Background: an optimization exercise with open tools, aiming at small area, a short achievable clock period and few clock cycles. Do not read the settings as production practice.
At most, simulation tests tie the RTL to the original design; equivalence was not proved.
Not every run is shown, and edits may drop behaviour that the tests do not exercise.
Function not checked in runs 2 and 4: the RTL went through the layout flow alone.
Power and IR drop assume default switching activity.

File: run.sh
#!/bin/bash
# synth_recipe.tcl (not shown) runs the flow's synth.tcl, then flattens the netlist and writes it again
# the make line also repeats each setting of config.mk as NAME=value (left out here)
make -C /OpenROAD-flow-scripts/flow DESIGN_CONFIG=/design/flow/config.mk WORK_HOME=/design/flow/orfs CLKGATE_MAP_FILE= SYNTH_SCRIPT=/design/flow/synth_recipe.tcl finish
File: constraint.sdc
create_clock -name core_clock -period 7.0 [get_ports {clk}]
set_input_delay 1.4000 -clock core_clock [delete_from_list [all_inputs] [get_ports {clk}]]
set_output_delay 1.4000 -clock core_clock [all_outputs]
set_load 0.01 [all_outputs]
File: config.mk
export PLATFORM = sky130hd
export DESIGN_NAME = top_level
export DESIGN_NICKNAME = top_level
export VERILOG_FILES = /design/flow/design.v
export SDC_FILE = /design/flow/constraint.sdc
export NUM_CORES = 4
export LEC_CHECK = 0
export CAP_MARGIN = 20
export CORE_MARGIN = 2
export CORE_UTILIZATION = 40
export SLEW_MARGIN = 40
File: design.v
module component_register #(
    parameter WIDTH = 8
) (
    input logic clk, rst, en,
    input logic [WIDTH-1:0] data_in,
    output logic [WIDTH-1:0] data_out
);
    always_ff @(posedge clk or posedge rst) begin
        if (rst) begin
            data_out <= '0;
        end else if (en) begin
            data_out <= data_in;
        end
    end
endmodule
module component_delay #(
    parameter WIDTH = 8,
    parameter CYCLES = 4
) (
    input logic clk, rst,
    input logic [WIDTH-1:0] data_in,
    output logic [WIDTH-1:0] data_out,
    output logic [CYCLES:0][WIDTH-1:0] data_all_out
);
    logic [CYCLES:0][WIDTH-1:0] mem;
    for (genvar i = 0; i < CYCLES; i++) begin : reg_array
        component_register #(
            .WIDTH(WIDTH)
        ) reg_array (
            .clk(clk),
            .rst(rst),
            .en(1'b1),
            .data_in(mem[i]),
            .data_out(mem[i+1])
        );
    end
    assign data_out = mem[CYCLES];
    assign mem[0] = data_in;
    for (genvar i = 0; i <= CYCLES; i++) begin : all_out_assign
        assign data_all_out[i] = mem[i];
    end
endmodule
module logic_we (
    input logic clk, rst, we, re, hit,
    output logic cache_we
);
    logic re_miss_reg_out;
    logic we_hit_reg_out;
    logic we_miss_reg_1_out;
    logic we_miss_reg_2_out;
    component_register #(
        .WIDTH(1)
    ) re_miss_reg (
        .clk(clk),
        .rst(rst),
        .en(1'b1),
        .data_in(re_miss_reg_out ? '0 : (re & ~hit)),
        .data_out(re_miss_reg_out)
    );
    component_register #(
        .WIDTH(1)
    ) we_hit_reg (
        .clk(clk),
        .rst(rst),
        .en(1'b1),
        .data_in(we && hit),
        .data_out(we_hit_reg_out)
    );
    component_register #(
        .WIDTH(1)
    ) we_miss_reg_1 (
        .clk(clk),
        .rst(rst),
        .en(1'b1),
        .data_in(we && ~hit),
        .data_out(we_miss_reg_1_out)
    );
    component_register #(
        .WIDTH(1)
    ) we_miss_reg_2 (
        .clk(clk),
        .rst(rst),
        .en(1'b1),
        .data_in(we_miss_reg_1_out),
        .data_out(we_miss_reg_2_out)
    );
    assign cache_we = re_miss_reg_out |
                      (we_hit_reg_out ? '0 : (we && hit)) |
                      ((we_miss_reg_1_out | we_miss_reg_2_out) ? '0 : (we && ~hit));
endmodule
module logic_done #(
    parameter MIN_CYCLES = 2
) (
    input logic clk, rst, we, re, hit,
    output logic op_in_progress, pre_done, done
);
    localparam int READ_HIT_CYCLES = MIN_CYCLES;
    localparam int READ_MISS_CYCLES = MIN_CYCLES+1;
    localparam int WRITE_HIT_CYCLES = MIN_CYCLES;
    localparam int WRITE_MISS_CYCLES = MIN_CYCLES+1;
    logic ones_in_pipe;
    logic read_hit_delay_out;
    logic [READ_HIT_CYCLES:0] read_hit_delay_all_out;
    logic read_hit_ones_in_pipe;
    always_comb begin
        read_hit_ones_in_pipe = '0;
        for (int i = 1; i <= READ_HIT_CYCLES; i++) begin
            read_hit_ones_in_pipe |= read_hit_delay_all_out[i];
        end
    end
    component_delay #(
        .WIDTH(1),
        .CYCLES(READ_HIT_CYCLES)
    ) read_hit_delay (
        .clk(clk),
        .rst(rst),
        .data_in(ones_in_pipe ? '0 : (re & hit)),
        .data_all_out(read_hit_delay_all_out),
        .data_out(read_hit_delay_out)
    );
    logic read_miss_delay_out;
    logic [READ_MISS_CYCLES:0] read_miss_delay_all_out;
    logic read_miss_ones_in_pipe;
    always_comb begin
        read_miss_ones_in_pipe = '0;
        for (int i = 1; i <= READ_MISS_CYCLES; i++) begin
            read_miss_ones_in_pipe |= read_miss_delay_all_out[i];
        end
    end
    component_delay #(
        .WIDTH(1),
        .CYCLES(READ_MISS_CYCLES)
    ) read_miss_delay (
        .clk(clk),
        .rst(rst),
        .data_in(ones_in_pipe ? '0 : (re & ~hit)),
        .data_all_out(read_miss_delay_all_out),
        .data_out(read_miss_delay_out)
    );
    logic write_hit_delay_out;
    logic [WRITE_HIT_CYCLES:0] write_hit_delay_all_out;
    logic write_hit_ones_in_pipe;
    always_comb begin
        write_hit_ones_in_pipe = '0;
        for (int i = 1; i <= WRITE_HIT_CYCLES; i++) begin
            write_hit_ones_in_pipe |= write_hit_delay_all_out[i];
        end
    end
    component_delay #(
        .WIDTH(1),
        .CYCLES(WRITE_HIT_CYCLES)
    ) write_hit_delay (
        .clk(clk),
        .rst(rst),
        .data_in(ones_in_pipe ? '0 : (we & hit)),
        .data_all_out(write_hit_delay_all_out),
        .data_out(write_hit_delay_out)
    );
    logic write_miss_delay_out;
    logic [WRITE_MISS_CYCLES:0] write_miss_delay_all_out;
    logic write_miss_ones_in_pipe;
    always_comb begin
        write_miss_ones_in_pipe = '0;
        for (int i = 1; i <= WRITE_MISS_CYCLES; i++) begin
            write_miss_ones_in_pipe |= write_miss_delay_all_out[i];
        end
    end
    component_delay #(
        .WIDTH(1),
        .CYCLES(WRITE_MISS_CYCLES)
    ) write_miss_delay (
        .clk(clk),
        .rst(rst),
        .data_in(ones_in_pipe ? '0 : (we & ~hit)),
        .data_all_out(write_miss_delay_all_out),
        .data_out(write_miss_delay_out)
    );
    assign done =   read_hit_delay_out |
                    read_miss_delay_out |
                    write_hit_delay_out |
                    write_miss_delay_out;
    assign pre_done =   read_hit_delay_all_out[READ_HIT_CYCLES-1] |
                        read_miss_delay_all_out[READ_MISS_CYCLES-1] |
                        write_hit_delay_all_out[WRITE_HIT_CYCLES-1] |
                        write_miss_delay_all_out[WRITE_MISS_CYCLES-1];
    always_comb begin
        op_in_progress = '0;
        for (int i = 0; i <= READ_HIT_CYCLES; i++) begin
            op_in_progress |= read_hit_delay_all_out[i];
        end
        for (int i = 0; i <= READ_MISS_CYCLES; i++) begin
            op_in_progress |= read_miss_delay_all_out[i];
        end
        for (int i = 0; i <= WRITE_HIT_CYCLES; i++) begin
            op_in_progress |= write_hit_delay_all_out[i];
        end
        for (int i = 0; i <= WRITE_MISS_CYCLES; i++) begin
            op_in_progress |= write_miss_delay_all_out[i];
        end
    end
    assign ones_in_pipe = read_hit_ones_in_pipe | read_miss_ones_in_pipe | write_hit_ones_in_pipe | write_miss_ones_in_pipe;
endmodule
module cache_control #(
    parameter WAYS = 4,
    parameter WIDTH = 8
) (
    input logic clk, rst, we, re, hit,
    input logic [WIDTH-1:0] data_in, data_from_RAM,
    input logic [WIDTH-1:0] data_from_cache,
    output logic op_in_progress, pre_done, done, cache_we,
    output logic [WIDTH-1:0] cache_data_in,
    output logic [WIDTH-1:0] data_out
);
    logic_we logic_we_inst (
        .clk(clk),
        .rst(rst),
        .we(we),
        .re(re),
        .hit(hit),
        .cache_we(cache_we)
    );
    logic_done #(
        .MIN_CYCLES(1)
    ) logic_done_inst (
        .clk(clk),
        .rst(rst),
        .we(we),
        .re(re),
        .hit(hit),
        .op_in_progress(op_in_progress),
        .pre_done(pre_done),
        .done(done)
    );
    assign cache_data_in = we ? data_in : data_from_RAM;
    logic [WIDTH-1:0] which_data;
    assign which_data = re ? (hit ? (data_from_cache) : data_from_RAM) : '0;
    component_register #(
        .WIDTH(WIDTH)
    ) data_out_reg (
        .clk(clk),
        .rst(rst),
        .en(pre_done),
        .data_in(which_data),
        .data_out(data_out)
    );
    component_delay ugh();
endmodule
module cache_data #(
    parameter WIDTH=8,
    parameter WAYS=4,
    parameter TOTAL_SIZE=16
    ) (
    input  logic clk, rst, we,
    input  logic [$clog2(WAYS)-1:0] way,
    input  logic [$clog2(TOTAL_SIZE/WAYS)-1:0] index,
    input  logic [WIDTH-1:0] data_in,
    output logic [WIDTH-1:0] data_out
);
    logic [WIDTH-1:0] mem [0:WAYS-1][0:TOTAL_SIZE/WAYS-1];
    always_ff @(posedge clk or posedge rst) begin
        if (rst) begin
            for (int i = 0; i < WAYS; i++) begin
                for (int j = 0; j < TOTAL_SIZE/WAYS; j++) begin
                    mem[i][j] <= '0;
                end
            end
        end else if (we) begin
            mem[way][index] <= data_in;
        end
    end
    assign data_out = mem[way][index];
endmodule
module cache_tag #(
    parameter WIDTH = 8,
    parameter WAYS = 4,
    parameter TOTAL_SIZE = 16,
    parameter RAM_DEPTH = 256
) (
    input  logic clk,
    input  logic rst,
    input  logic we,
    input  logic [$clog2(WAYS)-1:0] way,
    input  logic [$clog2(TOTAL_SIZE/WAYS)-1:0] index,
    input  logic [$clog2(RAM_DEPTH)-$clog2(TOTAL_SIZE/WAYS)-1:0] tag_in,
    output logic [WAYS-1:0][$clog2(RAM_DEPTH)-$clog2(TOTAL_SIZE/WAYS)-1:0] tag_out  
);
    logic [WIDTH-1:0] tags [0:WAYS-1][0:TOTAL_SIZE/WAYS-1];
    always_ff @(posedge clk or posedge rst) begin
        if (rst) begin
            for(int i = 0; i < WAYS; i++) begin
                for(int j = 0; j < TOTAL_SIZE/WAYS; j++) begin
                    tags[i][j] <= '0;  
                end
            end
        end else begin
            if (we) begin
                tags[way][index] <= tag_in;  
            end
        end
    end
    always_comb begin
        for(int i = 0; i < WAYS; i++) begin
            tag_out[i] = tags[i][index];  
        end
    end
endmodule
module cache_valid #(
    parameter WAYS = 4,
    parameter TOTAL_SIZE = 16
) (
    input logic clk,
    input logic rst,
    input logic we,
    input logic [$clog2(WAYS)-1:0] way,
    input logic [$clog2(TOTAL_SIZE/WAYS)-1:0] index,
    output logic [WAYS-1:0] valid_out  
);
    logic valid_bits [0:WAYS-1][0:TOTAL_SIZE/WAYS-1];
    always_ff @(posedge clk or posedge rst) begin
        if (rst) begin
            for(int i = 0; i < WAYS; i++) begin
                for(int j = 0; j < TOTAL_SIZE/WAYS; j++) begin
                    valid_bits[i][j] <= '0;  
                end
            end
        end else begin
            if (we) begin
                valid_bits[way][index] <= 1'b1;  
            end
        end
    end
    always_comb begin
        for(int i = 0; i < WAYS; i++) begin
            valid_out[i] = valid_bits[i][index];  
        end
    end
endmodule
module cache_hit #(
    parameter WAYS = 4,
    parameter TOTAL_SIZE = 16,
    parameter RAM_DEPTH = 256,
    parameter WIDTH = 8
) (
    input  logic [$clog2(RAM_DEPTH)-1-$clog2(TOTAL_SIZE/WAYS):0] target_tag,
    input  logic [WAYS-1:0][$clog2(RAM_DEPTH)-1-$clog2(TOTAL_SIZE/WAYS):0] tags,
    input  logic [WAYS-1:0] valid_bits,
    input  logic [$clog2(WAYS)-1:0] lru_way,
    output logic hit,
    output logic [$clog2(WAYS)-1:0] chosen_way
);
    always_comb begin
        hit = 0;
        chosen_way = 0;
        for (int i = 0; i < WAYS; i++) begin
            if (valid_bits[i] && (tags[i] == target_tag)) begin
                hit = 1;
                chosen_way = i;
            end
        end
        if (!hit) begin
            chosen_way = lru_way;
        end
    end
endmodule
module cache_lru #(
    parameter WAYS = 4,
    parameter TOTAL_SIZE = 16
) (
    input logic clk, rst, re, we, update,
    input logic [$clog2(WAYS)-1:0] way,
    input logic [$clog2(TOTAL_SIZE/WAYS)-1:0] index,
    output logic [$clog2(WAYS)-1:0] replace_way
);
    logic [$clog2(WAYS)-1:0] last_used [0:WAYS][0:(TOTAL_SIZE/WAYS)-1];
    logic [$clog2(WAYS)-1:0] replace_way_r;
    logic [$clog2(WAYS)-1:0] current_way_addr;
    always_comb begin
        current_way_addr = 0;
        for (int i = 0; i < WAYS; i++) begin
            if (last_used[i][index] == way) begin
                current_way_addr = i;
            end
        end
    end
    assign replace_way = last_used[0][index];
    always_ff @(posedge clk or posedge rst) begin
        if (rst) begin
            for (int i = 0; i < WAYS; i++) begin
                for (int j = 0; j < TOTAL_SIZE/WAYS; j++) begin
                    last_used[i][j] <= i;
                end
            end
        end else if (update) begin
            for (int i = 0; i < WAYS-1; i++) begin
                if (i >= current_way_addr) begin
                    last_used[i][index] <= last_used[i+1][index];
                end
            end
            last_used[WAYS-1][index] <= last_used[current_way_addr][index];
        end
    end
endmodule
module cache_top #(
    parameter WIDTH=8,
    parameter WAYS=4,
    parameter TOTAL_SIZE=16,
    parameter RAM_DEPTH=256
) (
    input  logic clk, rst, we, re,
    input  logic [$clog2(RAM_DEPTH)-1:0] addr,
    input  logic [WIDTH-1:0] data_in,
    input  logic [WIDTH-1:0] RAM_data_in,
    output logic [WIDTH-1:0] RAM_data_out,
    output logic [$clog2(RAM_DEPTH)-1:0] RAM_addr,
    output logic op_in_progress, done, RAM_we,
    output logic [WIDTH-1:0] data_out
);
logic new_operation;
logic we_r, re_r;
logic [$clog2(RAM_DEPTH)-1:0] addr_r;
logic [WIDTH-1:0] data_in_r;
assign new_operation = re | we;
always_ff @(posedge clk or posedge rst) begin
    if (rst) begin
        we_r <= '0;
        re_r <= '0;
        addr_r <= '0;
        data_in_r <= '0;
    end else begin
        if (new_operation) begin
            we_r <= we;
            re_r <= re;
            addr_r <= addr;
            data_in_r <= data_in;
        end else if (done) begin
            we_r <= '0;
            re_r <= '0;
            addr_r <= '0;
            data_in_r <= '0;
        end
    end
end
assign RAM_addr = addr_r;  
assign RAM_data_out = data_in_r;  
logic hit;
logic pre_done;
logic [$clog2(TOTAL_SIZE/WAYS)-1:0] index;  
logic [$clog2(RAM_DEPTH)-$clog2(TOTAL_SIZE/WAYS)-1:0] target_tag;  
logic [WAYS-1:0][$clog2(RAM_DEPTH)-$clog2(TOTAL_SIZE/WAYS)-1:0] tags;  
logic [WAYS-1:0] valid_bit;  
logic [WAYS-1:0] valid_bits;  
logic [$clog2(WAYS)-1:0] chosen_way;  
logic [$clog2(WAYS)-1:0] replace_way;  
logic [WIDTH-1:0] cache_data_out;  
logic [WIDTH-1:0] cache_data_in;  
logic cache_we;  
assign index = addr_r[$clog2(TOTAL_SIZE/WAYS)-1:0];
assign target_tag = addr_r[$clog2(RAM_DEPTH)-1:$clog2(TOTAL_SIZE/WAYS)];
cache_data #(
    .WIDTH(WIDTH),
    .WAYS(WAYS),
    .TOTAL_SIZE(TOTAL_SIZE)
) cache_data_inst (
    .clk(clk),
    .rst(rst),
    .we(cache_we),
    .way(chosen_way),
    .index(index),
    .data_in(cache_data_in),
    .data_out(cache_data_out)
);
cache_tag #(
    .WIDTH($clog2(RAM_DEPTH)),
    .WAYS(WAYS),
    .TOTAL_SIZE(TOTAL_SIZE)
) cache_tag_inst (
    .clk(clk),
    .rst(rst),
    .we(cache_we),
    .way(chosen_way),
    .index(index),
    .tag_in(target_tag),
    .tag_out(tags)
);
cache_valid #(
    .WAYS(WAYS),
    .TOTAL_SIZE(TOTAL_SIZE)
) cache_valid_inst (
    .clk(clk),
    .rst(rst),
    .we(cache_we),
    .way(chosen_way),
    .index(index),
    .valid_out(valid_bits)
);
cache_hit #(
    .WAYS(WAYS),
    .TOTAL_SIZE(TOTAL_SIZE),
    .RAM_DEPTH(RAM_DEPTH),
    .WIDTH(WIDTH)
) cache_hit_inst (
    .target_tag(target_tag),
    .tags(tags),
    .valid_bits(valid_bits),
    .lru_way(replace_way),
    .hit(hit),
    .chosen_way(chosen_way)
);
cache_lru #( 
    .WAYS(WAYS),
    .TOTAL_SIZE(TOTAL_SIZE)
) cache_lru_inst (
    .clk(clk),
    .rst(rst),
    .re(re_r),
    .we(we_r),
    .update(pre_done),
    .way(chosen_way),
    .index(index),
    .replace_way(replace_way)
);
cache_control #(
    .WAYS(WAYS),
    .WIDTH(WIDTH)
) cache_control_inst (
    .clk(clk),
    .rst(rst),
    .we(we_r),
    .re(re_r),
    .hit(hit),
    .data_in(data_in_r),
    .data_from_RAM(RAM_data_in),
    .data_from_cache(cache_data_out),
    .op_in_progress(op_in_progress),
    .pre_done(pre_done),
    .done(done),
    .cache_we(cache_we),
    .cache_data_in(cache_data_in),
    .data_out(data_out)
);
assign RAM_we = we_r;
endmodule
module ram #(
    parameter WIDTH=8,
    parameter DEPTH=256
    ) (
    input  logic clk, rst, we,
    input  logic [WIDTH-1:0] data_in,
    input  logic [$clog2(DEPTH)-1:0] addr,
    output logic [WIDTH-1:0] data_out
);
    logic [WIDTH-1:0] mem [0:DEPTH-1];
    always_ff @(posedge clk or posedge rst) begin
        if (rst) begin
            for (int i = 0; i < DEPTH; i++) begin
                mem[i] <= '0;
            end
            data_out <= '0;
        end else begin
            if (we) begin
                mem[addr] <= data_in;
            end
            data_out <= mem[addr];
        end
    end
endmodule
module top_level #(
    parameter WIDTH=8,
    parameter WAYS=4,
    parameter TOTAL_SIZE=16,
    parameter RAM_DEPTH=256
) (
    input  logic clk, rst, we, re,
    input  logic [$clog2(RAM_DEPTH)-1:0] addr,
    input  logic [WIDTH-1:0] data_in,
    output logic done, op_in_progress,
    output logic [WIDTH-1:0] data_out
);
    logic RAM_we;
    logic [WIDTH-1:0] RAM_data_in, RAM_data_out;
    logic [$clog2(RAM_DEPTH)-1:0] RAM_addr;
    cache_top #(
        .WIDTH(WIDTH),
        .WAYS(WAYS),
        .TOTAL_SIZE(TOTAL_SIZE),
        .RAM_DEPTH(RAM_DEPTH)
    ) cache_top_inst (
        .clk(clk),
        .rst(rst),
        .we(we),
        .re(re),
        .addr(addr),
        .data_in(data_in),
        .RAM_data_in(RAM_data_out),  
        .RAM_data_out(RAM_data_in),  
        .RAM_addr(RAM_addr),
        .op_in_progress(op_in_progress),
        .done(done),
        .RAM_we(RAM_we),
        .data_out(data_out)
    );
    ram #(
        .WIDTH(WIDTH),
        .DEPTH(RAM_DEPTH)
    ) ram_inst (
        .clk(clk),
        .rst(rst),
        .we(RAM_we),
        .addr(RAM_addr),
        .data_in(RAM_data_in),
        .data_out(RAM_data_out)
    );
endmodule
==> impl_results.md, run 1 <==
* Syn avg cell area at 13.2 um2
* Unrepaired setup endpoints after global routing: no
* Root buffer cell: clkbuf_16
* Largest net degree at the start of global routing at 140
* Max H-tree Level at 5
* Yosys reg bits at 2,364
* Reg2reg start: cache_top_inst.addr_r[1]
* Crit. Startpoint: cache_top_inst.addr_r[1]
* Place WS at 1.60 ns
* Largest regs: ram_inst.mem (2048), cache_top_inst.cache_data_inst.mem (128), cache_top_inst.cache_tag_inst.tags (96)
* Max Clock Freq at approximately 170 MHz
* Synth Area in Adders at 0%
* Syn Inst Count at between 7,000 and 8,000
* Max IR drop VDD at about 0.26 mV
* Hold slack at 0.368 ns
* Commonest non-fill, non-tap cell in the layout: dfrtp_1
* Fin cells at approximately 12,000
* Rows at 186
* Final Hold Fails at 0
* Met1 WL at 254,000 um
* Min-delay worst type: flip-flop to flip-flop
* Reg with most FFs: ram_inst.mem
* Status: timing/DRC/antenna clean
* Worst Setup Path Type: flip-flop to flip-flop
* GRT Max-Usage Layer: met2
* Synth area leader: dfrtp_1
* Post-synth ARST share at 100%
* Count of pins over their slew limit at 0
* Number of DRC markers in iteration 0 at 14,600
* Layout net count at 8,388
* Total power at 36.9 mW
* Post-CTS Setup Bufs at 0
* Post-synth EDFFs at 0
* Yosys top cell area share at between 50 and 60%
* Num CTS Buffers at 291
* Maxcap violations at 0
* GR met2 Demand/Resource at between 60 and 70%
* Main combinational cell family by area after synthesis: multiplexers
* Initial Util at around two fifths
* DR top layer: met5
* Main synth FF type: dfrtp_1
* Commonest non-fill, non-tap cells in the layout: dfrtp_1 (2,331), mux2_2 (2,156), a22oi_1 (708)
* Top delay family on crit path: simple AND/OR/NAND/NOR gates
* Setup TNS at 0 ns
* Max reg flops at 2,048
* Fill cells at 23,000
* Post-synth top cells: dfrtp_1 (2,348), mux2_2 (2,156), a22oi_1 (723), nor2_1 (448), nand2_1 (406)
* Post-synthesis sequential area ratio at 57.2%
* Cell Area, Placed at 113,000 um2
* Final Instance Area at 123,000 um2
* Count leader, synth: dfrtp_1
* Clock-pin slew on the worst setup and hold paths at ~0.070 ns
* Distinct cells, synth at 81
* Dpl hpwl at 509,000 um
* Crit share post-route at 82.2%
* Synth warn at 15
* Die span in x at 512 um
* Synth-to-layout area growth at 18.6%
* DR WL met3 at 95,900 um
* Critical path depth in cells at 11
* Max transition margin at 24.3%
* PostCTS Resize Cnt at 0
* Io pins at 30
* Clock Tree Buf Depth at 4
* Layout cells sized above 1 at 42.1%
* Setup ws final at about 1.2 ns
* CTS Hold Bufs at 0
* Critical path buffers and inverters at 1
* WL per Instance at 58.0 um
* Multi-input logic area at 43,300 um2
* IO Port Bufs at 29
* P per Cell Area at 301 nW/um2
* CTS sink cnt at about 2,400
* Simple-gate share of the synthesized area at 6.45%
* Critical Path End: ram_inst.data_out[0]
* First-pass GRT wire length at 879,000 um
* Synthesized net count at between 7,000 and 8,000
* CTS tree: done
* Tot GR Track Use at 52.3%
* Worst-Margin Slew at 1.14 ns
* Setup slack, reg-to-reg at 1.24 ns
* Leak at between 50 and 60 nW
* Cells after DPL at about 11,000
* Synth area leaders: dfrtp_1 (57%), mux2_2 (23%), a22oi_1 (5.2%), nor2_1 (1.6%), nand2_1 (1.5%)
* Max FO, Critical Path at 53
* Setup crit end kind: flip-flop
* Req. time, crit path at 7.77 ns
* Tmin final at 5.76 ns
* DR pass1 iterations at 8
* DIE AREA at 263,000 um2
* Critical path data arrival time at 6.53 ns
* Mux cell area share after synthesis at 24.7%
* # DRC at 0
* Met2 routed WL at 274,000 um
* Slowest CP cell: dfrtp_4
* Synth Area in Compound Gates at 9.51%
* Vias per cell at 7.28
* CP max stage delay at 0.91 ns
* GP Congestion at between 1 and 1.5
* GR Overflow Total at 0
* Crit path cell chain: or2_2, or2_2, nor2_1, buf_4, a22o_1, a221oi_1, nand3_1, nor4_2, nand2_1, nor3_1, a31oi_1
* Antenna violations before repair at around 130
* Core area at 257,000 um2
* Final setup violation count at 0
* Synth Area in XOR/XNOR at 0.263%
* R2R Path End: ram_inst.data_out[0]
* Crit-path most repeated cell: or2_2
Testbench counts for the RTL of run 1, summed over its fixed seeds: cycles 40,233.
==> run 1: cells by family after synthesis <==
logic type | after synthesis
AOI/OAI and AO/OA | 1315
xor gates and xnor gates | 31
buffers and inverters | 478
DFF | 2364
muxes | 2242
and+or+nand+nor | 1386
==> run 1: final cells by class <==
class,count,share of cell area (%)
clock inverter,64,0.595
antenna,130,0.265
sequential,2364,48.3
clock buffer,419,6.83
timing repair buffer,716,5.22
tap,3384,3.45
inverter,21,0.0673
multi-input combinational,4974,35.3
==> run 1: where the power goes <==
part / leakage (nW) / internal (mW) / switching, mW
registers: 32.3 / 15.4 / 1.47
clock network: 4.48 / 8.68 / 6.30
logic: 22.0 / 1.97 / 3.03
total: 58.7 / 26.1 / 10.8
==> run 1: how the worst min path moves through the flow <==
stage	startpoint	to	slack [ns]	cells after the start
4_1_cts	flip-flop	flip-flop	0.38	0
5_1_grt	flip-flop	flip-flop	0.39	0
3_3_place_gp	flip-flop	flip-flop	0.35	0
6_report	flip-flop	flip-flop	0.37	0
3_5_place_dp	flip-flop	flip-flop	0.36	0
2_1_floorplan	flip-flop	flip-flop	0.35	0
run_1/met3.png
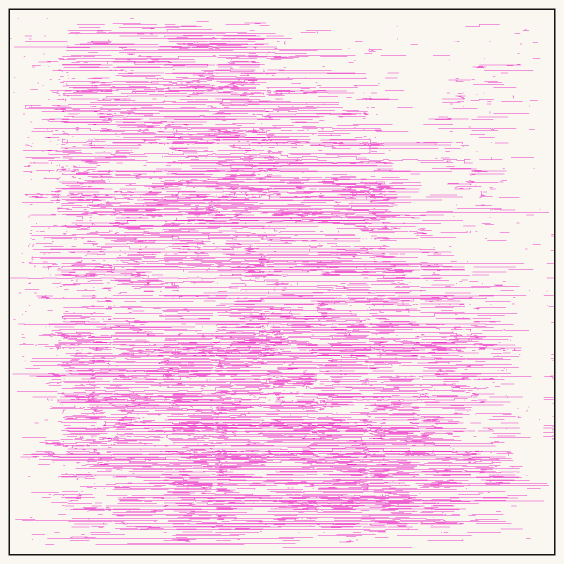
- nets with wire on the layer: 1,926
- wire length on this layer: 95.9 mm
- share of all routed wire: 14%
- longest straight run: 376 um
- main direction: horizontal

run_1/registers.png
Bar = 200 um. Other sequential cells in the stronger gray, the rest of the logic in the fainter gray.
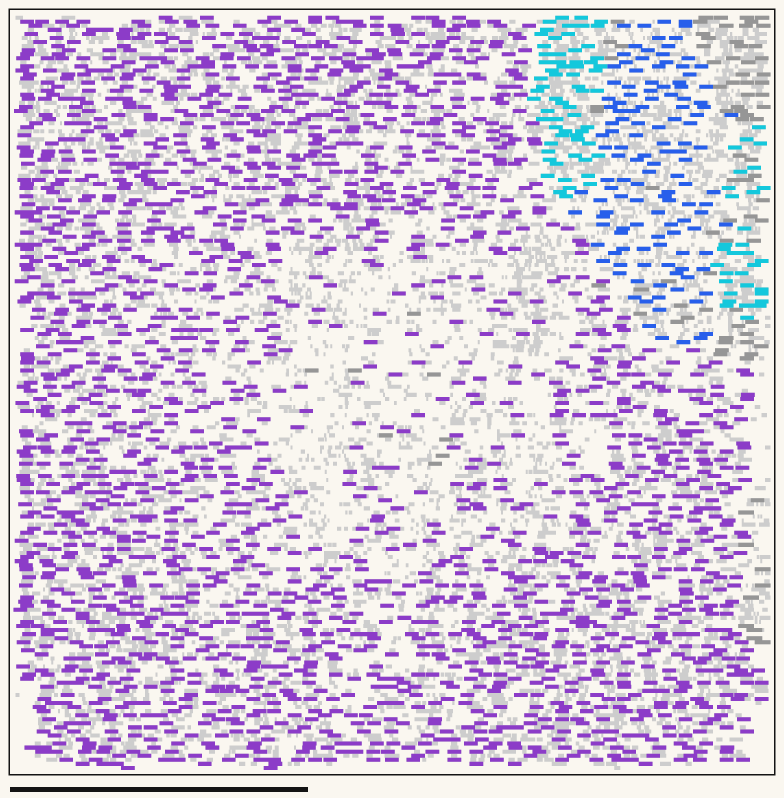
- cache_top_inst.cache_data_inst.mem: blue (flops 128; where north-east)
- cache_top_inst.cache_tag_inst.tags: cyan (flops 96; where north-east)
- ram_inst.mem: purple (flops 2,048; where spread over the die)
Sequential Area: 59,200 um2
fin util: 47.8%

run_1/final_clocks.png
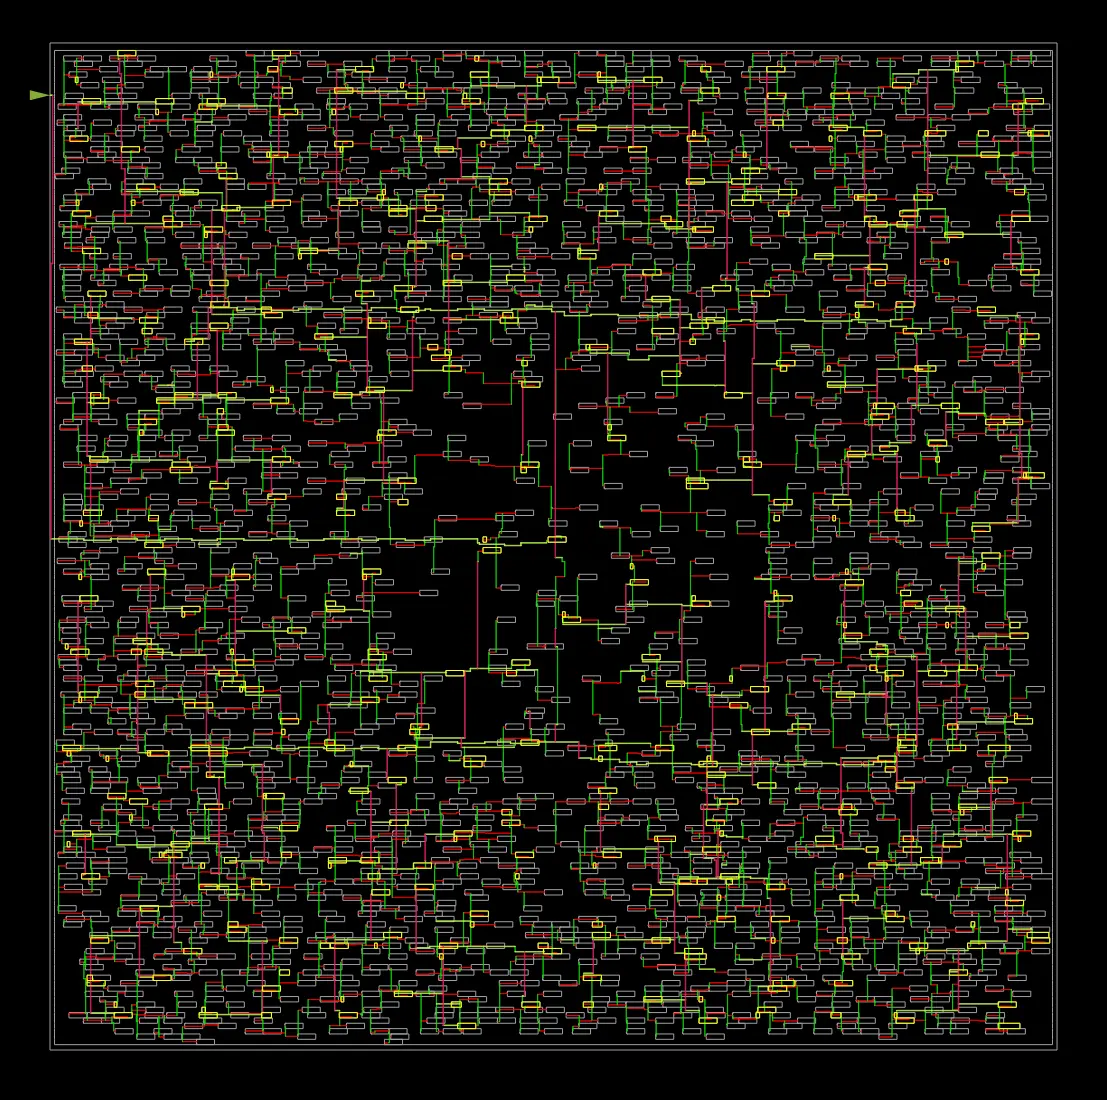
clock latency (worst-skew pair): 1.01 ns
seq_cells: 2,364
Clk. pwr: 15.0 mW
clk_buf instances: 419
Final Skew: 0.102 ns

run_1/met1.png
Bar = 200 um.
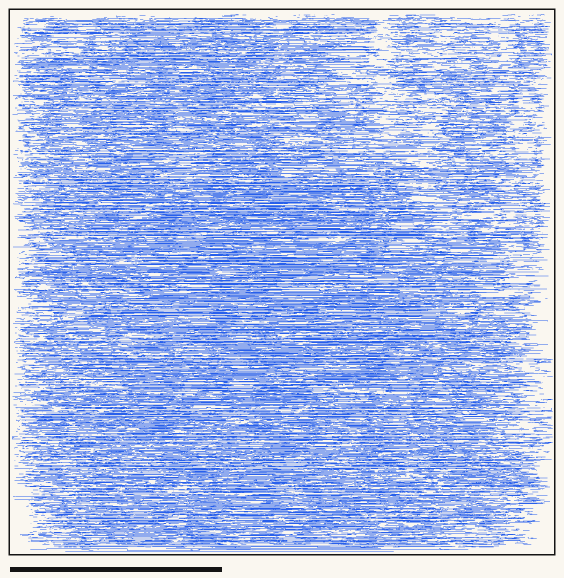
- share of all routed wire: 36%
- wire length on this layer: 254 mm
- nets with wire on the layer: 8,028
- longest straight run: 310 um
met1 Usage GRT: 63.0%
Vias: 87,900
Post-Route WL: 700,000 um

--- run 2 (diff from run 1) ---
==> design.v (replaced) <==
module top_level #(
    parameter WIDTH=8,
    parameter WAYS=4,
    parameter TOTAL_SIZE=16,
    parameter RAM_DEPTH=256
) (
    input  logic clk, rst, we, re,
    input  logic [$clog2(RAM_DEPTH)-1:0] addr,
    input  logic [WIDTH-1:0] data_in,
    output logic done, op_in_progress,
    output logic [WIDTH-1:0] data_out
);
    logic [RAM_DEPTH-1:0][WIDTH-1:0] mem;
    logic [RAM_DEPTH-1:0] valid;
    logic done_r, wr_pend;
    logic [$clog2(RAM_DEPTH)-1:0] waddr_r;
    logic [WIDTH-1:0] wdata_r, dout_r;
    always_ff @(posedge clk or posedge rst) begin
        if (rst) begin
            done_r  <= 1'b0;
            wr_pend <= 1'b0;
            dout_r  <= '0;
        end else begin
            done_r  <= re | we;
            wr_pend <= we;
            dout_r  <= (re && valid[addr]) ? mem[addr] : '0;
        end
    end
    always_ff @(posedge clk) begin
        waddr_r <= addr;
        wdata_r <= data_in;
    end
    always_ff @(posedge clk or posedge rst) begin
        if (rst) valid <= '0;
        else if (wr_pend) valid[waddr_r] <= 1'b1;
    end
    always_ff @(posedge clk) begin
        if (wr_pend) mem[waddr_r] <= wdata_r;
    end
    assign done = done_r;
    assign op_in_progress = done_r;
    assign data_out = dout_r;
endmodule
run_2/met1.png
Bar = 200 um.
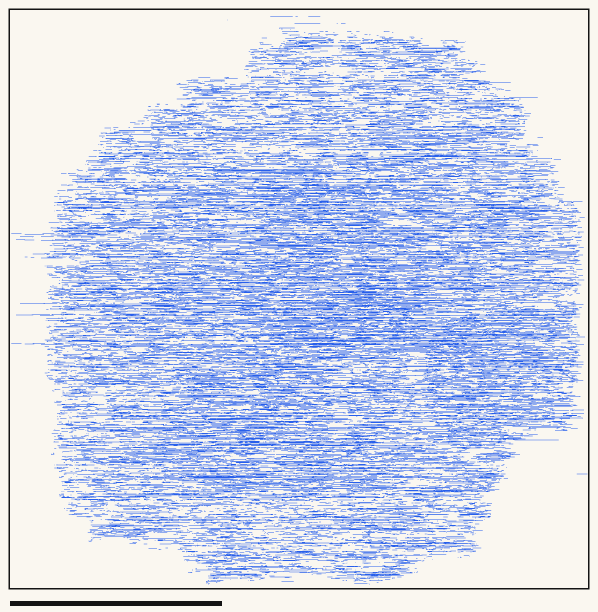
- wire length on this layer: 154 mm
- main direction: horizontal
- share of all routed wire: 42%
- longest straight run: 108 um
- nets with wire on the layer: 6,813
Vias: 68,500
Post-Route WL: 363,000 um
met1 Usage GRT: 34.0%

==> run 2 against run 1 <==
Compared with the run above:
- global-route usage is 28 points lower
- via count shrank 22%
- synthesized cell count decreased by 11%
- register-to-register slack improved by 0.91 ns
- power down 8.5%
- final area is 6.2% higher
==> impl_results.md, run 2 <==
* Yosys top cell area share at 52.7% (was 56.8%)
* Dpl hpwl at 235,000 um (was 509,000 um)
* Final Hold Fails at 0 (unchanged)
* Synth warn at 1 (was 15)
* Status: timing/DRC/antenna clean (unchanged)
* Switching Fraction at 24.6% (was 29.3%)
* Synthesized net count at 6,972 (was 7,836)
* Leading cell kind: sequential cells (unchanged)
* Layout net count at 6,934 (was 8,388)
* Largest net degree at the start of global routing at 167 (was 140)
* Root buffer cell: clkbuf_16 (unchanged)
* Crit. Startpoint: waddr_r[0] (was cache_top_inst.addr_r[1])
* Fill cells at 25,000 (was 23,000)
* Well Taps at 3,900 (was 3,384)
* Worst hold stages at 1 (was 0)
* Die span in x at 544 um (was 512 um)
* Max transition margin at 34.4% (was 24.3%)
* GR Overflow Total at 0 (unchanged)
* Synth-to-layout area growth at 11.7% (was 18.6%)
* Fin util at 44.9% (was 47.8%)
* Clock power frac at 41.4% (was 40.6%)
* R2R Path End: mem[785] (was ram_inst.data_out[0])
* Worst Setup Path Type: flip-flop to flip-flop (unchanged)
* Clock-pin slew on the worst setup and hold paths at 0.06 ns (was 0.07 ns)
* Worst-Margin Slew at 0.981 ns (was 1.14 ns)
* GR met2 Demand/Resource at 36.5% (was 69.6%)
* Clock Tree Buf Depth at 4 (unchanged)
* DIE AREA at 296,000 um2 (was 263,000 um2)
* Io pins at 30 (unchanged)
* Multi-input logic area at 46,000 um2 (was 43,300 um2)
* Setup crit end kind: flip-flop (unchanged)
* Post-synth EDFFs at 2,048 (was 0)
* Max reg flops at 2,048 (unchanged)
* Met2 routed WL at 164,000 um (was 274,000 um)
* Unrepaired setup endpoints after global routing: no (unchanged)
* Slowest CP cell: nor2_2 (was dfrtp_4)
* Crit path cell chain: inv_1, ha_1, nand2b_1, or3_1, nand2_1, nor2_4, nand2_2, nor2_2, mux2_2 (was or2_2, or2_2, nor2_1, buf_4, a22o_1, a221oi_1, nand3_1, nor4_2, nand2_1, nor3_1, a31oi_1)
* Distinct cells, synth at 86 (was 81)
* GP Congestion at 0.900 (was 1.15)
* Initial Util at 40.1% (was 40.3%)
* GRT Max-Usage Layer: met2 (unchanged)
* Commonest non-fill, non-tap cells in the layout: edfxtp_1 (2,048), mux2_2 (2,018), mux4_2 (580) (was dfrtp_1 (2,331), mux2_2 (2,156), a22oi_1 (708))
* Synth area leaders: edfxtp_1 (53%), mux2_2 (19%), mux4_2 (11%), dfrtp_1 (5.7%), o21bai_1 (1.4%) (was dfrtp_1 (57%), mux2_2 (23%), a22oi_1 (5.2%), nor2_1 (1.6%), nand2_1 (1.5%))
* Multi-input gates at 4,094 (was 4,974)
* Count leader, synth: edfxtp_1 (was dfrtp_1)
* Number of DRC markers in iteration 0 at 8,589 (was 14,600)
* Tmin final at 4.85 ns (was 5.76 ns)
* Gate power share at 9.6% (was 13.5%)
* Num CTS Buffers at 268 (was 291)
* Maxcap violations at 0 (unchanged)
* Layout non-clock buf frac at 1.81% (was 5.22%)
* DR top layer: met5 (unchanged)
run_2/final_clocks.png
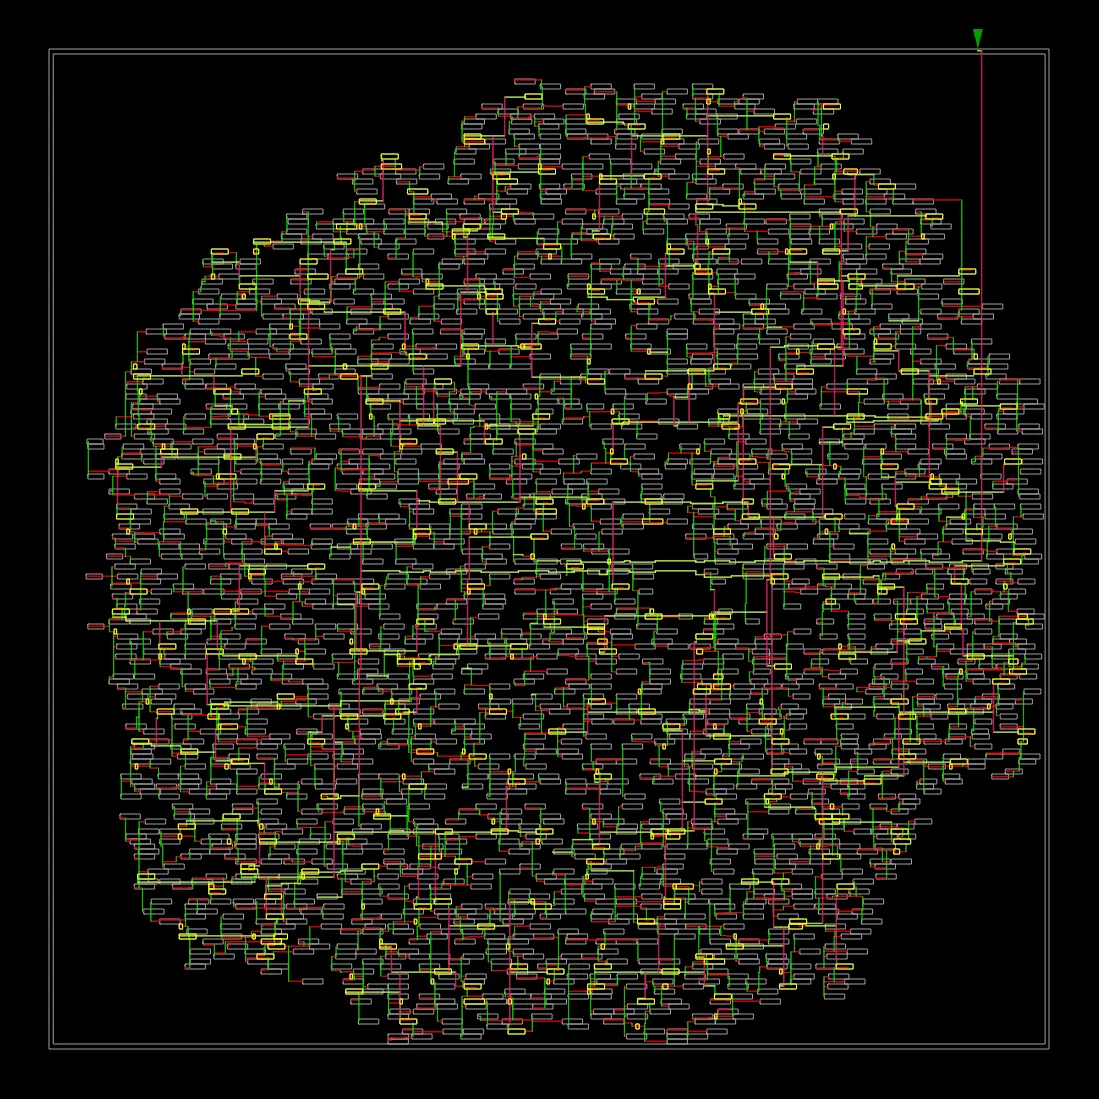
seq_cells: 2,330
Clk. pwr: 14.0 mW
clk_buf instances: 347
clock latency (worst-skew pair): 0.91 ns
CTS sink cnt: 2,330

==> run 2: cell types whose count changed in the layout (fill, tap and decap cells not counted), moves of 111 or more <==
cell | before | now
diode_2 | 130 | 6
edfxtp_1 | 0 | 2048
a221oi_1 | 133 | 12
dfrtp_1 | 2331 | 265
buf_4 | 594 | 112
nor2_1 | 376 | 79
a22o_1 | 152 | 2
a21oi_1 | 158 | 37
nand4_1 | 137 | 26
mux2_2 | 2156 | 2018
o21bai_1 | 1 | 225
a22oi_1 | 708 | 38
mux4_2 | 28 | 580
==> run 2: cell families (layout without fill, tap and decap cells) <==
family,after synthesis,after routing,share of synthesized area [%]
multiplexers,2768,2768,32.2
flip-flops,2330,2330,58.7
AND/OR/NAND/NOR,790,790,3.56
AO/OA/AOI/OAI,526,526,3.30
buffers and inverters,523,695,2.15
adder cells (fa/ha/maj),5,5,0.0536
XOR/XNOR,5,5,0.0376
other,0,6,0
==> run 2: worst reg2reg max path, cell delays in order (launching register included) <==
cell and delay, ns:
dfxtp_1 0.68, inv_1 0.29, ha_1 0.37, nand2b_1 0.23, or3_1 0.32, nand2_1 0.16, nor2_4 0.65, nand2_2 0.70
nor2_2 0.78, mux2_2 0.42
--- run 3 (diff from run 2) ---
==> design.v (replaced) <==
module top_level #(
    parameter WIDTH=8,
    parameter WAYS=4,
    parameter TOTAL_SIZE=16,
    parameter RAM_DEPTH=256
) (
    input  logic clk, rst, we, re,
    input  logic [$clog2(RAM_DEPTH)-1:0] addr,
    input  logic [WIDTH-1:0] data_in,
    output logic done, op_in_progress,
    output logic [WIDTH-1:0] data_out
);
    logic [RAM_DEPTH-1:0][WIDTH-1:0] mem;
    logic done_r, wr_pend, clr;
    logic [$clog2(RAM_DEPTH)-1:0] waddr_r;
    logic [WIDTH-1:0] wdata_r, lo_r, hi_r;
    always_ff @(posedge clk or posedge rst) begin
        if (rst) begin
            done_r  <= 1'b0;
            wr_pend <= 1'b0;
            clr     <= 1'b1;
        end else begin
            done_r  <= re | we;
            wr_pend <= we;
            clr     <= 1'b0;
        end
    end
    always_ff @(posedge clk) begin
        waddr_r <= addr;
        wdata_r <= data_in;
    end
    always_ff @(posedge clk) begin
        lo_r <= (re && !addr[7]) ? mem[{1'b0, addr[6:0]}] : '0;
        hi_r <= (re &&  addr[7]) ? mem[{1'b1, addr[6:0]}] : '0;
    end
    logic [WIDTH-1:0] wdata;
    assign wdata = clr ? '0 : wdata_r;
    for (genvar i = 0; i < RAM_DEPTH; i++) begin : row
        always_ff @(posedge clk) begin
            if (clr || (wr_pend && waddr_r == i)) mem[i] <= wdata;
        end
    end
    assign done = done_r;
    assign op_in_progress = done_r;
    assign data_out = lo_r | hi_r;
endmodule
--- a/config.mk
+++ b/config.mk
@@ -9,3 +9,6 @@
 export CORE_MARGIN = 2
-export CORE_UTILIZATION = 40
+export CORE_UTILIZATION = 65
+export CTS_CLUSTER_DIAMETER = 60
+export CTS_CLUSTER_SIZE = 25
+export SETUP_SLACK_MARGIN = 4.0
 export SLEW_MARGIN = 40
run_3/met3.png
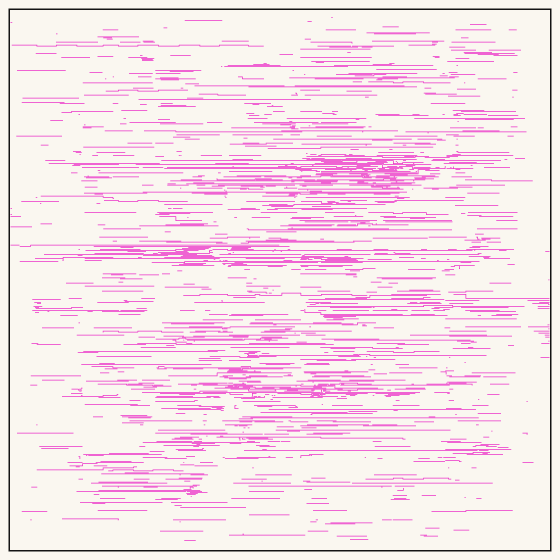
- wire length on this layer: 25.2 mm
- nets with wire on the layer: 637
Vias: 42,700
Post-Route WL: 217,000 um
grt met3 use: 8.29%

==> run 3 against run 2 <==
Compared with the run above:
- clock power fell by 37%
- via count fell by 38%
- die area fell by 56%
- combinational power fell by about 30%
- sequential power fell by 9%
- worst setup slack improved by 1.7 ns
- clock skew fell by 0.025 ns
- synthesized cell count fell by 39%
- routed wire length fell by 40%
==> impl_results.md, run 3 <==
* Status: timing/DRC/antenna clean (unchanged)
* Max transition margin at 31.4% (was 34.4%)
* Number of DRC markers in iteration 0 at 6,584 (was 8,589)
* Setup slack, reg-to-reg at 3.80 ns (was 2.15 ns)
* Int Power at 20.0 mW (was 25.4 mW)
* Switching Fraction at 23.5% (was 24.6%)
* Leak at 31.7 nW (was 44.3 nW)
* Max Clock Freq at 313 MHz (was 206 MHz)
* Synth Area in Adders at 0% (was 0.0536%)
* CTS tree: done (unchanged)
* Tmin final at 3.20 ns (was 4.85 ns)
* Max FO, Critical Path at 8 (was 16)
* Post-synth EDFFs at 2,048 (unchanged)
* Fin cells at 6,071 (was 11,000)
* Critical path buffers and inverters at 1 (unchanged)
* Seq_cells at 2,083 (was 2,330)
* Multi-input logic area at 19,300 um2 (was 46,000 um2)
* Comb group at 2.27 mW (was 3.24 mW)
* Yosys top cell area share at 74.8% (was 52.7%)
* Leading cell kind: sequential cells (unchanged)
* Main combinational cell family by area after synthesis: multiplexers (unchanged)
* Non-clk invs at 3 (was 12)
* Post-synth ARST share at 0.144% (was 11.4%)
* Syn avg cell area at 19.3 um2 (was 16.8 um2)
* Clock power frac at 33.6% (was 41.4%)
* # DRC at 0 (unchanged)
* Req. time, crit path at 7.40 ns (was 7.64 ns)
* CTS Hold Bufs at 0 (unchanged)
* Cell Area, Placed at 84,700 um2 (was 121,000 um2)
* Final Instance Area at 91,200 um2 (was 130,000 um2)
* Initial Util at 65.5% (was 40.1%)
* Syn Inst Count at 4,250 (was 6,947)
* Synth-to-layout area growth at 10.9% (was 11.7%)
* Crit share post-route at 45.7% (was 69.3%)
* Io pins at 30 (unchanged)
* Count leader, synth: edfxtp_1 (unchanged)
* Crit path cell chain: inv_1, nor2_1, nand3_1, o21bai_1 (was inv_1, ha_1, nand2b_1, or3_1, nand2_1, nor2_4, nand2_2, nor2_2, mux2_2)
* WL per Instance at 35.8 um (was 32.9 um)
* Clk. pwr at 8.77 mW (was 14.0 mW)
* Distinct cells, synth at 51 (was 86)
* Root buffer cell: clkbuf_16 (unchanged)
* Total power at 26.1 mW (was 33.7 mW)
* Worst-Margin Slew at 1.03 ns (was 0.981 ns)
* Critical path data arrival time at 3.60 ns (was 5.49 ns)
* Hold_sp: wdata_r[3] (was valid[44])
* Antenna violations before repair at 6 (was 13)
* R2R Path End: mem[1850] (was mem[785])
* Slowest CP cell: o21bai_1 (was nor2_2)
* Reg2reg start: wr_pend (was waddr_r[0])
* Rows at 130 (was 198)
* Well Taps at 1,650 (was 3,900)
* CP max stage delay at 0.94 ns (was 0.76 ns)
* Final Skew at 0.0251 ns (was 0.0501 ns)
* Final Hold Fails at 0 (unchanged)
* Layout non-clock buf frac at 2.99% (was 1.81%)
* Min-delay worst type: flip-flop to flip-flop (unchanged)
* Gate power share at 8.7% (was 9.6%)
* Post-synthesis sequential area ratio at 75.7% (was 58.7%)
* Cells after DPL at 5,761 (was 10,500)
* Largest net degree at the start of global routing at 177 (was 167)
* Total net switching power at 6.12 mW (was 8.29 mW)
* Sequential share of cell area at 68.3% (was 52.6%)
* Max H-tree Level at 4 (was 5)
* Crit. Startpoint: wr_pend (was waddr_r[0])
* DIE AREA at 129,000 um2 (was 296,000 um2)
* Setup ws final at 3.80 ns (was 2.15 ns)
* Top delay family on crit path: simple AND/OR/NAND/NOR gates (unchanged)
* GR Overflow Total at 0 (unchanged)
* First-pass GRT wire length at 306,000 um (was 518,000 um)
Testbench counts for the RTL of run 3, summed over its fixed seeds: cycles 24,000.
run_3/final_clocks.png
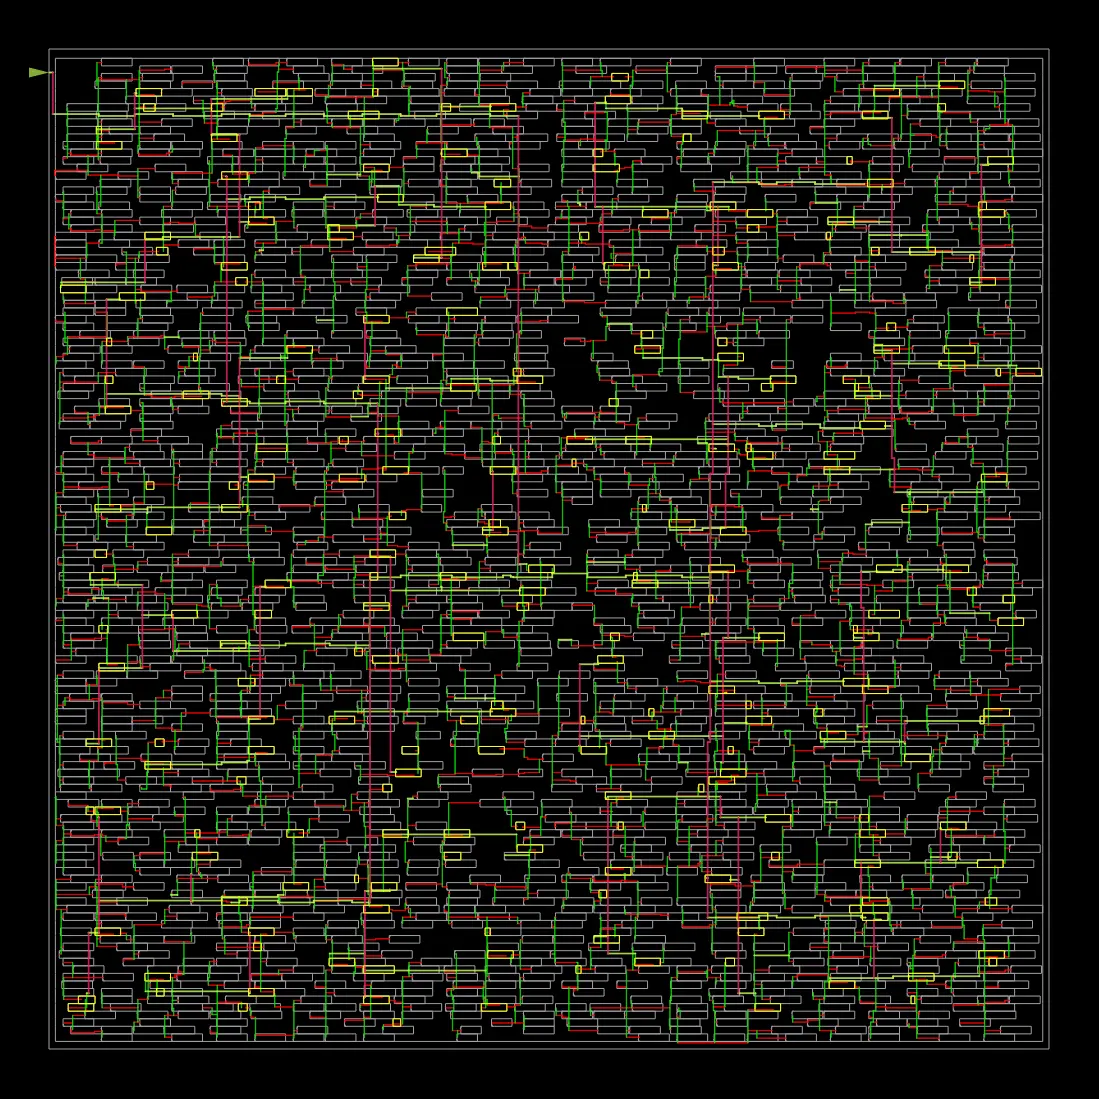
clock latency (worst-skew pair): 0.80 ns
clk_buf instances: 152
CTS sink cnt: 2,083
Num CTS Buffers: 142

-- run 3: cell families (layout without fill, tap and decap cells) --
| family | Yosys count | in the layout |
|---|---|---|
| DFF | 2083 | 2083 |
| muxes | 796 | 796 |
| AOI/OAI and AO/OA | 759 | 759 |
| and+or+nand+nor | 332 | 335 |
| buffers and inverters | 279 | 443 |
| other | 1 | 5 |
-- run 3: worst max path at each step --
stage,to,slack (ns),cells after the start
after floorplan,mem[1003],3.67,3
after global placement,hi_r[6],2.04,8
after detailed placement,hi_r[6],2.01,8
after CTS,mem[1470],3.90,4
after global routing,mem[1850],3.77,4
final,mem[1850],3.80,4
-- run 3: timing repair --
action	in CTS	in global routing
buffers inserted	20	9
cloned	18	4
setup endpoints to repair	67	212
pin swaps	10	9
resized for setup	164	49
-- run 3: metal layers --
layer / track usage [%] / up-vias / routed length, um / part of all wire, %
met5: 0 / - / 12 / 0.0055
met4: 10.6 / 2 / 7200 / 3.3
met3: 8.29 / 362 / 25200 / 12
met2: 49.6 / 2480 / 99600 / 46
met1: 50.2 / 22200 / 85100 / 39
li1: - / 17600 / - / -
--- run 4 (diff from run 3) ---
==> design.v (replaced) <==
module top_level #(
    parameter WIDTH=8,
    parameter WAYS=4,
    parameter TOTAL_SIZE=16,
    parameter RAM_DEPTH=256
) (
    input  logic clk, rst, we, re,
    input  logic [$clog2(RAM_DEPTH)-1:0] addr,
    input  logic [WIDTH-1:0] data_in,
    output logic done, op_in_progress,
    output logic [WIDTH-1:0] data_out
);
    logic [RAM_DEPTH-1:0][WIDTH-1:0] mem;
    logic done_r;
    logic [WIDTH-1:0] dout_r;
    logic clr;
    always_ff @(posedge clk or posedge rst) begin
        if (rst) done_r <= 1'b0;
        else     done_r <= re | we;
    end
    always_ff @(posedge clk or posedge rst) begin
        if (rst) clr <= 1'b1;
        else     clr <= 1'b0;
    end
    logic [RAM_DEPTH-1:0] sel;
    always_comb begin
        for (int i = 0; i < RAM_DEPTH; i++)
            sel[i] = (addr == i);
    end
    always_ff @(posedge clk) begin
        dout_r <= re ? mem[addr] : '0;
    end
    logic [WIDTH-1:0] wdata;
    assign wdata = clr ? '0 : data_in;
    for (genvar i = 0; i < RAM_DEPTH; i++) begin : row
        always_ff @(posedge clk) begin
            if (clr || (we && sel[i])) mem[i] <= wdata;
        end
    end
    assign done = done_r;
    assign op_in_progress = done_r;
    assign data_out = dout_r;
endmodule
--- a/config.mk
+++ b/config.mk
@@ -9,5 +9,3 @@
 export CORE_MARGIN = 2
-export CORE_UTILIZATION = 65
-export CTS_CLUSTER_DIAMETER = 60
-export CTS_CLUSTER_SIZE = 25
+export CORE_UTILIZATION = 55
 export SETUP_SLACK_MARGIN = 4.0
run_4/met3.png
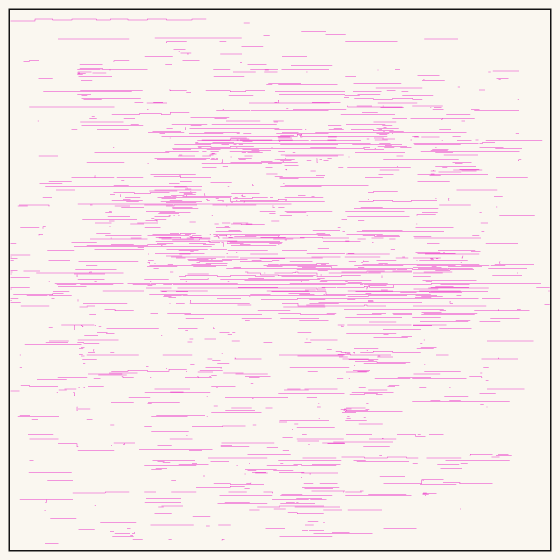
- share of all routed wire: 8.9%
- main direction: horizontal
- nets with wire on the layer: 541
- longest straight run: 154 um
- wire length on this layer: 19,700 um

==> run 4 against run 3 <==
Compared with the run above:
- combinational power is essentially flat
- flip-flop and latch count is 25 lower
- count of clock-buffer cells in the layout increased by 107
- non-clock buffer count up 57
- fmax fell by 3.0%
- clock power increased by 21%
- synthesized area fell by 0.82%
- worst hold slack improved by 0.076 ns
- critical endpoint is now dout_r[4]
- largest cell class unchanged
- largest power group unchanged
==> impl_results.md, run 4 <==
* Final setup violation count at 0 (unchanged)
* Mux cell area share after synthesis at 14.7% (was 13.7%)
* Slowest CP cell: nor3_2 (was o21bai_1)
* Sequential share of cell area at 65.2% (was 68.3%)
* Sequential Area at 61,700 um2 (was 62,300 um2)
* Tmin final at 3.30 ns (was 3.20 ns)
* Synth area leaders: edfxtp_1 (75%), mux4_2 (11%), mux2i_1 (3.3%), a21o_1 (1.5%), o21bai_1 (0.91%) (was edfxtp_1 (75%), mux4_2 (7.1%), mux2i_1 (6.5%), a22oi_1 (2.7%), a21o_1 (1.6%))
* Reg with most FFs: mem (unchanged)
* Rows at 141 (was 130)
* Max reg flops at 2,048 (unchanged)
* # DRC at 0 (unchanged)
* Total net switching power at 6.10 mW (was 6.12 mW)
* Final Instance Area at 94,600 um2 (was 91,200 um2)
* Switching Fraction at 22.3% (was 23.5%)
* Status: timing/DRC/antenna clean (unchanged)
* Non-clk invs at 4 (was 3)
* Min-delay worst type: input port to asynchronous set/reset pin (was flip-flop to flip-flop)
* First-pass GRT wire length at 315,000 um (was 306,000 um)
* GRT Max-Usage Layer: met2 (was met1)
* Synth-to-layout area growth at 16.0% (was 10.9%)
* Maxcap violations at 0 (unchanged)
* Fill cells at 9,874 (was 7,498)
* N_diodes at 3 (was 4)
* DIE AREA at 151,000 um2 (was 129,000 um2)
* Max H-tree Level at 4 (unchanged)
* Reg2reg start: clr (was wr_pend)
* Synth Area in Compound Gates at 5.65% (was 6.59%)
* Setup slack, reg-to-reg at 4.10 ns (was 3.80 ns)
* Fraction of area in multi-input gates at 21.2% (about the same)
* Met1 Usage GRT at 42.2% (was 50.2%)
* Critical path buffers and inverters at 4 (was 1)
* Critical path depth in cells at 11 (was 4)
* Synthesized net count at 3,985 (was 4,270)
* Leading cell kind: sequential cells (unchanged)
* Syn avg cell area at 20.6 um2 (was 19.3 um2)
* Post-synth EDFFs at 2,048 (unchanged)
* Crit share post-route at 47.1% (was 45.7%)
* Worst Setup Path Type: input port to flip-flop (was flip-flop to flip-flop)
* GP Congestion at 0.865 (was 1.00)
* Max IR drop VDD at 0.229 mV (was 0.314 mV)
* Final Skew at 0.0248 ns (was 0.0251 ns)
* Yosys reg bits at 2,058 (was 2,083)
* GR Overflow Total at 0 (unchanged)
run_4/registers.png
Bar = 100 um. Other sequential cells in the stronger gray, the rest of the logic in the fainter gray.
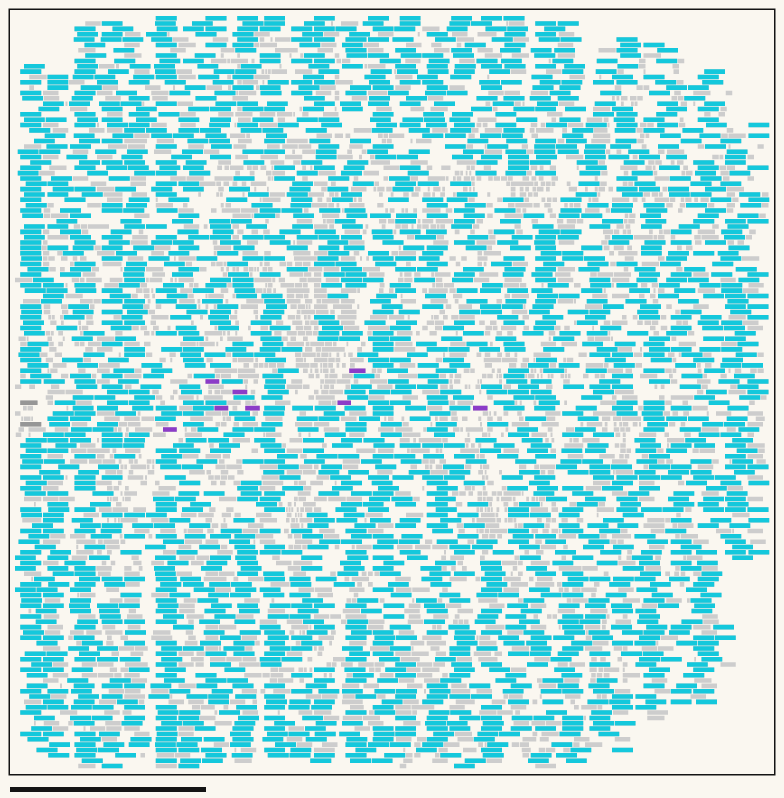
- mem: cyan (flops 2,048; where spread over the die)
- dout_r: purple (flops 8)
- not colored: 2

-- run 4: cell types whose count changed after synthesis, moves of 18 or more --
cell | before | now
mux4_2 | 261 | 401
dfxtp_1 | 32 | 8
nand3_1 | 98 | 58
nor2_1 | 37 | 55
o21ai_0 | 46 | 66
mux2_2 | 0 | 25
mux2i_1 | 535 | 269
o22ai_1 | 15 | 34
nor3_1 | 38 | 7
a22oi_1 | 293 | 94
-- run 4: layer usage --
layer | vias up | part of all wire, % | wire, um
li1 | 17100 | - | -
met4 | 6 | 3.6 | 8050
met1 | 22400 | 40 | 88500
met3 | 395 | 8.9 | 19700
met5 | - | 0.026 | 58
met2 | 2181 | 48 | 106000
-- run 4: cell families after synthesis --
group,after synthesis
buffers and inverters,263
AOI/OAI and AO/OA,651
muxes,695
other,1
DFF,2058
and+or+nand+nor,297
-- run 4: stage by stage --
step,hold slack [ns],power [mW],worst slack [ns],cells,util [%]
after CTS,0.666,27.4,3.72,6233,63.6
after global routing,0.705,28.1,3.74,6249,64.1
final,0.720,27.4,3.70,6251,64.2
after floorplan,0.782,15.9,2.88,3965,-
after detailed placement,0.999,16.7,1.74,5756,56.9
after global placement,1.00,16.6,1.55,5747,56.7
--- run 5 (diff from run 4) ---
==> design.v (replaced) <==
module andor16n #(parameter W = 8) (
    input  logic [15:0][W-1:0] d,
    input  logic [15:0] s,
    output logic [W-1:0] yn
);
    logic [1:0][W-1:0] h;
    always_comb begin
        h = '0;
        for (int k = 0; k < 8; k++) begin
            h[0] |= d[k] & {W{s[k]}};
            h[1] |= d[k+8] & {W{s[k+8]}};
        end
    end
    assign yn = ~(h[0] | h[1]);
endmodule
module nand4w #(parameter W = 8) (
    input  logic [W-1:0] a, b, c, d,
    output logic [W-1:0] y
);
    assign y = ~(a & b & c & d);
endmodule
module top_level #(
    parameter WIDTH=8,
    parameter WAYS=4,
    parameter TOTAL_SIZE=16,
    parameter RAM_DEPTH=256
) (
    input  logic clk, rst, we, re,
    input  logic [$clog2(RAM_DEPTH)-1:0] addr,
    input  logic [WIDTH-1:0] data_in,
    output logic done, op_in_progress,
    output logic [WIDTH-1:0] data_out
);
    logic [RAM_DEPTH-1:0][WIDTH-1:0] mem;
    logic done_r, wr_pend, clr;
    logic [$clog2(RAM_DEPTH)-1:0] waddr_r;
    logic [WIDTH-1:0] wdata_r, lo_r, hi_r;
    always_ff @(posedge clk or posedge rst) begin
        if (rst) begin
            done_r  <= 1'b0;
            wr_pend <= 1'b0;
            clr     <= 1'b1;
        end else begin
            done_r  <= re | we;
            wr_pend <= we;
            clr     <= 1'b0;
        end
    end
    always_ff @(posedge clk) begin
        waddr_r <= addr;
        wdata_r <= data_in;
    end
    logic [RAM_DEPTH-1:0] sel;
    always_comb begin
        for (int i = 0; i < RAM_DEPTH; i++) sel[i] = (addr == i);
    end
    logic [15:0][WIDTH-1:0] t1;    
    logic [3:0][WIDTH-1:0]  t2;    
    for (genvar i = 0; i < 16; i++) begin : l1
        andor16n #(.W(WIDTH)) g (.d(mem[16*i+15:16*i]), .s(sel[16*i+15:16*i]), .yn(t1[i]));
    end
    for (genvar i = 0; i < 4; i++) begin : l2
        nand4w #(.W(WIDTH)) g (.a(t1[4*i]), .b(t1[4*i+1]), .c(t1[4*i+2]), .d(t1[4*i+3]), .y(t2[i]));
    end
    always_ff @(posedge clk) begin
        lo_r <= re ? (t2[0] | t2[1]) : '0;
        hi_r <= re ? (t2[2] | t2[3]) : '0;
    end
    logic [WIDTH-1:0] wdata;
    assign wdata = clr ? '0 : wdata_r;
    for (genvar i = 0; i < RAM_DEPTH; i++) begin : row
        always_ff @(posedge clk) begin
            if (clr || (wr_pend && waddr_r == i)) mem[i] <= wdata;
        end
    end
    assign done = done_r;
    assign op_in_progress = done_r;
    assign data_out = lo_r | hi_r;
endmodule
--- a/config.mk
+++ b/config.mk
@@ -9,4 +9,7 @@
 export CORE_MARGIN = 2
-export CORE_UTILIZATION = 55
+export CORE_UTILIZATION = 65
+export CTS_CLUSTER_DIAMETER = 60
+export CTS_CLUSTER_SIZE = 25
 export SETUP_SLACK_MARGIN = 4.0
 export SLEW_MARGIN = 40
+export SYNTH_HIERARCHICAL = 1
run_5/met1.png
Bar = 100 um.
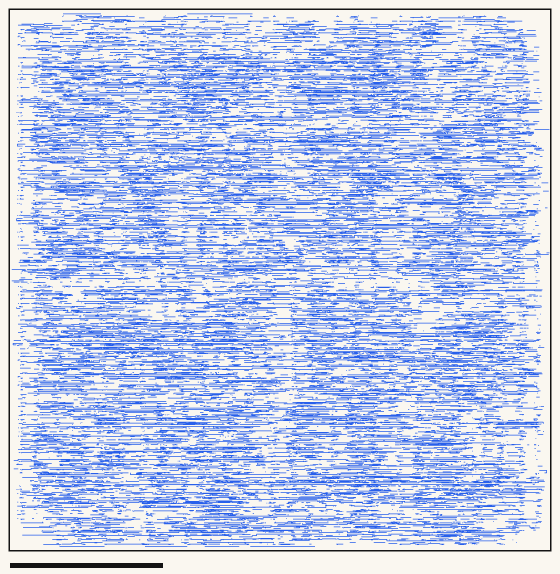
- wire length on this layer: 80.6 mm
- nets with wire on the layer: 4,159
- longest straight run: 95.7 um
- main direction: horizontal

==> run 5 against run 4 <==
Compared with the run above:
- sequential share of layout area grew 4.2 points
- worst setup slack gained 0.21 ns
- die area decreased by 17%
- routed wire length is 3.6% lower
- flip-flop and latch count increased by 25
==> impl_results.md, run 5 <==
* Status: timing/DRC/antenna clean (unchanged)
* Max reg flops at 2,048 (unchanged)
* Fill cells at 6,969 (was 9,874)
* Multi-input gates at 1,786 (was 1,646)
* Reg2reg start: waddr_r[4] (was clr)
* Layout non-clock buf frac at 2.94% (was 4.18%)
* Rows at 128 (was 141)
* Layout cells sized above 1 at 25.3% (was 28.5%)
* Met2 routed WL at 103,000 um (was 106,000 um)
* Top delay family on crit path: simple AND/OR/NAND/NOR gates (unchanged)
* Vias per cell at 7.45 (was 6.72)
* Worst hold stages at 1
* Hold EP: mem[827]
* CTS Hold Bufs at 0 (unchanged)
* Yosys reg bits at 2,083 (was 2,058)
* GR Overflow Total at 0 (unchanged)
* Io pins at 30 (unchanged)
* Synthesized net count at 4,325 (was 3,985)
* Hold_sp: wdata_r[3]
* Grt met3 use at 7.05% (was 5.33%)
* Clock latency (worst-skew pair) at 0.76 ns (was 0.82 ns)
* Clk. pwr at 8.80 mW (was 10.6 mW)
* Final Skew at 0.0224 ns (was 0.0248 ns)
* Clock power frac at 35.0% (was 38.7%)
* Main synth FF type: edfxtp_1 (unchanged)
* Worst Setup Path Type: input port to flip-flop (unchanged)
* Sequential share of cell area at 69.4% (was 65.2%)
* Pwr top: sequential cells (unchanged)
* Maxcap violations at 0 (unchanged)
* Synth warn at 8 (was 1)
* R2R Path End: mem[61] (was mem[1242])
* Count of pins over their slew limit at 0 (unchanged)
* Max FO, Critical Path at 17 (was 15)
* Syn avg cell area at 18.5 um2 (was 20.6 um2)
* Dpl hpwl at 125,000 um (was 129,000 um)
* Clock-cell share of area at 5.41% (was 6.77%)
* GR met2 Demand/Resource at 53.2% (was 46.0%)
* Setup crit end kind: flip-flop (unchanged)
* WL per Instance at 36.0 um (was 35.5 um)
* Sequential Area at 62,200 um2 (was 61,700 um2)
* # DRC at 0 (unchanged)
Testbench counts for the RTL of run 5, summed over its fixed seeds: cycles 24,000.
run_5/drive_strength.png
Bar = 100 um.
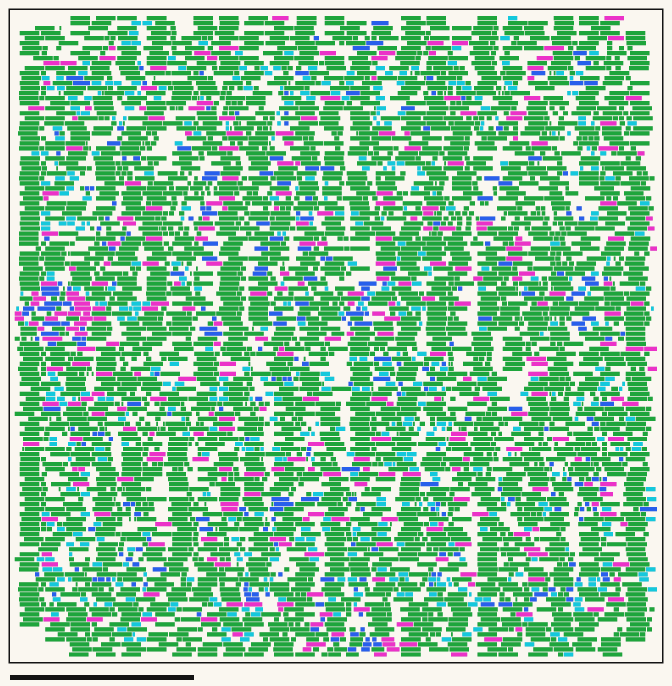
- drive 3 to 4: blue (cells 269; share 6.2%; most used buf_4)
- drive 1 or less: green (cells 3,231; share 75%; most used edfxtp_1)
- drive 2: cyan (cells 518; share 12%; most used o31ai_2)
- drive 6 and up: magenta (cells 306; share 7.1%; most used clkbuf_16)
synth-to-layout area growth: 12.7%
setup ws final: 3.92 ns
bufs w/o clock: 208
Final Instance Area: 89,700 um2

## run 5: cell count changes after synthesis, moves of 122 or more
cell / before / now
a22o_1: 3 / 512
a221oi_1: 23 / 480
mux4_2: 401 / 0
mux2i_1: 269 / 0
o31ai_1: 0 / 246
nor2_1: 55 / 256
a21o_1: 164 / 0
and4_1: 6 / 128
## run 5: through the flow
stage	std cells	cell area [um2]	utilization (%)	power [mW]	worst slack [ns]
2_1_floorplan	4305	79800	-	15.8	3.80
3_3_place_gp	5588	79600	65.5	16.3	1.16
3_5_place_dp	5617	81400	67.0	16.4	1.66
4_1_cts	5921	88200	72.6	25.1	3.91
5_1_grt	5949	89700	73.8	25.8	3.87
6_report	5951	89700	73.8	25.1	3.92
## run 5: kinds of logic after synthesis
logic type             count (synthesis)  synth area share [%]
AO/OA/AOI/OAI                       1296                  14.2
buffers and inverters                436                  3.94
flip-flops                          2083                  78.2
other                                  1               0.00471
AND/OR/NAND/NOR                      489                  3.67
## run 5: timing repair
action	CTS	global route
buffers inserted	60	22
endpoints found under the hold margin	0	0
gates resized for setup	374	170
pin swaps	51	25
setup endpoints to repair	42	643
cloned	0	1
--- run 6 (diff from run 5) ---
--- a/design.v
+++ b/design.v
@@ -14,2 +14,5 @@
     assign yn = ~(h[0] | h[1]);
+endmodule
+module nor2g (input logic a, b, output logic y);
+    assign y = ~(a | b);
 endmodule
@@ -68,2 +71,8 @@
     end
+    logic [15:0] wlon, whin;
+    for (genvar k = 0; k < 16; k++) begin : wdec
+        assign wlon[k] = ~(clr || (wr_pend && waddr_r[3:0] == k));
+        assign whin[k] = ~(clr || waddr_r[7:4] == k);
+    end
+    logic [RAM_DEPTH-1:0] wen;
     logic [WIDTH-1:0] wdata;
@@ -71,4 +80,5 @@
     for (genvar i = 0; i < RAM_DEPTH; i++) begin : row
+        nor2g w (.a(wlon[i % 16]), .b(whin[i / 16]), .y(wen[i]));
         always_ff @(posedge clk) begin
-            if (clr || (wr_pend && waddr_r == i)) mem[i] <= wdata;
+            if (wen[i]) mem[i] <= wdata;
         end
run_6/met1.png
Bar = 100 um.
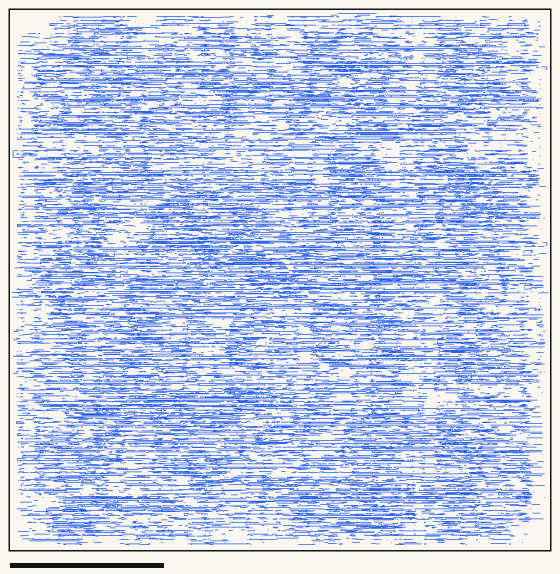
- wire length on this layer: 80.7 mm
- longest straight run: 151 um
- nets with wire on the layer: 4,170
- share of all routed wire: 38%
- main direction: horizontal
Post-Route WL: 211,000 um
Vias: 43,400

==> run 6 against run 5 <==
Compared with the run above:
- non-clock buffer count down 2
- count of clock-buffer cells in the layout shrank 11
- routed wire length shrank 1.6%
- worst setup slack got worse by 0.0034 ns
- sequential share of layout area increased by 2.3 points
- via count fell by 2.2%
- first-iteration DRC count rose by 9.2%
- sequential power barely moved
- synthesized area fell by 1.7%
==> impl_results.md, run 6 <==
* Status: timing/DRC/antenna clean (unchanged)
* Tot GR Track Use at 34.1% (was 33.9%)
* Post-synth EDFFs at 2,048 (unchanged)
* Max Clock Freq at 324 MHz (was 325 MHz)
* Slowest CP cell: nand4_1 (was a221oi_2)
* Place WS at 1.54 ns (was 1.66 ns)
* Leak at 25.9 nW (was 27.9 nW)
* Clock power frac at 34.2% (was 35.0%)
* Layout cells sized above 1 at 20.1% (was 25.3%)
* Synth area leaders: edfxtp_1 (79%), a22o_1 (5.7%), a221oi_1 (5.4%), nor2_1 (2.4%), buf_6 (2.2%) (was edfxtp_1 (77%), a22o_1 (5.6%), a221oi_1 (5.3%), o31ai_1 (2.3%), buf_6 (2.1%))
* Met2 routed WL at 96,900 um (was 103,000 um)
* Rows at 127 (was 128)
* Max transition margin at 43.3% (was 28.9%)
* Total net switching power at 5.57 mW (was 5.52 mW)
* Setup ws final at 3.92 ns (about the same)
* Non-clk invs at 2 (was 3)
* Clk_buf instances at 151 (was 162)
* Post-synth top cells: edfxtp_1 (2,048), a22o_1 (512), nor2_1 (502), a221oi_1 (480), buf_6 (153) (was edfxtp_1 (2,048), a22o_1 (512), a221oi_1 (480), nor2_1 (256), o31ai_1 (246))
* Post-synth ARST share at 0.144% (unchanged)
* Mux cell area share after synthesis at 0% (unchanged)
* Seq_cells at 2,083 (unchanged)
* Main combinational cell family by area after synthesis: compound AO/OA/AOI/OAI gates (unchanged)
* Die span in x at 351 um (was 354 um)
* Commonest non-fill, non-tap cells in the layout: edfxtp_1 (2,048), a22o_1 (512), a221oi_1 (371) (was edfxtp_1 (2,048), a22o_1 (512), a221oi_1 (330))
* CTS sink cnt at 2,083 (unchanged)
* Fraction of area in multi-input gates at 17.7% (was 19.9%)
* Synth Area in XOR/XNOR at 0% (unchanged)
* Min-delay worst type: flip-flop to flip-flop (unchanged)
* Crit share post-route at 44.1% (was 44.0%)
* Worst-Margin Slew at 0.850 ns (was 1.07 ns)
* Dpl hpwl at 127,000 um (was 125,000 um)
* N_diodes at 0 (was 2)
* Synth warn at 8 (unchanged)
* Io pins at 30 (unchanged)
* # DRC at 0 (unchanged)
* Synth area leader: edfxtp_1 (unchanged)
* Clk. pwr at 8.48 mW (was 8.80 mW)
* Final setup violation count at 0 (unchanged)
* Crit path cell chain: buf_6, buf_6, nand4bb_4, buf_12, nor2_1, a22o_1, a221oi_2, and4_4, nand4_1, o21a_1 (was buf_6, nand4bb_4, buf_12, nor2_2, a221oi_2, and4_1, nand4_1, o21a_1)
* Reg2reg start: waddr_r[1] (was waddr_r[4])
* CP max stage delay at 0.36 ns (was 0.39 ns)
* Largest net degree at the start of global routing at 167 (was 165)
* Worst hold stages at 1 (unchanged)
* Cells after DPL at 5,639 (was 5,617)
* Core area at 120,000 um2 (was 122,000 um2)
* Synth Area in Adders at 0% (unchanged)
* Well Taps at 1,612 (was 1,625)
* Syn Inst Count at 4,221 (was 4,305)
* DR pass1 iterations at 6 (unchanged)
* Synth-to-layout area growth at 10.9% (was 12.7%)
* Int Power at 19.2 mW (was 19.6 mW)
* Pwr top: sequential cells (unchanged)
* Fin cells at 5,957 (was 5,951)
* GP Congestion at 0.909 (was 0.941)
* CTS Hold Bufs at 0 (unchanged)
Testbench counts for the RTL of run 6, summed over its fixed seeds: cycles 24,000.
run_6/registers.png
Bar = 100 um. Other sequential cells in the stronger gray, the rest of the logic in the fainter gray.
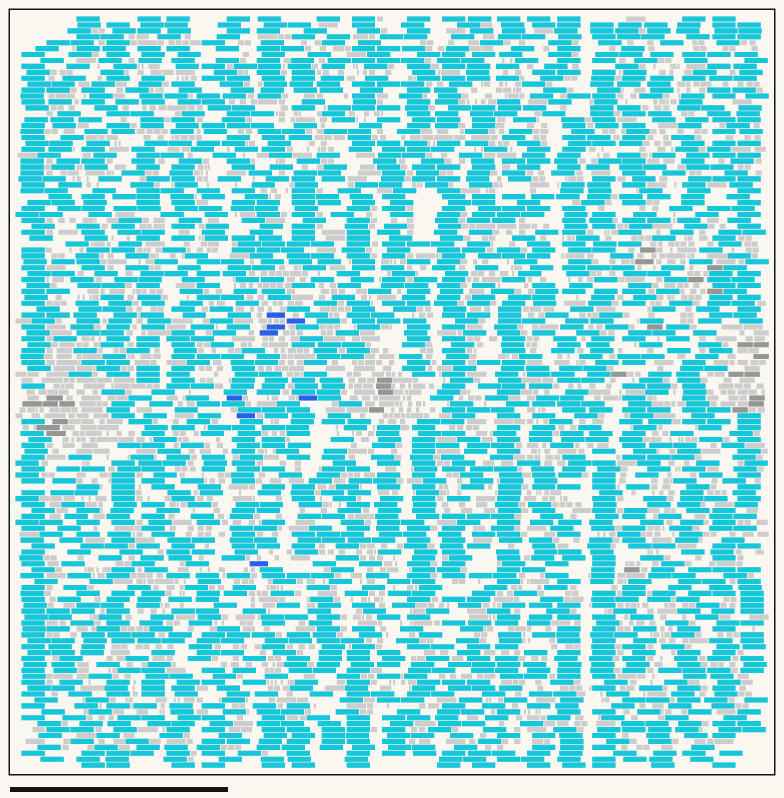
- hi_r: blue (flops 8)
- mem: cyan (flops 2,048; where spread over the die)
Sequential Power: 15.2 mW
sequential share of cell area: 71.8%
fin util: 72.5%
Sequential Area: 62,300 um2

## run 6: per-stage QoR
| step | util (%) | area [um2] | hold WS [ns] |
|---|---|---|---|
| final | 72.5 | 86800 | 0.676 |
| after global routing | 72.5 | 86800 | 0.681 |
| after CTS | 71.6 | 85600 | 0.671 |
| after detailed placement | 66.3 | 79300 | 0.662 |
| after global placement | 66.0 | 79000 | 0.704 |
| after floorplan | - | 78300 | 0.668 |
## run 6: how the worst max path moves through the flow
stage | slack, ns | endpoint | from | depth (start not counted)
after floorplan | 3.76 | mem[0] | clr | 2
after global routing | 3.98 | data_out[4] | lo_r[4] | 2
after CTS | 3.92 | lo_r[0] | addr[7] | 9
after global placement | 0.87 | lo_r[1] | addr[1] | 9
final | 3.92 | hi_r[6] | addr[5] | 10
after detailed placement | 1.54 | lo_r[0] | addr[1] | 9
## run 6: kinds of logic (layout without fill, tap and decap cells)
| kind of cell | count (synthesis) | count (layout) |
|---|---|---|
| flip-flops | 2083 | 2083 |
| AND/OR/NAND/NOR | 735 | 737 |
| AO/OA/AOI/OAI | 1072 | 1072 |
| other | 1 | 1 |
| buffers and inverters | 330 | 452 |
--- run 7 (diff from run 6) ---
--- a/design.v
+++ b/design.v
@@ -1,15 +1,16 @@
-module andor16n #(parameter W = 8) (
-    input  logic [15:0][W-1:0] d,
-    input  logic [15:0] s,
-    output logic [W-1:0] yn
+module andor8 #(parameter W = 8) (
+    input  logic [7:0][W-1:0] d,
+    input  logic [7:0] s,
+    output logic [W-1:0] y
 );
-    logic [1:0][W-1:0] h;
     always_comb begin
-        h = '0;
-        for (int k = 0; k < 8; k++) begin
-            h[0] |= d[k] & {W{s[k]}};
-            h[1] |= d[k+8] & {W{s[k+8]}};
-        end
+        y = '0;
+        for (int k = 0; k < 8; k++) y |= d[k] & {W{s[k]}};
     end
-    assign yn = ~(h[0] | h[1]);
+endmodule
+module nor2w #(parameter W = 8) (
+    input  logic [W-1:0] a, b,
+    output logic [W-1:0] y
+);
+    assign y = ~(a | b);
 endmodule
@@ -59,13 +60,17 @@
     end
-    logic [15:0][WIDTH-1:0] t1;    
-    logic [3:0][WIDTH-1:0]  t2;    
-    for (genvar i = 0; i < 16; i++) begin : l1
-        andor16n #(.W(WIDTH)) g (.d(mem[16*i+15:16*i]), .s(sel[16*i+15:16*i]), .yn(t1[i]));
+    logic [31:0][WIDTH-1:0] t1;    
+    logic [15:0][WIDTH-1:0] t2;    
+    logic [3:0][WIDTH-1:0]  t3;    
+    for (genvar i = 0; i < 32; i++) begin : l1
+        andor8 #(.W(WIDTH)) g (.d(mem[8*i+7:8*i]), .s(sel[8*i+7:8*i]), .y(t1[i]));
     end
-    for (genvar i = 0; i < 4; i++) begin : l2
-        nand4w #(.W(WIDTH)) g (.a(t1[4*i]), .b(t1[4*i+1]), .c(t1[4*i+2]), .d(t1[4*i+3]), .y(t2[i]));
+    for (genvar i = 0; i < 16; i++) begin : l2
+        nor2w #(.W(WIDTH)) g (.a(t1[2*i]), .b(t1[2*i+1]), .y(t2[i]));
+    end
+    for (genvar i = 0; i < 4; i++) begin : l3
+        nand4w #(.W(WIDTH)) g (.a(t2[4*i]), .b(t2[4*i+1]), .c(t2[4*i+2]), .d(t2[4*i+3]), .y(t3[i]));
     end
     always_ff @(posedge clk) begin
-        lo_r <= re ? (t2[0] | t2[1]) : '0;
-        hi_r <= re ? (t2[2] | t2[3]) : '0;
+        lo_r <= re ? (t3[0] | t3[1]) : '0;
+        hi_r <= re ? (t3[2] | t3[3]) : '0;
     end
run_7/drive_strength.png
Bar = 100 um.
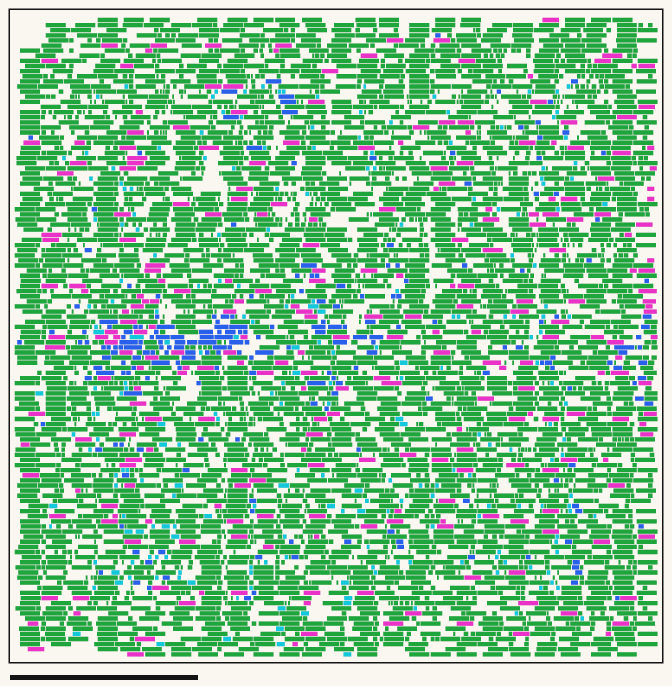
- drive 6 and up: magenta (cells 266; share 5.8%; most used clkbuf_16)
- drive 3 to 4: blue (cells 219; share 4.8%; most used buf_4)
- drive 2: cyan (cells 230; share 5.0%; most used nor2_2)
- drive 1 or less: green (cells 3,851; share 84%; most used edfxtp_1)
bufs w/o clock: 166
Final Instance Area: 85,200 um2
setup ws final: 3.88 ns
synth-to-layout area growth: 11.6%

==> run 7 against run 6 <==
Compared with the run above:
- power rose by 0.51%
- utilization rose by 0.69 points
- global-route usage rose by 0.24 points
- critical path type unchanged
- critical endpoint is now hi_r[1]
==> impl_results.md, run 7 <==
* Yosys top cell area share at 80.6% (was 78.6%)
* Main synth FF type: edfxtp_1 (unchanged)
* Status: timing/DRC/antenna clean (unchanged)
* Unrepaired setup endpoints after global routing: yes (unchanged)
* Seq_cells at 2,083 (unchanged)
* Main combinational cell family by area after synthesis: compound AO/OA/AOI/OAI gates (unchanged)
* GP Congestion at 0.914 (was 0.909)
* Syn avg cell area at 17.0 um2 (was 18.5 um2)
* Worst Setup Path Type: input port to flip-flop (unchanged)
* DR pass1 iterations at 6 (unchanged)
* PostCTS Resize Cnt at 283 (was 439)
* Fin cells at 6,093 (was 5,957)
* Critical path data arrival time at 3.77 ns (about the same)
* Critical path buffers and inverters at 2 (was 3)
* Max FO, Critical Path at 17 (was 12)
* Syn Inst Count at 4,477 (was 4,221)
* Total power at 24.9 mW (was 24.8 mW)
* First-pass GRT wire length at 293,000 um (was 294,000 um)
* Antenna violations before repair at 10 (was 15)
* Synth area leader: edfxtp_1 (unchanged)
* Die span in x at 347 um (was 351 um)
* Layout net count at 4,477 (was 4,262)
* CP max stage delay at 0.39 ns (was 0.36 ns)
* Tmin final at 3.12 ns (was 3.08 ns)
* N_diodes at 3 (was 0)
* Clk_buf instances at 153 (was 151)
* Well Taps at 1,524 (was 1,612)
* Post-synth ARST share at 0.144% (unchanged)
* Synth Area in XOR/XNOR at 0% (unchanged)
* Crit path cell chain: buf_4, nand4bb_2, buf_12, nor2_2, a22oi_1, nand4_1, nor2_4, nand4_1, o21a_1 (was buf_6, buf_6, nand4bb_4, buf_12, nor2_1, a22o_1, a221oi_2, and4_4, nand4_1, o21a_1)
* Post-CTS Setup Bufs at 42 (was 41)
* Sequential share of cell area at 73.1% (was 71.8%)
* Vias per cell at 7.14 (was 7.28)
* Sequential Area at 62,300 um2 (unchanged)
* Fraction of area in multi-input gates at 16.8% (was 17.7%)
* Max H-tree Level at 4 (unchanged)
* Yosys reg bits at 2,083 (unchanged)
* Count of pins over their slew limit at 0 (unchanged)
* Fin util at 73.2% (was 72.5%)
* Synth warn at 8 (unchanged)
* Crit share post-route at 44.6% (was 44.1%)
* Count leader, synth: edfxtp_1 (unchanged)
* Initial Util at 65.6% (was 65.4%)
* Worst-Margin Slew at 0.943 ns (was 0.850 ns)
* Req. time, crit path at 7.65 ns (was 7.68 ns)
* Commonest non-fill, non-tap cell in the layout: edfxtp_1 (unchanged)
* Post-synth top cells: edfxtp_1 (2,048), a22oi_1 (1,024), nor2_1 (630), nand4_1 (290), clkbuf_1 (163) (was edfxtp_1 (2,048), a22o_1 (512), nor2_1 (502), a221oi_1 (480), buf_6 (153))
* Max reg flops at 2,048 (unchanged)
* Rows at 125 (was 127)
* Min-delay worst type: flip-flop to flip-flop (unchanged)
* Non-clk invs at 2 (unchanged)
* Top delay family on crit path: simple AND/OR/NAND/NOR gates (unchanged)
* Hold slack at 0.605 ns (was 0.676 ns)
* Largest net degree at the start of global routing at 162 (was 167)
* Multi-input logic area at 14,300 um2 (was 15,400 um2)
* CTS Hold Bufs at 0 (unchanged)
* Final Skew at 0.0236 ns (was 0.0314 ns)
* Post-synthesis sequential area ratio at 81.5% (was 79.5%)
* IO Port Bufs at 29 (unchanged)
* Multi-input gates at 2,066 (was 1,810)
* Leak at 25.1 nW (was 25.9 nW)
* Clock-cell share of area at 5.60% (was 5.34%)
* Synth Area in Compound Gates at 10.5% (was 12.1%)
* Crit-path most repeated cell: nand4_1 (was buf_6)
* DIE AREA at 120,000 um2 (was 123,000 um2)
* Core area at 116,000 um2 (was 120,000 um2)
* Clock-pin slew on the worst setup and hold paths at 0.08 ns (was 0.09 ns)
* P per Cell Area at 293 nW/um2 (was 286 nW/um2)
* Slowest CP cell: nand4_1 (unchanged)
* Max Clock Freq at 321 MHz (was 324 MHz)
* Number of DRC markers in iteration 0 at 6,656 (was 6,975)
* CTS tree: done (unchanged)
* Maxcap violations at 0 (unchanged)
* Reg with most FFs: mem (unchanged)
* Clock Tree Buf Depth at 3 (unchanged)
* Dpl hpwl at 126,000 um (was 127,000 um)
* GR Overflow Total at 0 (unchanged)
* Commonest non-fill, non-tap cells in the layout: edfxtp_1 (2,048), a22oi_1 (992), nor2_1 (424) (was edfxtp_1 (2,048), a22o_1 (512), a221oi_1 (371))
* WL per Instance at 33.9 um (was 35.4 um)
* Fill cells at 7,014 (was 7,113)
* Synth Area in Adders at 0% (unchanged)
* Layout cells sized above 1 at 15.7% (was 20.1%)
* Cells after DPL at 5,780 (was 5,639)
* Clock latency (worst-skew pair) at 0.77 ns (was 0.80 ns)
* Post-synth EDFFs at 2,048 (unchanged)
* Cell Area, Placed at 78,500 um2 (was 79,300 um2)
* Final setup violation count at 0 (unchanged)
* Setup crit end kind: flip-flop (unchanged)
* # DRC at 0 (unchanged)
* Num CTS Buffers at 138 (was 139)
* Root buffer cell: clkbuf_16 (unchanged)
* Mux cell area share after synthesis at 0% (unchanged)
* Setup TNS at 0 ns (unchanged)
Testbench counts for the RTL of run 7, summed over its fixed seeds: cycles 24,000.
run_7/met1.png
Bar = 100 um.
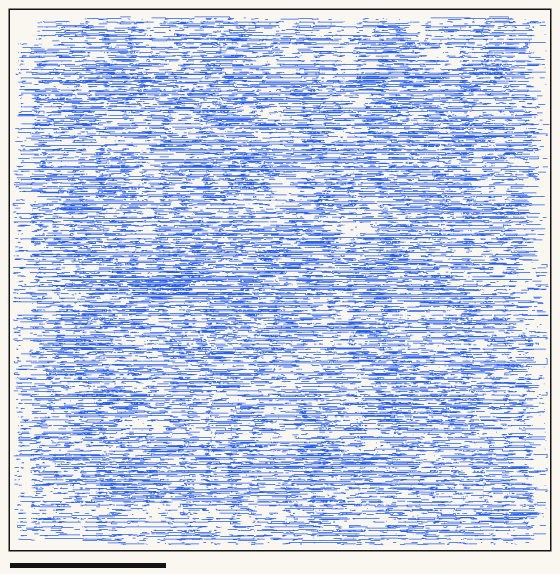
- nets with wire on the layer: 4,355
- share of all routed wire: 38%
- longest straight run: 106 um
Post-Route WL: 207,000 um
Vias: 43,500

-- run 7: cell types whose count changed in the layout (fill, tap and decap cells not counted), sizes merged, moves of 3 or more --
cell	delta
nor2	+128
bufinv	+7
clkinvlp	-4
and4	-128
buf	-40
a22oi	+1024
a22o	-512
nand4	+256
diode	+3
a221oi	-512
-- run 7: power breakdown --
part           internal [mW]  switching (mW)
combinational          0.209           0.910
sequential              14.8           0.306
clock                   4.42            4.26
-- run 7: per-layer routing --
metal / vias to the layer above / wire (um) / GRT usage, %
met4: 2 / 8630 / 13.3
li1: 18200 / - / -
met2: 2741 / 94900 / 51.4
met3: 374 / 23600 / 7.67
met5: - / 13 / 0
met1: 22200 / 79400 / 50.2
-- run 7: worst paths after layout --
check	depth (start not counted)	slack [ns]	to	from
setup / recovery	9	3.88	hi_r[1]	addr[2]
hold / removal	1	0.61	mem[656]	wdata_r[0]
setup reg to reg	4	3.95	mem[56]	wr_pend
hold reg to reg	1	0.61	mem[656]	wdata_r[0]
max in group asynchronous	2	5.82	clr	rst
min in group asynchronous	2	0.90	done_r	rst
-- run 7: Yosys stat by module (local to each module, per instance), excerpt --
module / area (um2) / cells inside
nor2g: 3.75 / 1
top_level: 64400 / 2525
--- run 8 (diff from run 7) ---
--- a/design.v
+++ b/design.v
@@ -10,7 +10,8 @@
 endmodule
-module nor2w #(parameter W = 8) (
+module oai21w #(parameter W = 8) (
     input  logic [W-1:0] a, b,
+    input  logic s,
     output logic [W-1:0] y
 );
-    assign y = ~(a | b);
+    assign y = ~((a | b) & {W{s}});
 endmodule
@@ -40,3 +41,3 @@
     logic [$clog2(RAM_DEPTH)-1:0] waddr_r;
-    logic [WIDTH-1:0] wdata_r, lo_r, hi_r;
+    logic [WIDTH-1:0] wdata_r, lo_rn, hi_rn;
     always_ff @(posedge clk or posedge rst) begin
@@ -56,5 +57,6 @@
     end
-    logic [RAM_DEPTH-1:0] sel;
-    always_comb begin
-        for (int i = 0; i < RAM_DEPTH; i++) sel[i] = (addr == i);
+    logic [15:0] lo1h, hi1h;
+    for (genvar k = 0; k < 16; k++) begin : rdec
+        assign lo1h[k] = (addr[3:0] == k);
+        assign hi1h[k] = (addr[7:4] == k);
     end
@@ -64,6 +66,6 @@
     for (genvar i = 0; i < 32; i++) begin : l1
-        andor8 #(.W(WIDTH)) g (.d(mem[8*i+7:8*i]), .s(sel[8*i+7:8*i]), .y(t1[i]));
+        andor8 #(.W(WIDTH)) g (.d(mem[8*i+7:8*i]), .s(lo1h[8*(i%2)+7:8*(i%2)]), .y(t1[i]));
     end
     for (genvar i = 0; i < 16; i++) begin : l2
-        nor2w #(.W(WIDTH)) g (.a(t1[2*i]), .b(t1[2*i+1]), .y(t2[i]));
+        oai21w #(.W(WIDTH)) g (.a(t1[2*i]), .b(t1[2*i+1]), .s(hi1h[i]), .y(t2[i]));
     end
@@ -73,4 +75,4 @@
     always_ff @(posedge clk) begin
-        lo_r <= re ? (t3[0] | t3[1]) : '0;
-        hi_r <= re ? (t3[2] | t3[3]) : '0;
+        lo_rn <= ~(re ? (t3[0] | t3[1]) : '0);
+        hi_rn <= ~(re ? (t3[2] | t3[3]) : '0);
     end
@@ -92,3 +94,3 @@
     assign op_in_progress = done_r;
-    assign data_out = lo_r | hi_r;
+    assign data_out = ~(lo_rn & hi_rn);
 endmodule
--- a/config.mk
+++ b/config.mk
@@ -12,3 +12,3 @@
 export CTS_CLUSTER_SIZE = 25
-export SETUP_SLACK_MARGIN = 4.0
+export SETUP_SLACK_MARGIN = 4.4
 export SLEW_MARGIN = 40
run_8/met1.png
Bar = 100 um.
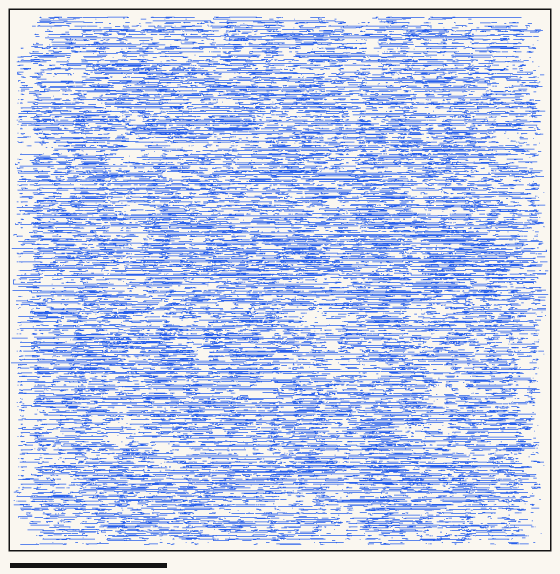
- wire length on this layer: 78.7 mm
- main direction: horizontal
- share of all routed wire: 36%
- nets with wire on the layer: 4,183
- longest straight run: 119 um
Post-Route WL: 220,000 um
Vias: 44,300
met1 Usage GRT: 53.8%

==> run 8 against run 7 <==
Compared with the run above:
- still clean on timing, DRC and antenna
- final cell count down 2.6%
- utilization up 3.1 points
- fmax up 4.4%
- register-to-register slack better by 0.33 ns
- sequential power about the same
- critical path type unchanged
==> impl_results.md, run 8 <==
* Status: timing/DRC/antenna clean (unchanged)
* Yosys top cell area share at 82.0% (was 80.6%)
* Mux cell area share after synthesis at 0% (unchanged)
* Sequential fraction of design power at 59.8% (was 60.7%)
* Slowest CP cell: nand4_1 (unchanged)
* CTS tree: done (unchanged)
* Synth-to-layout area growth at 16.4% (was 11.6%)
* Met2 routed WL at 102,000 um (was 94,900 um)
* # DRC at 0 (unchanged)
* Worst Setup Path Type: input port to flip-flop (unchanged)
* DIE AREA at 118,000 um2 (was 120,000 um2)
* Synth area leaders: edfxtp_1 (82%), a22oi_1 (10%), nand4_1 (2.4%), nor2_1 (1.4%), o21ai_0 (0.96%) (was edfxtp_1 (81%), a22oi_1 (10%), nor2_1 (3.1%), nand4_1 (2.4%), dfxtp_1 (0.84%))
* GR Overflow Total at 0 (unchanged)
* Comb group at 1.72 mW (was 1.12 mW)
* Switching Fraction at 23.1% (was 22.0%)
* Req. time, crit path at 7.67 ns (was 7.65 ns)
* Die span in x at 344 um (was 347 um)
* Leak at 26.0 nW (was 25.1 nW)
* Commonest non-fill, non-tap cell in the layout: edfxtp_1 (unchanged)
* Final Skew at 0.0275 ns (was 0.0236 ns)
* Antenna violations before repair at 6 (was 10)
* Largest net degree at the start of global routing at 197 (was 162)
* Max FO, Critical Path at 6 (was 17)
* Number of DRC markers in iteration 0 at 7,653 (was 6,656)
* Met1 WL at 78,700 um (was 79,400 um)
* Synthesized net count at 4,188 (was 4,497)
* Tmin final at 2.99 ns (was 3.12 ns)
* Reg with most FFs: mem (unchanged)
* Max Clock Freq at 335 MHz (was 321 MHz)
* Reg2Reg Depth at 4 (unchanged)
* Total net switching power at 5.84 mW (was 5.47 mW)
* Distinct cells, synth at 31 (was 32)
* Main combinational cell family by area after synthesis: compound AO/OA/AOI/OAI gates (unchanged)
* Pwr top: sequential cells (unchanged)
* Crit share post-route at 42.7% (was 44.6%)
* Vias per cell at 7.47 (was 7.14)
* Dpl hpwl at 119,000 um (was 126,000 um)
* Critical path buffers and inverters at 3 (was 2)
* Final Hold Fails at 0 (unchanged)
* Synth Area in Compound Gates at 11.5% (was 10.5%)
* Tot GR Track Use at 37.3% (was 34.3%)
* Place WS at 1.69 ns (was 1.61 ns)
* Final Instance Area at 87,300 um2 (was 85,200 um2)
* Multi-input logic area at 14,300 um2 (about the same)
* Fill cells at 6,178 (was 7,014)
* Synth Area in Adders at 0% (unchanged)
* CTS sink cnt at 2,083 (unchanged)
* Crit path cell chain: buf_12, nand2b_4, nor2_4, buf_12, buf_16, a22oi_1, nand4_1, o21ai_2, nand4_1, o21ai_1 (was buf_4, nand4bb_2, buf_12, nor2_2, a22oi_1, nand4_1, nor2_4, nand4_1, o21a_1)
* Yosys reg bits at 2,083 (unchanged)
* Syn avg cell area at 18.0 um2 (was 17.0 um2)
* Max H-tree Level at 4 (unchanged)
* Post-synth ARST share at 0.144% (unchanged)
* Layout net count at 4,333 (was 4,477)
* Post-synthesis sequential area ratio at 83.0% (was 81.5%)
* Main synth FF type: edfxtp_1 (unchanged)
* Synth Area in XOR/XNOR at 0% (unchanged)
* Root buffer cell: clkbuf_16 (unchanged)
* Int Power at 19.5 mW (was 19.4 mW)
* Final setup violation count at 0 (unchanged)
* Crit start category: input port (unchanged)
* Top delay family on crit path: simple AND/OR/NAND/NOR gates (unchanged)
* Worst-Margin Slew at 0.892 ns (was 0.943 ns)
* Post-synth EDFFs at 2,048 (unchanged)
* Io pins at 30 (unchanged)
* Core area at 114,000 um2 (was 116,000 um2)
* Cell Area, Placed at 78,000 um2 (was 78,500 um2)
* Max transition margin at 40.3% (was 37.0%)
* Total power at 25.3 mW (was 24.9 mW)
* Max reg flops at 2,048 (unchanged)
* Sequential Power at 15.1 mW (about the same)
* Num CTS Buffers at 138 (unchanged)
* Commonest non-fill, non-tap cells in the layout: edfxtp_1 (2,048), a22oi_1 (878), nand4_1 (288) (was edfxtp_1 (2,048), a22oi_1 (992), nor2_1 (424))
* Maxcap violations at 0 (unchanged)
* Simple-gate share of the synthesized area at 4.24% (was 6.23%)
* IO Port Bufs at 29 (unchanged)
* Worst hold stages at 1 (unchanged)
* Min-delay worst type: flip-flop to flip-flop (unchanged)
* CP max stage delay at 0.46 ns (was 0.39 ns)
* P per Cell Area at 290 nW/um2 (was 293 nW/um2)
* Synth warn at 8 (unchanged)
* DR WL met3 at 30,100 um (was 23,600 um)
* Rows at 124 (was 125)
* Clk. pwr at 8.46 mW (was 8.68 mW)
* Hold EP: mem[1359] (was mem[656])
* Unrepaired setup endpoints after global routing: yes (unchanged)
* Layout cells sized above 1 at 21.9% (was 15.7%)
* Setup ws final at 4.01 ns (was 3.88 ns)
* DR pass1 iterations at 6 (unchanged)
* Max IR drop VDD at 0.271 mV (about the same)
* Hold_sp: wdata_r[7] (was wdata_r[0])
* Post-synth top cells: edfxtp_1 (2,048), a22oi_1 (1,024), nand4_1 (288), nor2_1 (276), o21ai_0 (144) (was edfxtp_1 (2,048), a22oi_1 (1,024), nor2_1 (630), nand4_1 (290), clkbuf_1 (163))
* Syn Inst Count at 4,168 (was 4,477)
* First-pass GRT wire length at 307,000 um (was 293,000 um)
* Critical path data arrival time at 3.66 ns (was 3.77 ns)
* DR top layer: met4 (was met5)
* Setup TNS at 0 ns (unchanged)
* Sequential Area at 62,300 um2 (about the same)
* Count leader, synth: edfxtp_1 (unchanged)
* Clock Tree Buf Depth at 3 (unchanged)
* WL per Instance at 37.1 um (was 33.9 um)
* R2R Path End: mem[1238] (was mem[56])
* Count of pins over their slew limit at 0 (unchanged)
* Setup slack, reg-to-reg at 4.28 ns (was 3.95 ns)
* Clock power frac at 33.4% (was 34.8%)
* Clock latency (worst-skew pair) at 0.78 ns (was 0.77 ns)
* Setup crit end kind: flip-flop (unchanged)
Testbench counts for the RTL of run 8, summed over its fixed seeds: cycles 24,000.
run_8/drive_strength.png
Bar = 100 um.
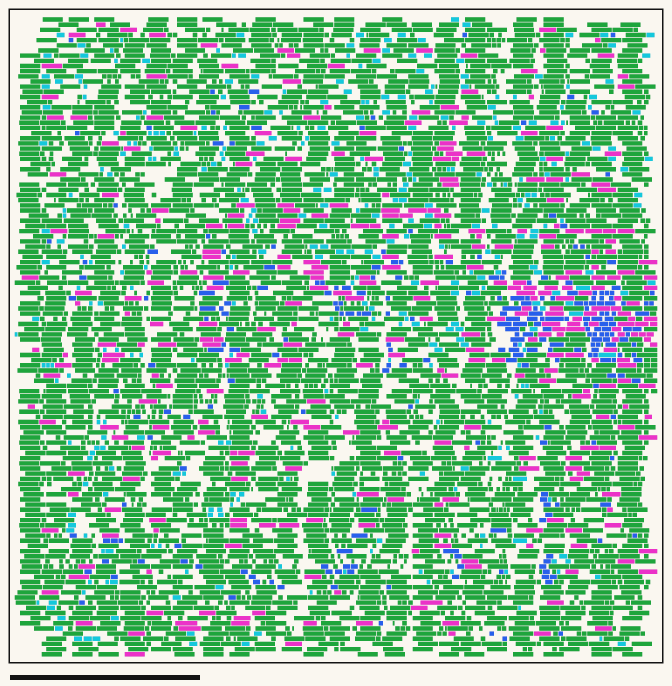
- drive 6 and up: magenta (cells 346; share 7.8%; most used clkbuf_16)
- drive 1 or less: green (cells 3,452; share 78%; most used edfxtp_1)
- drive 3 to 4: blue (cells 256; share 5.8%; most used buf_4)
- drive 2: cyan (cells 366; share 8.3%; most used a22oi_2)

-- run 8: layout make-up --
type,count,area share (%)
multi-input combinational,1824,16.3
clock buffer,157,4.17
tap,1512,2.17
sequential,2083,71.3
antenna,5,0.0143
inverter,1,0.00430
clock inverter,90,1.13
timing repair buffer,265,4.82
-- run 8: layer usage --
metal,vias up,global-route usage (%)
li1,17700,-
met1,22600,53.8
met2,3494,56.4
met3,465,8.63
met4,0,14.9
met5,-,0
-- run 8: through the flow --
step / utilization, % / std cells
finish: 76.3 / 5937
global placement: 67.8 / 5539
CTS: 75.5 / 5914
detailed placement: 68.2 / 5559
global route: 76.3 / 5932
floorplan: - / 4168
-- run 8: worst max-delay path by stage --
stage,cells after the start,startpoint,endpoint,slack [ns]
after floorplan,2,clr,mem[0],3.79
after global placement,9,addr[0],hi_rn[7],1.70
after detailed placement,9,addr[0],hi_rn[7],1.69
after CTS,2,hi_rn[6],data_out[6],4.17
after global routing,10,addr[2],hi_rn[3],4.12
final,10,addr[2],hi_rn[5],4.01
-- run 8: what timing repair did --
action,CTS,global route
gates cloned,41,4
setup endpoints to repair,2347,1016
setup buffers,67,11
resized for setup,706,159
pin swaps,191,82
hold buffers,0,0
--- run 9 (diff from run 8) ---
--- a/design.v
+++ b/design.v
@@ -41,3 +41,4 @@
     logic [$clog2(RAM_DEPTH)-1:0] waddr_r;
-    logic [WIDTH-1:0] wdata_r, lo_rn, hi_rn;
+    logic [WIDTH-1:0] wdata_r;
+    logic [3:0][WIDTH-1:0] part_rn;
     always_ff @(posedge clk or posedge rst) begin
@@ -75,4 +76,3 @@
     always_ff @(posedge clk) begin
-        lo_rn <= ~(re ? (t3[0] | t3[1]) : '0);
-        hi_rn <= ~(re ? (t3[2] | t3[3]) : '0);
+        for (int q = 0; q < 4; q++) part_rn[q] <= ~(t3[q] & {WIDTH{re}});
     end
@@ -94,3 +94,3 @@
     assign op_in_progress = done_r;
-    assign data_out = ~(lo_rn & hi_rn);
+    assign data_out = ~(part_rn[0] & part_rn[1] & part_rn[2] & part_rn[3]);
 endmodule
run_9/registers.png
Bar = 100 um. Other sequential cells in the stronger gray, the rest of the logic in the fainter gray.
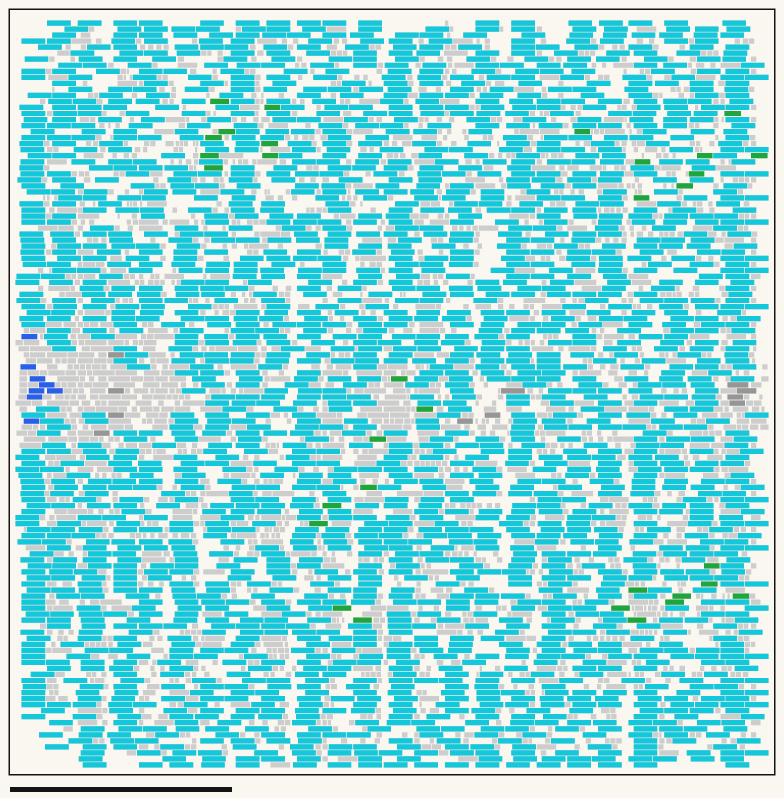
- mem: cyan (flops 2,048; where spread over the die)
- part_rn: green (flops 32; where spread over the die)
- wdata_r: blue (flops 8; where west)

==> run 9 against run 8 <==
Compared with the run above:
- still clean on timing, DRC and antenna
- count of clock-buffer cells in the layout down 4
- worst setup slack worse by 0.046 ns
- non-clock buffer count up 37
- critical path depth shrank 8
- register-to-register slack improved by 0.04 ns
- flip-flop and latch count up 16
- utilization up 0.38 points
- routed wire length is 11% higher
- clock skew grew 0.0053 ns
- final cell count increased by 1.1%
- fmax down 1.5%
- synthesized cell count grew 0.77%
- critical path type is now flip-flop to output port
- largest cell class unchanged
- largest power group unchanged
==> impl_results.md, run 9 <==
* Clock power frac at 33.5% (was 33.4%)
* Post-synth ARST share at 0.143% (was 0.144%)
* Synth area leaders: edfxtp_1 (82%), a22oi_1 (10%), nand4_1 (2.5%), nor2_1 (1.4%), dfxtp_1 (1.3%) (was edfxtp_1 (82%), a22oi_1 (10%), nand4_1 (2.4%), nor2_1 (1.4%), o21ai_0 (0.96%))
* Commonest non-fill, non-tap cells in the layout: edfxtp_1 (2,048), a22oi_1 (947), nand4_1 (296) (was edfxtp_1 (2,048), a22oi_1 (878), nand4_1 (288))
* DR WL met3 at 40,000 um (was 30,100 um)
* Crit share post-route at 43.4% (was 42.7%)
* Largest regs: mem (2048), part_rn (32)
* Final Hold Fails at 0 (unchanged)
* Int Power at 19.5 mW (about the same)
* Met1 Usage GRT at 52.6% (was 53.8%)
* Reg2reg start: wr_pend (was waddr_r[0])
* Post-Route WL at 245,000 um (was 220,000 um)
* Number of DRC markers in iteration 0 at 9,179 (was 7,653)
* DR pass1 iterations at 9 (was 6)
* Fin util at 76.7% (was 76.3%)
* Final Skew at 0.0328 ns (was 0.0275 ns)
* Hold_sp: wdata_r[5] (was wdata_r[7])
* CTS sink cnt at 2,099 (was 2,083)
* Crit start category: flip-flop (was input port)
* Critical path data arrival time at 1.63 ns (was 3.66 ns)
* IO Port Bufs at 29 (unchanged)
* Largest net degree at the start of global routing at 126 (was 197)
* Io pins at 30 (unchanged)
* Worst Setup Path Type: flip-flop to output port (was input port to flip-flop)
* Clock-pin slew on the worst setup and hold paths at 0.08 ns (about the same)
* Met2 routed WL at 111,000 um (was 102,000 um)
* Core area at 115,000 um2 (was 114,000 um2)
* Root buffer cell: clkbuf_16 (unchanged)
* PostCTS Resize Cnt at 470 (was 706)
* Syn Inst Count at 4,200 (was 4,168)
* R2R Path End: mem[284] (was mem[1238])
* Setup crit end kind: output port (was flip-flop)
* DR top layer: met5 (was met4)
* Post-CTS Setup Bufs at 43 (was 67)
* Count leader, synth: edfxtp_1 (unchanged)
* Clock Tree Buf Depth at 3 (unchanged)
* Clock latency (worst-skew pair) at 0.78 ns (about the same)
* Max Clock Freq at 329 MHz (was 335 MHz)
* DIE AREA at 119,000 um2 (was 118,000 um2)
* First-pass GRT wire length at 310,000 um (was 307,000 um)
* P per Cell Area at 290 nW/um2 (about the same)
* GR Overflow Total at 0 (unchanged)
* Fill cells at 6,114 (was 6,178)
* Switching Fraction at 23.5% (was 23.1%)
* Max H-tree Level at 4 (unchanged)
* Initial Util at 65.7% (was 65.6%)
* Setup TNS at 0 ns (unchanged)
* Pwr top: sequential cells (unchanged)
* Req. time, crit path at 5.60 ns (was 7.67 ns)
* Max IR drop VDD at 0.270 mV (was 0.271 mV)
* Min-delay worst type: flip-flop to flip-flop (unchanged)
* Die span in x at 345 um (was 344 um)
* Vias per cell at 7.69 (was 7.47)
* Comb group at 1.76 mW (was 1.72 mW)
* Rows at 124 (unchanged)
* CTS tree: done (unchanged)
* Critical Path End: data_out[4] (was hi_rn[5])
* Place WS at 2.29 ns (was 1.69 ns)
* Final setup violation count at 0 (unchanged)
* Worst-Margin Slew at 0.871 ns (was 0.892 ns)
* Cell Area, Placed at 78,200 um2 (was 78,000 um2)
* Gate power share at 6.9% (was 6.8%)
* Synthesized net count at 4,220 (was 4,188)
* Layout net count at 4,395 (was 4,333)
* Synth warn at 8 (unchanged)
* Reg with most FFs: mem (unchanged)
* Yosys reg bits at 2,099 (was 2,083)
* Main synth FF type: edfxtp_1 (unchanged)
* Layout cells sized above 1 at 21.8% (was 21.9%)
* Syn avg cell area at 17.9 um2 (was 18.0 um2)
* Count of pins over their slew limit at 0 (unchanged)
* Status: timing/DRC/antenna clean (unchanged)
* Max transition margin at 41.7% (was 40.3%)
* Total net switching power at 6.00 mW (was 5.84 mW)
* Max FO, Critical Path at 2 (was 6)
Testbench counts for the RTL of run 9, summed over its fixed seeds: cycles 24,000.
run_9/final_clocks.png
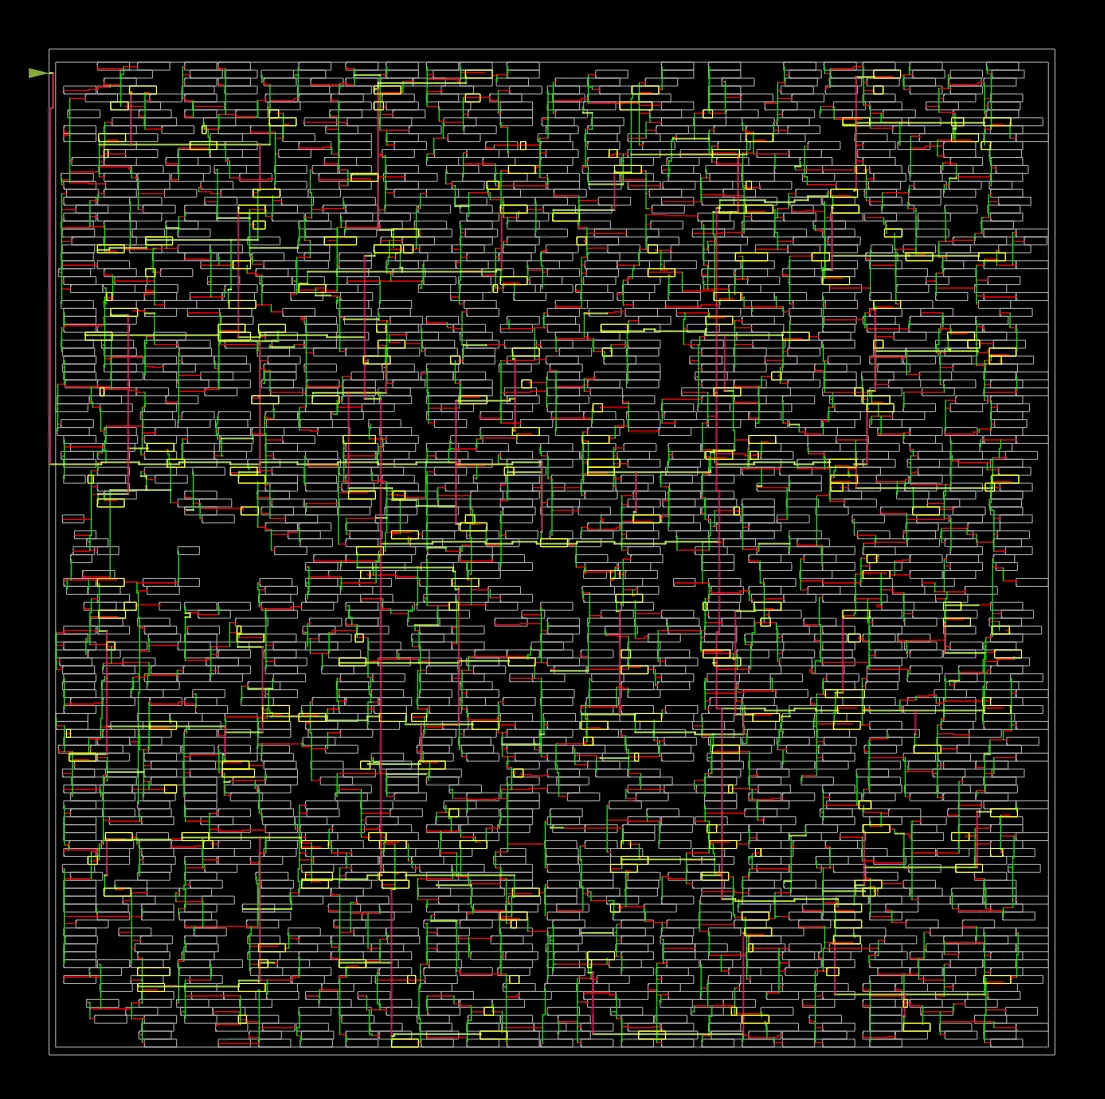
Clk. pwr: 8.56 mW
clk_buf instances: 153
Num CTS Buffers: 135
seq_cells: 2,099

run 9: metrics by stage:
step           hold slack, ns  instances  power (mW)
5_1_grt                 0.680       5995        26.1
6_report                0.667       6003        25.5
3_5_place_dp            0.631       5573        16.9
2_1_floorplan           0.623       4200        16.1
4_1_cts                 0.647       5893        25.3
3_3_place_gp            0.633       5560        16.7
run 9: cells by family (layout without fill, tap and decap cells):
logic type             after synthesis  count (layout)  share of synthesized area, %
buffers and inverters              266             547                          1.34
AOI/OAI and AO/OA                 1184            1184                          11.3
DFF                               2099            2099                          83.0
and+or+nand+nor                    650             651                          4.40
other                                1              10                       0.00498
run 9: area by class of cell:
class,count,area [um2],area share [%]
antenna,9,22.5,0.0256
clock buffer,153,3640,4.13
clock inverter,91,1020,1.16
inverter,1,3.75,0.00427
multi-input combinational,1836,13800,15.7
sequential,2099,62600,71.2
tap,1512,1890,2.15
timing repair buffer,302,4960,5.64
run 9: critical path, cell delays in order (launching register included):
cell	delay, ns
dfxtp_4	0.45
nand4_1	0.21
buf_2	0.21
run 9: per-module statistics from Yosys (local to each module, per instance), a selection:
module	copies in the design	flops+latches	cell area, um2
nor2g	256	0	3.75
top_level	1	2099	63300
--- run 10 (diff from run 9) ---
--- a/design.v
+++ b/design.v
@@ -8,2 +8,10 @@
         for (int k = 0; k < 8; k++) y |= d[k] & {W{s[k]}};
+    end
+endmodule
+module dec4 (
+    input  logic [3:0] a,
+    output logic [15:0] y
+);
+    for (genvar k = 0; k < 16; k++) begin : d
+        assign y[k] = (a == k);
     end
@@ -41,4 +49,3 @@
     logic [$clog2(RAM_DEPTH)-1:0] waddr_r;
-    logic [WIDTH-1:0] wdata_r;
-    logic [3:0][WIDTH-1:0] part_rn;
+    logic [WIDTH-1:0] wdata_r, lo_rn, hi_rn;
     always_ff @(posedge clk or posedge rst) begin
@@ -58,7 +65,8 @@
     end
-    logic [15:0] lo1h, hi1h;
-    for (genvar k = 0; k < 16; k++) begin : rdec
-        assign lo1h[k] = (addr[3:0] == k);
-        assign hi1h[k] = (addr[7:4] == k);
+    logic [3:0][15:0] lo1h;
+    logic [15:0] hi1h;
+    for (genvar q = 0; q < 4; q++) begin : rdec
+        dec4 lo (.a(addr[3:0]), .y(lo1h[q]));
     end
+    dec4 rdec_hi (.a(addr[7:4]), .y(hi1h));
     logic [31:0][WIDTH-1:0] t1;    
@@ -67,3 +75,3 @@
     for (genvar i = 0; i < 32; i++) begin : l1
-        andor8 #(.W(WIDTH)) g (.d(mem[8*i+7:8*i]), .s(lo1h[8*(i%2)+7:8*(i%2)]), .y(t1[i]));
+        andor8 #(.W(WIDTH)) g (.d(mem[8*i+7:8*i]), .s(lo1h[i/8][8*(i%2)+7:8*(i%2)]), .y(t1[i]));
     end
@@ -76,3 +84,4 @@
     always_ff @(posedge clk) begin
-        for (int q = 0; q < 4; q++) part_rn[q] <= ~(t3[q] & {WIDTH{re}});
+        lo_rn <= ~(re ? (t3[0] | t3[1]) : '0);
+        hi_rn <= ~(re ? (t3[2] | t3[3]) : '0);
     end
@@ -94,3 +103,3 @@
     assign op_in_progress = done_r;
-    assign data_out = ~(part_rn[0] & part_rn[1] & part_rn[2] & part_rn[3]);
+    assign data_out = ~(lo_rn & hi_rn);
 endmodule
run_10/met1.png
Bar = 100 um.
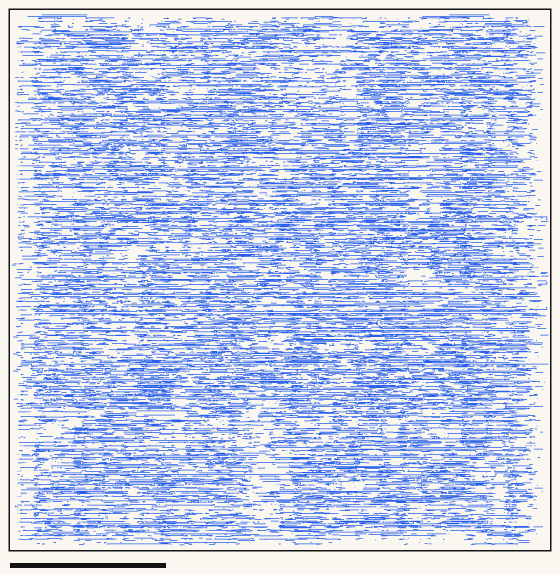
- wire length on this layer: 78.7 mm
- longest straight run: 109 um
- share of all routed wire: 37%
- nets with wire on the layer: 4,244
Vias: 43,900
met1 Usage GRT: 51.1%

==> run 10 against run 9 <==
Compared with the run above:
- clock power rose by 2%
- synthesized cell count up 0.57%
- non-clock buffer count is 45 lower
- sequential share of layout area is 0.33 points lower
- count of clock-buffer cells in the layout decreased by 6
- via count down 4.8%
- sequential power about the same
- largest power group unchanged
==> impl_results.md, run 10 <==
* Syn avg cell area at 18.0 um2 (was 17.9 um2)
* Max transition margin at 39.5% (was 41.7%)
* Multi-input logic area at 15,000 um2 (was 13,800 um2)
* Min-delay worst type: flip-flop to flip-flop (unchanged)
* Setup slack, reg-to-reg at 4.41 ns (was 4.32 ns)
* Post-synth ARST share at 0.144% (was 0.143%)
* Maxcap violations at 0 (unchanged)
* Initial Util at 65.5% (was 65.7%)
* Met2 routed WL at 98,600 um (was 111,000 um)
* Final Skew at 0.0301 ns (was 0.0328 ns)
* Fill cells at 6,528 (was 6,114)
* Synth area leaders: edfxtp_1 (81%), a22oi_1 (10%), nand4_1 (2.4%), nor2_1 (1.3%), o21ai_0 (0.91%) (was edfxtp_1 (82%), a22oi_1 (10%), nand4_1 (2.5%), nor2_1 (1.4%), dfxtp_1 (1.3%))
* Max IR drop VDD at 0.290 mV (was 0.270 mV)
* Post-synth top cells: edfxtp_1 (2,048), a22oi_1 (1,024), nand4_1 (288), nor2_1 (258), o21ai_0 (138) (was edfxtp_1 (2,048), a22oi_1 (1,024), nand4_1 (296), nor2_1 (277), clkbuf_1 (132))
* Synth Area in Compound Gates at 11.3% (about the same)
* Commonest non-fill, non-tap cells in the layout: edfxtp_1 (2,048), a22oi_1 (885), nand4_1 (288) (was edfxtp_1 (2,048), a22oi_1 (947), nand4_1 (296))
* GP Congestion at 0.890 (was 0.844)
* Sequential fraction of design power at 59.1% (was 59.6%)
* First-pass GRT wire length at 299,000 um (was 310,000 um)
* Leak at 26.3 nW (was 26.4 nW)
* Fin cells at 5,978 (was 6,003)
* Clock-cell share of area at 5.48% (was 5.29%)
* CTS Hold Bufs at 0 (unchanged)
* Setup ws final at 4.11 ns (was 3.97 ns)
* Bufs w/o clock at 257 (was 302)
* Setup crit end kind: flip-flop (was output port)
* Io pins at 30 (unchanged)
* DR WL met3 at 26,100 um (was 40,000 um)
* Root buffer cell: clkbuf_16 (unchanged)
* Final setup violation count at 0 (unchanged)
* Die span in x at 346 um (was 345 um)
* Met1 WL at 78,700 um (was 80,500 um)
* Hold_sp: wdata_r[0] (was wdata_r[5])
* WL per Instance at 35.4 um (was 40.8 um)
* Simple-gate share of the synthesized area at 5.42% (was 4.40%)
* Switching Fraction at 23.2% (was 23.5%)
* Sequential share of cell area at 70.9% (was 71.2%)
* Place WS at 2.14 ns (was 2.29 ns)
* Reg2reg start: waddr_r[2] (was wr_pend)
* Rows at 125 (was 124)
* Yosys top cell area share at 80.7% (was 81.6%)
* Distinct cells, synth at 35 (was 29)
* CP max stage delay at 0.37 ns (was 0.45 ns)
* Max FO, Critical Path at 8 (was 2)
* Setup TNS at 0 ns (unchanged)
* Worst-Margin Slew at 0.907 ns (was 0.871 ns)
* Clk_buf instances at 147 (was 153)
* Layout net count at 4,369 (was 4,395)
* Crit start category: input port (was flip-flop)
* Commonest non-fill, non-tap cell in the layout: edfxtp_1 (unchanged)
* Main combinational cell family by area after synthesis: compound AO/OA/AOI/OAI gates (unchanged)
* Int Power at 19.7 mW (was 19.5 mW)
* Crit path cell chain: buf_16, buf_8, clkbuf_16, and4_4, buf_8, a22oi_2, nand4_1, o21ai_2, nand4_1, o21ai_1 (was nand4_1, buf_2)
* PostCTS Resize Cnt at 646 (was 470)
* Num CTS Buffers at 139 (was 135)
* CTS tree: done (unchanged)
* Gate power share at 6.8% (was 6.9%)
* Reg with most FFs: mem (unchanged)
* Clock-pin slew on the worst setup and hold paths at 0.08 ns (about the same)
* Core area at 116,000 um2 (was 115,000 um2)
* Synth Area in XOR/XNOR at 0% (unchanged)
* Fraction of area in multi-input gates at 17.0% (was 15.7%)
* Largest net degree at the start of global routing at 154 (was 126)
* Unrepaired setup endpoints after global routing: yes (unchanged)
* Synth Area in Adders at 0% (unchanged)
* Non-clk invs at 1 (unchanged)
* Number of DRC markers in iteration 0 at 7,421 (was 9,179)
* Max H-tree Level at 4 (unchanged)
* Tot GR Track Use at 35.0% (was 37.8%)
* Clock Tree Buf Depth at 3 (unchanged)
* Cell Area, Placed at 78,500 um2 (was 78,200 um2)
* Crit share post-route at 41.3% (was 43.4%)
* Critical path buffers and inverters at 4 (was 1)
* Syn Inst Count at 4,224 (was 4,200)
* Crit. Startpoint: addr[2] (was part_rn[4])
* IO Port Bufs at 29 (unchanged)
* Post-CTS Setup Bufs at 50 (was 43)
* Antenna violations before repair at 5 (was 10)
* Tmin final at 2.89 ns (was 3.03 ns)
* DIE AREA at 120,000 um2 (was 119,000 um2)
* Cells after DPL at 5,610 (was 5,573)
* DR pass1 iterations at 8 (was 9)
* Slowest CP cell: nand4_1 (was dfxtp_4)
* DR top layer: met5 (unchanged)
* Status: timing/DRC/antenna clean (unchanged)
* Max Clock Freq at 346 MHz (was 329 MHz)
* Synth area leader: edfxtp_1 (unchanged)
* Synth warn at 8 (unchanged)
* CTS sink cnt at 2,083 (was 2,099)
* Mux cell area share after synthesis at 0% (unchanged)
* GR Overflow Total at 0 (unchanged)
* Post-synth EDFFs at 2,048 (unchanged)
* Synthesized net count at 4,244 (was 4,220)
* Sequential Area at 62,300 um2 (was 62,600 um2)
* Post-synthesis sequential area ratio at 81.7% (was 83.0%)
* Fin util at 75.6% (was 76.7%)
* Synth-to-layout area growth at 15.3% (was 16.7%)
* Seq_cells at 2,083 (was 2,099)
* Max reg flops at 2,048 (unchanged)
* Total net switching power at 5.94 mW (was 6.00 mW)
* Main synth FF type: edfxtp_1 (unchanged)
* Final Instance Area at 87,900 um2 (about the same)
* Layout non-clock buf frac at 4.44% (was 5.64%)
* Layout cells sized above 1 at 22.3% (was 21.8%)
* Clock power frac at 34.1% (was 33.5%)
* Multi-input gates at 1,867 (was 1,836)
Testbench counts for the RTL of run 10, summed over its fixed seeds: cycles 24,000.
run_10/met3.png
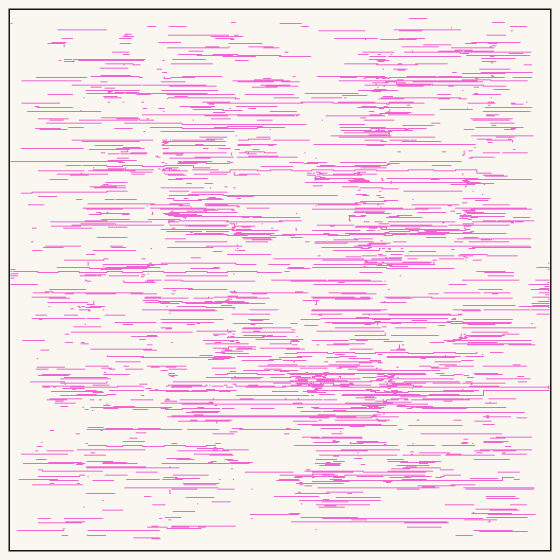
- wire length on this layer: 26.1 mm
- longest straight run: 158 um
- main direction: horizontal
- share of all routed wire: 12%
grt met3 use: 6.92%
Post-Route WL: 211,000 um

## run 10: layer usage
metal	up-vias	GRT usage, %
li1	18000	-
met1	22500	51.1
met2	3077	53.4
met3	414	6.92
met4	2	12.7
met5	-	0
## run 10: per-module statistics from Yosys, one instance, submodules excluded, a selection
module | cells | area (um2) | copies in the design | flip-flops and latches
top_level | 2172 | 62700 | 1 | 2083
dec4 | 20 | 277 | 5 | 0
nor2g | 1 | 3.75 | 256 | 0
## run 10: worst paths after layout
path | to | cells past startpoint
worst max-delay path | lo_rn[6] | 10
worst min-delay path | mem[1848] | 1
worst max register to register | mem[668] | 4
worst min register to register | mem[1848] | 1
max in group asynchronous | clr | 2
min in group asynchronous | wr_pend | 2
## run 10: per-stage QoR
stage | hold WS (ns) | power (mW)
floorplan | 0.629 | 16.0
global placement | 0.652 | 16.7
detailed placement | 0.655 | 16.8
CTS | 0.659 | 25.6
global route | 0.678 | 26.3
finish | 0.662 | 25.6
## run 10: power groups by stage
stage,logic (mW),registers (mW),clock network [mW]
2_1_floorplan,0.760,15.3,0
3_3_place_gp,1.37,15.3,0
3_5_place_dp,1.43,15.4,0
4_1_cts,1.64,15.1,8.79
5_1_grt,1.81,15.2,9.24
6_report,1.75,15.1,8.75

-- static timing again, ports no longer ideal --
Ports are ideal in the flow. The routed layouts listed here were re-timed in OpenROAD. Step 1: set_driving_cell puts a clkbuf_16 on clk and a buf_2 on each other input, an assumption about the parent block. Step 2 moves the port delays by t, midway between the first and last clock arrival at a register: inputs arrive t later, outputs are due t later. That takes back most of the time a late clock gives input paths. Three values: ideal, step 1, step 2; two values: the first two.
| run | shift t [ns] | setup slack, ns | worst setup path after step 2 | worst slew at a driven data input, ns | cell pins on the clock port's net |
|---|---|---|---|---|---|
| run 1 | 1.062 | 1.245 / 1.245 / 1.245 | register to register | 0.03 | 1 |
| run 2 | 1.001 | 2.150 / 2.150 / 1.669 | input to register | 0.05 | 1 |
| run 3 | 0.865 | 3.804 / 3.637 / 2.772 | input to register | 0.39 | 1 |
| run 4 | 0.893 | 3.705 / 3.528 / 2.636 | input to register | 0.34 | 1 |
| run 5 | 0.839 | 3.919 / 3.938 / 3.109 | input to register | 0.09 | 1 |
| run 6 | 0.863 | 3.915 / 3.833 / 2.970 | input to register | 0.20 | 1 |
| run 7 | 0.832 | 3.880 / 3.835 / 3.003 | input to register | 0.19 | 1 |
| run 8 | 0.839 | 4.011 / 4.017 / 3.177 | input to register | 0.26 | 1 |
| run 9 | 0.833 | 3.965 / 3.890 / 3.297 | input to register | 0.11 | 1 |
| run 10 | 0.861 | 4.108 / 3.808 / 2.948 | input to register | 0.47 | 1 |
After both steps setup and hold are still met in every run listed. The setup slack of run 10, which loses most, moves by -0.300 ns with the drivers and by -1.160 ns with both steps.
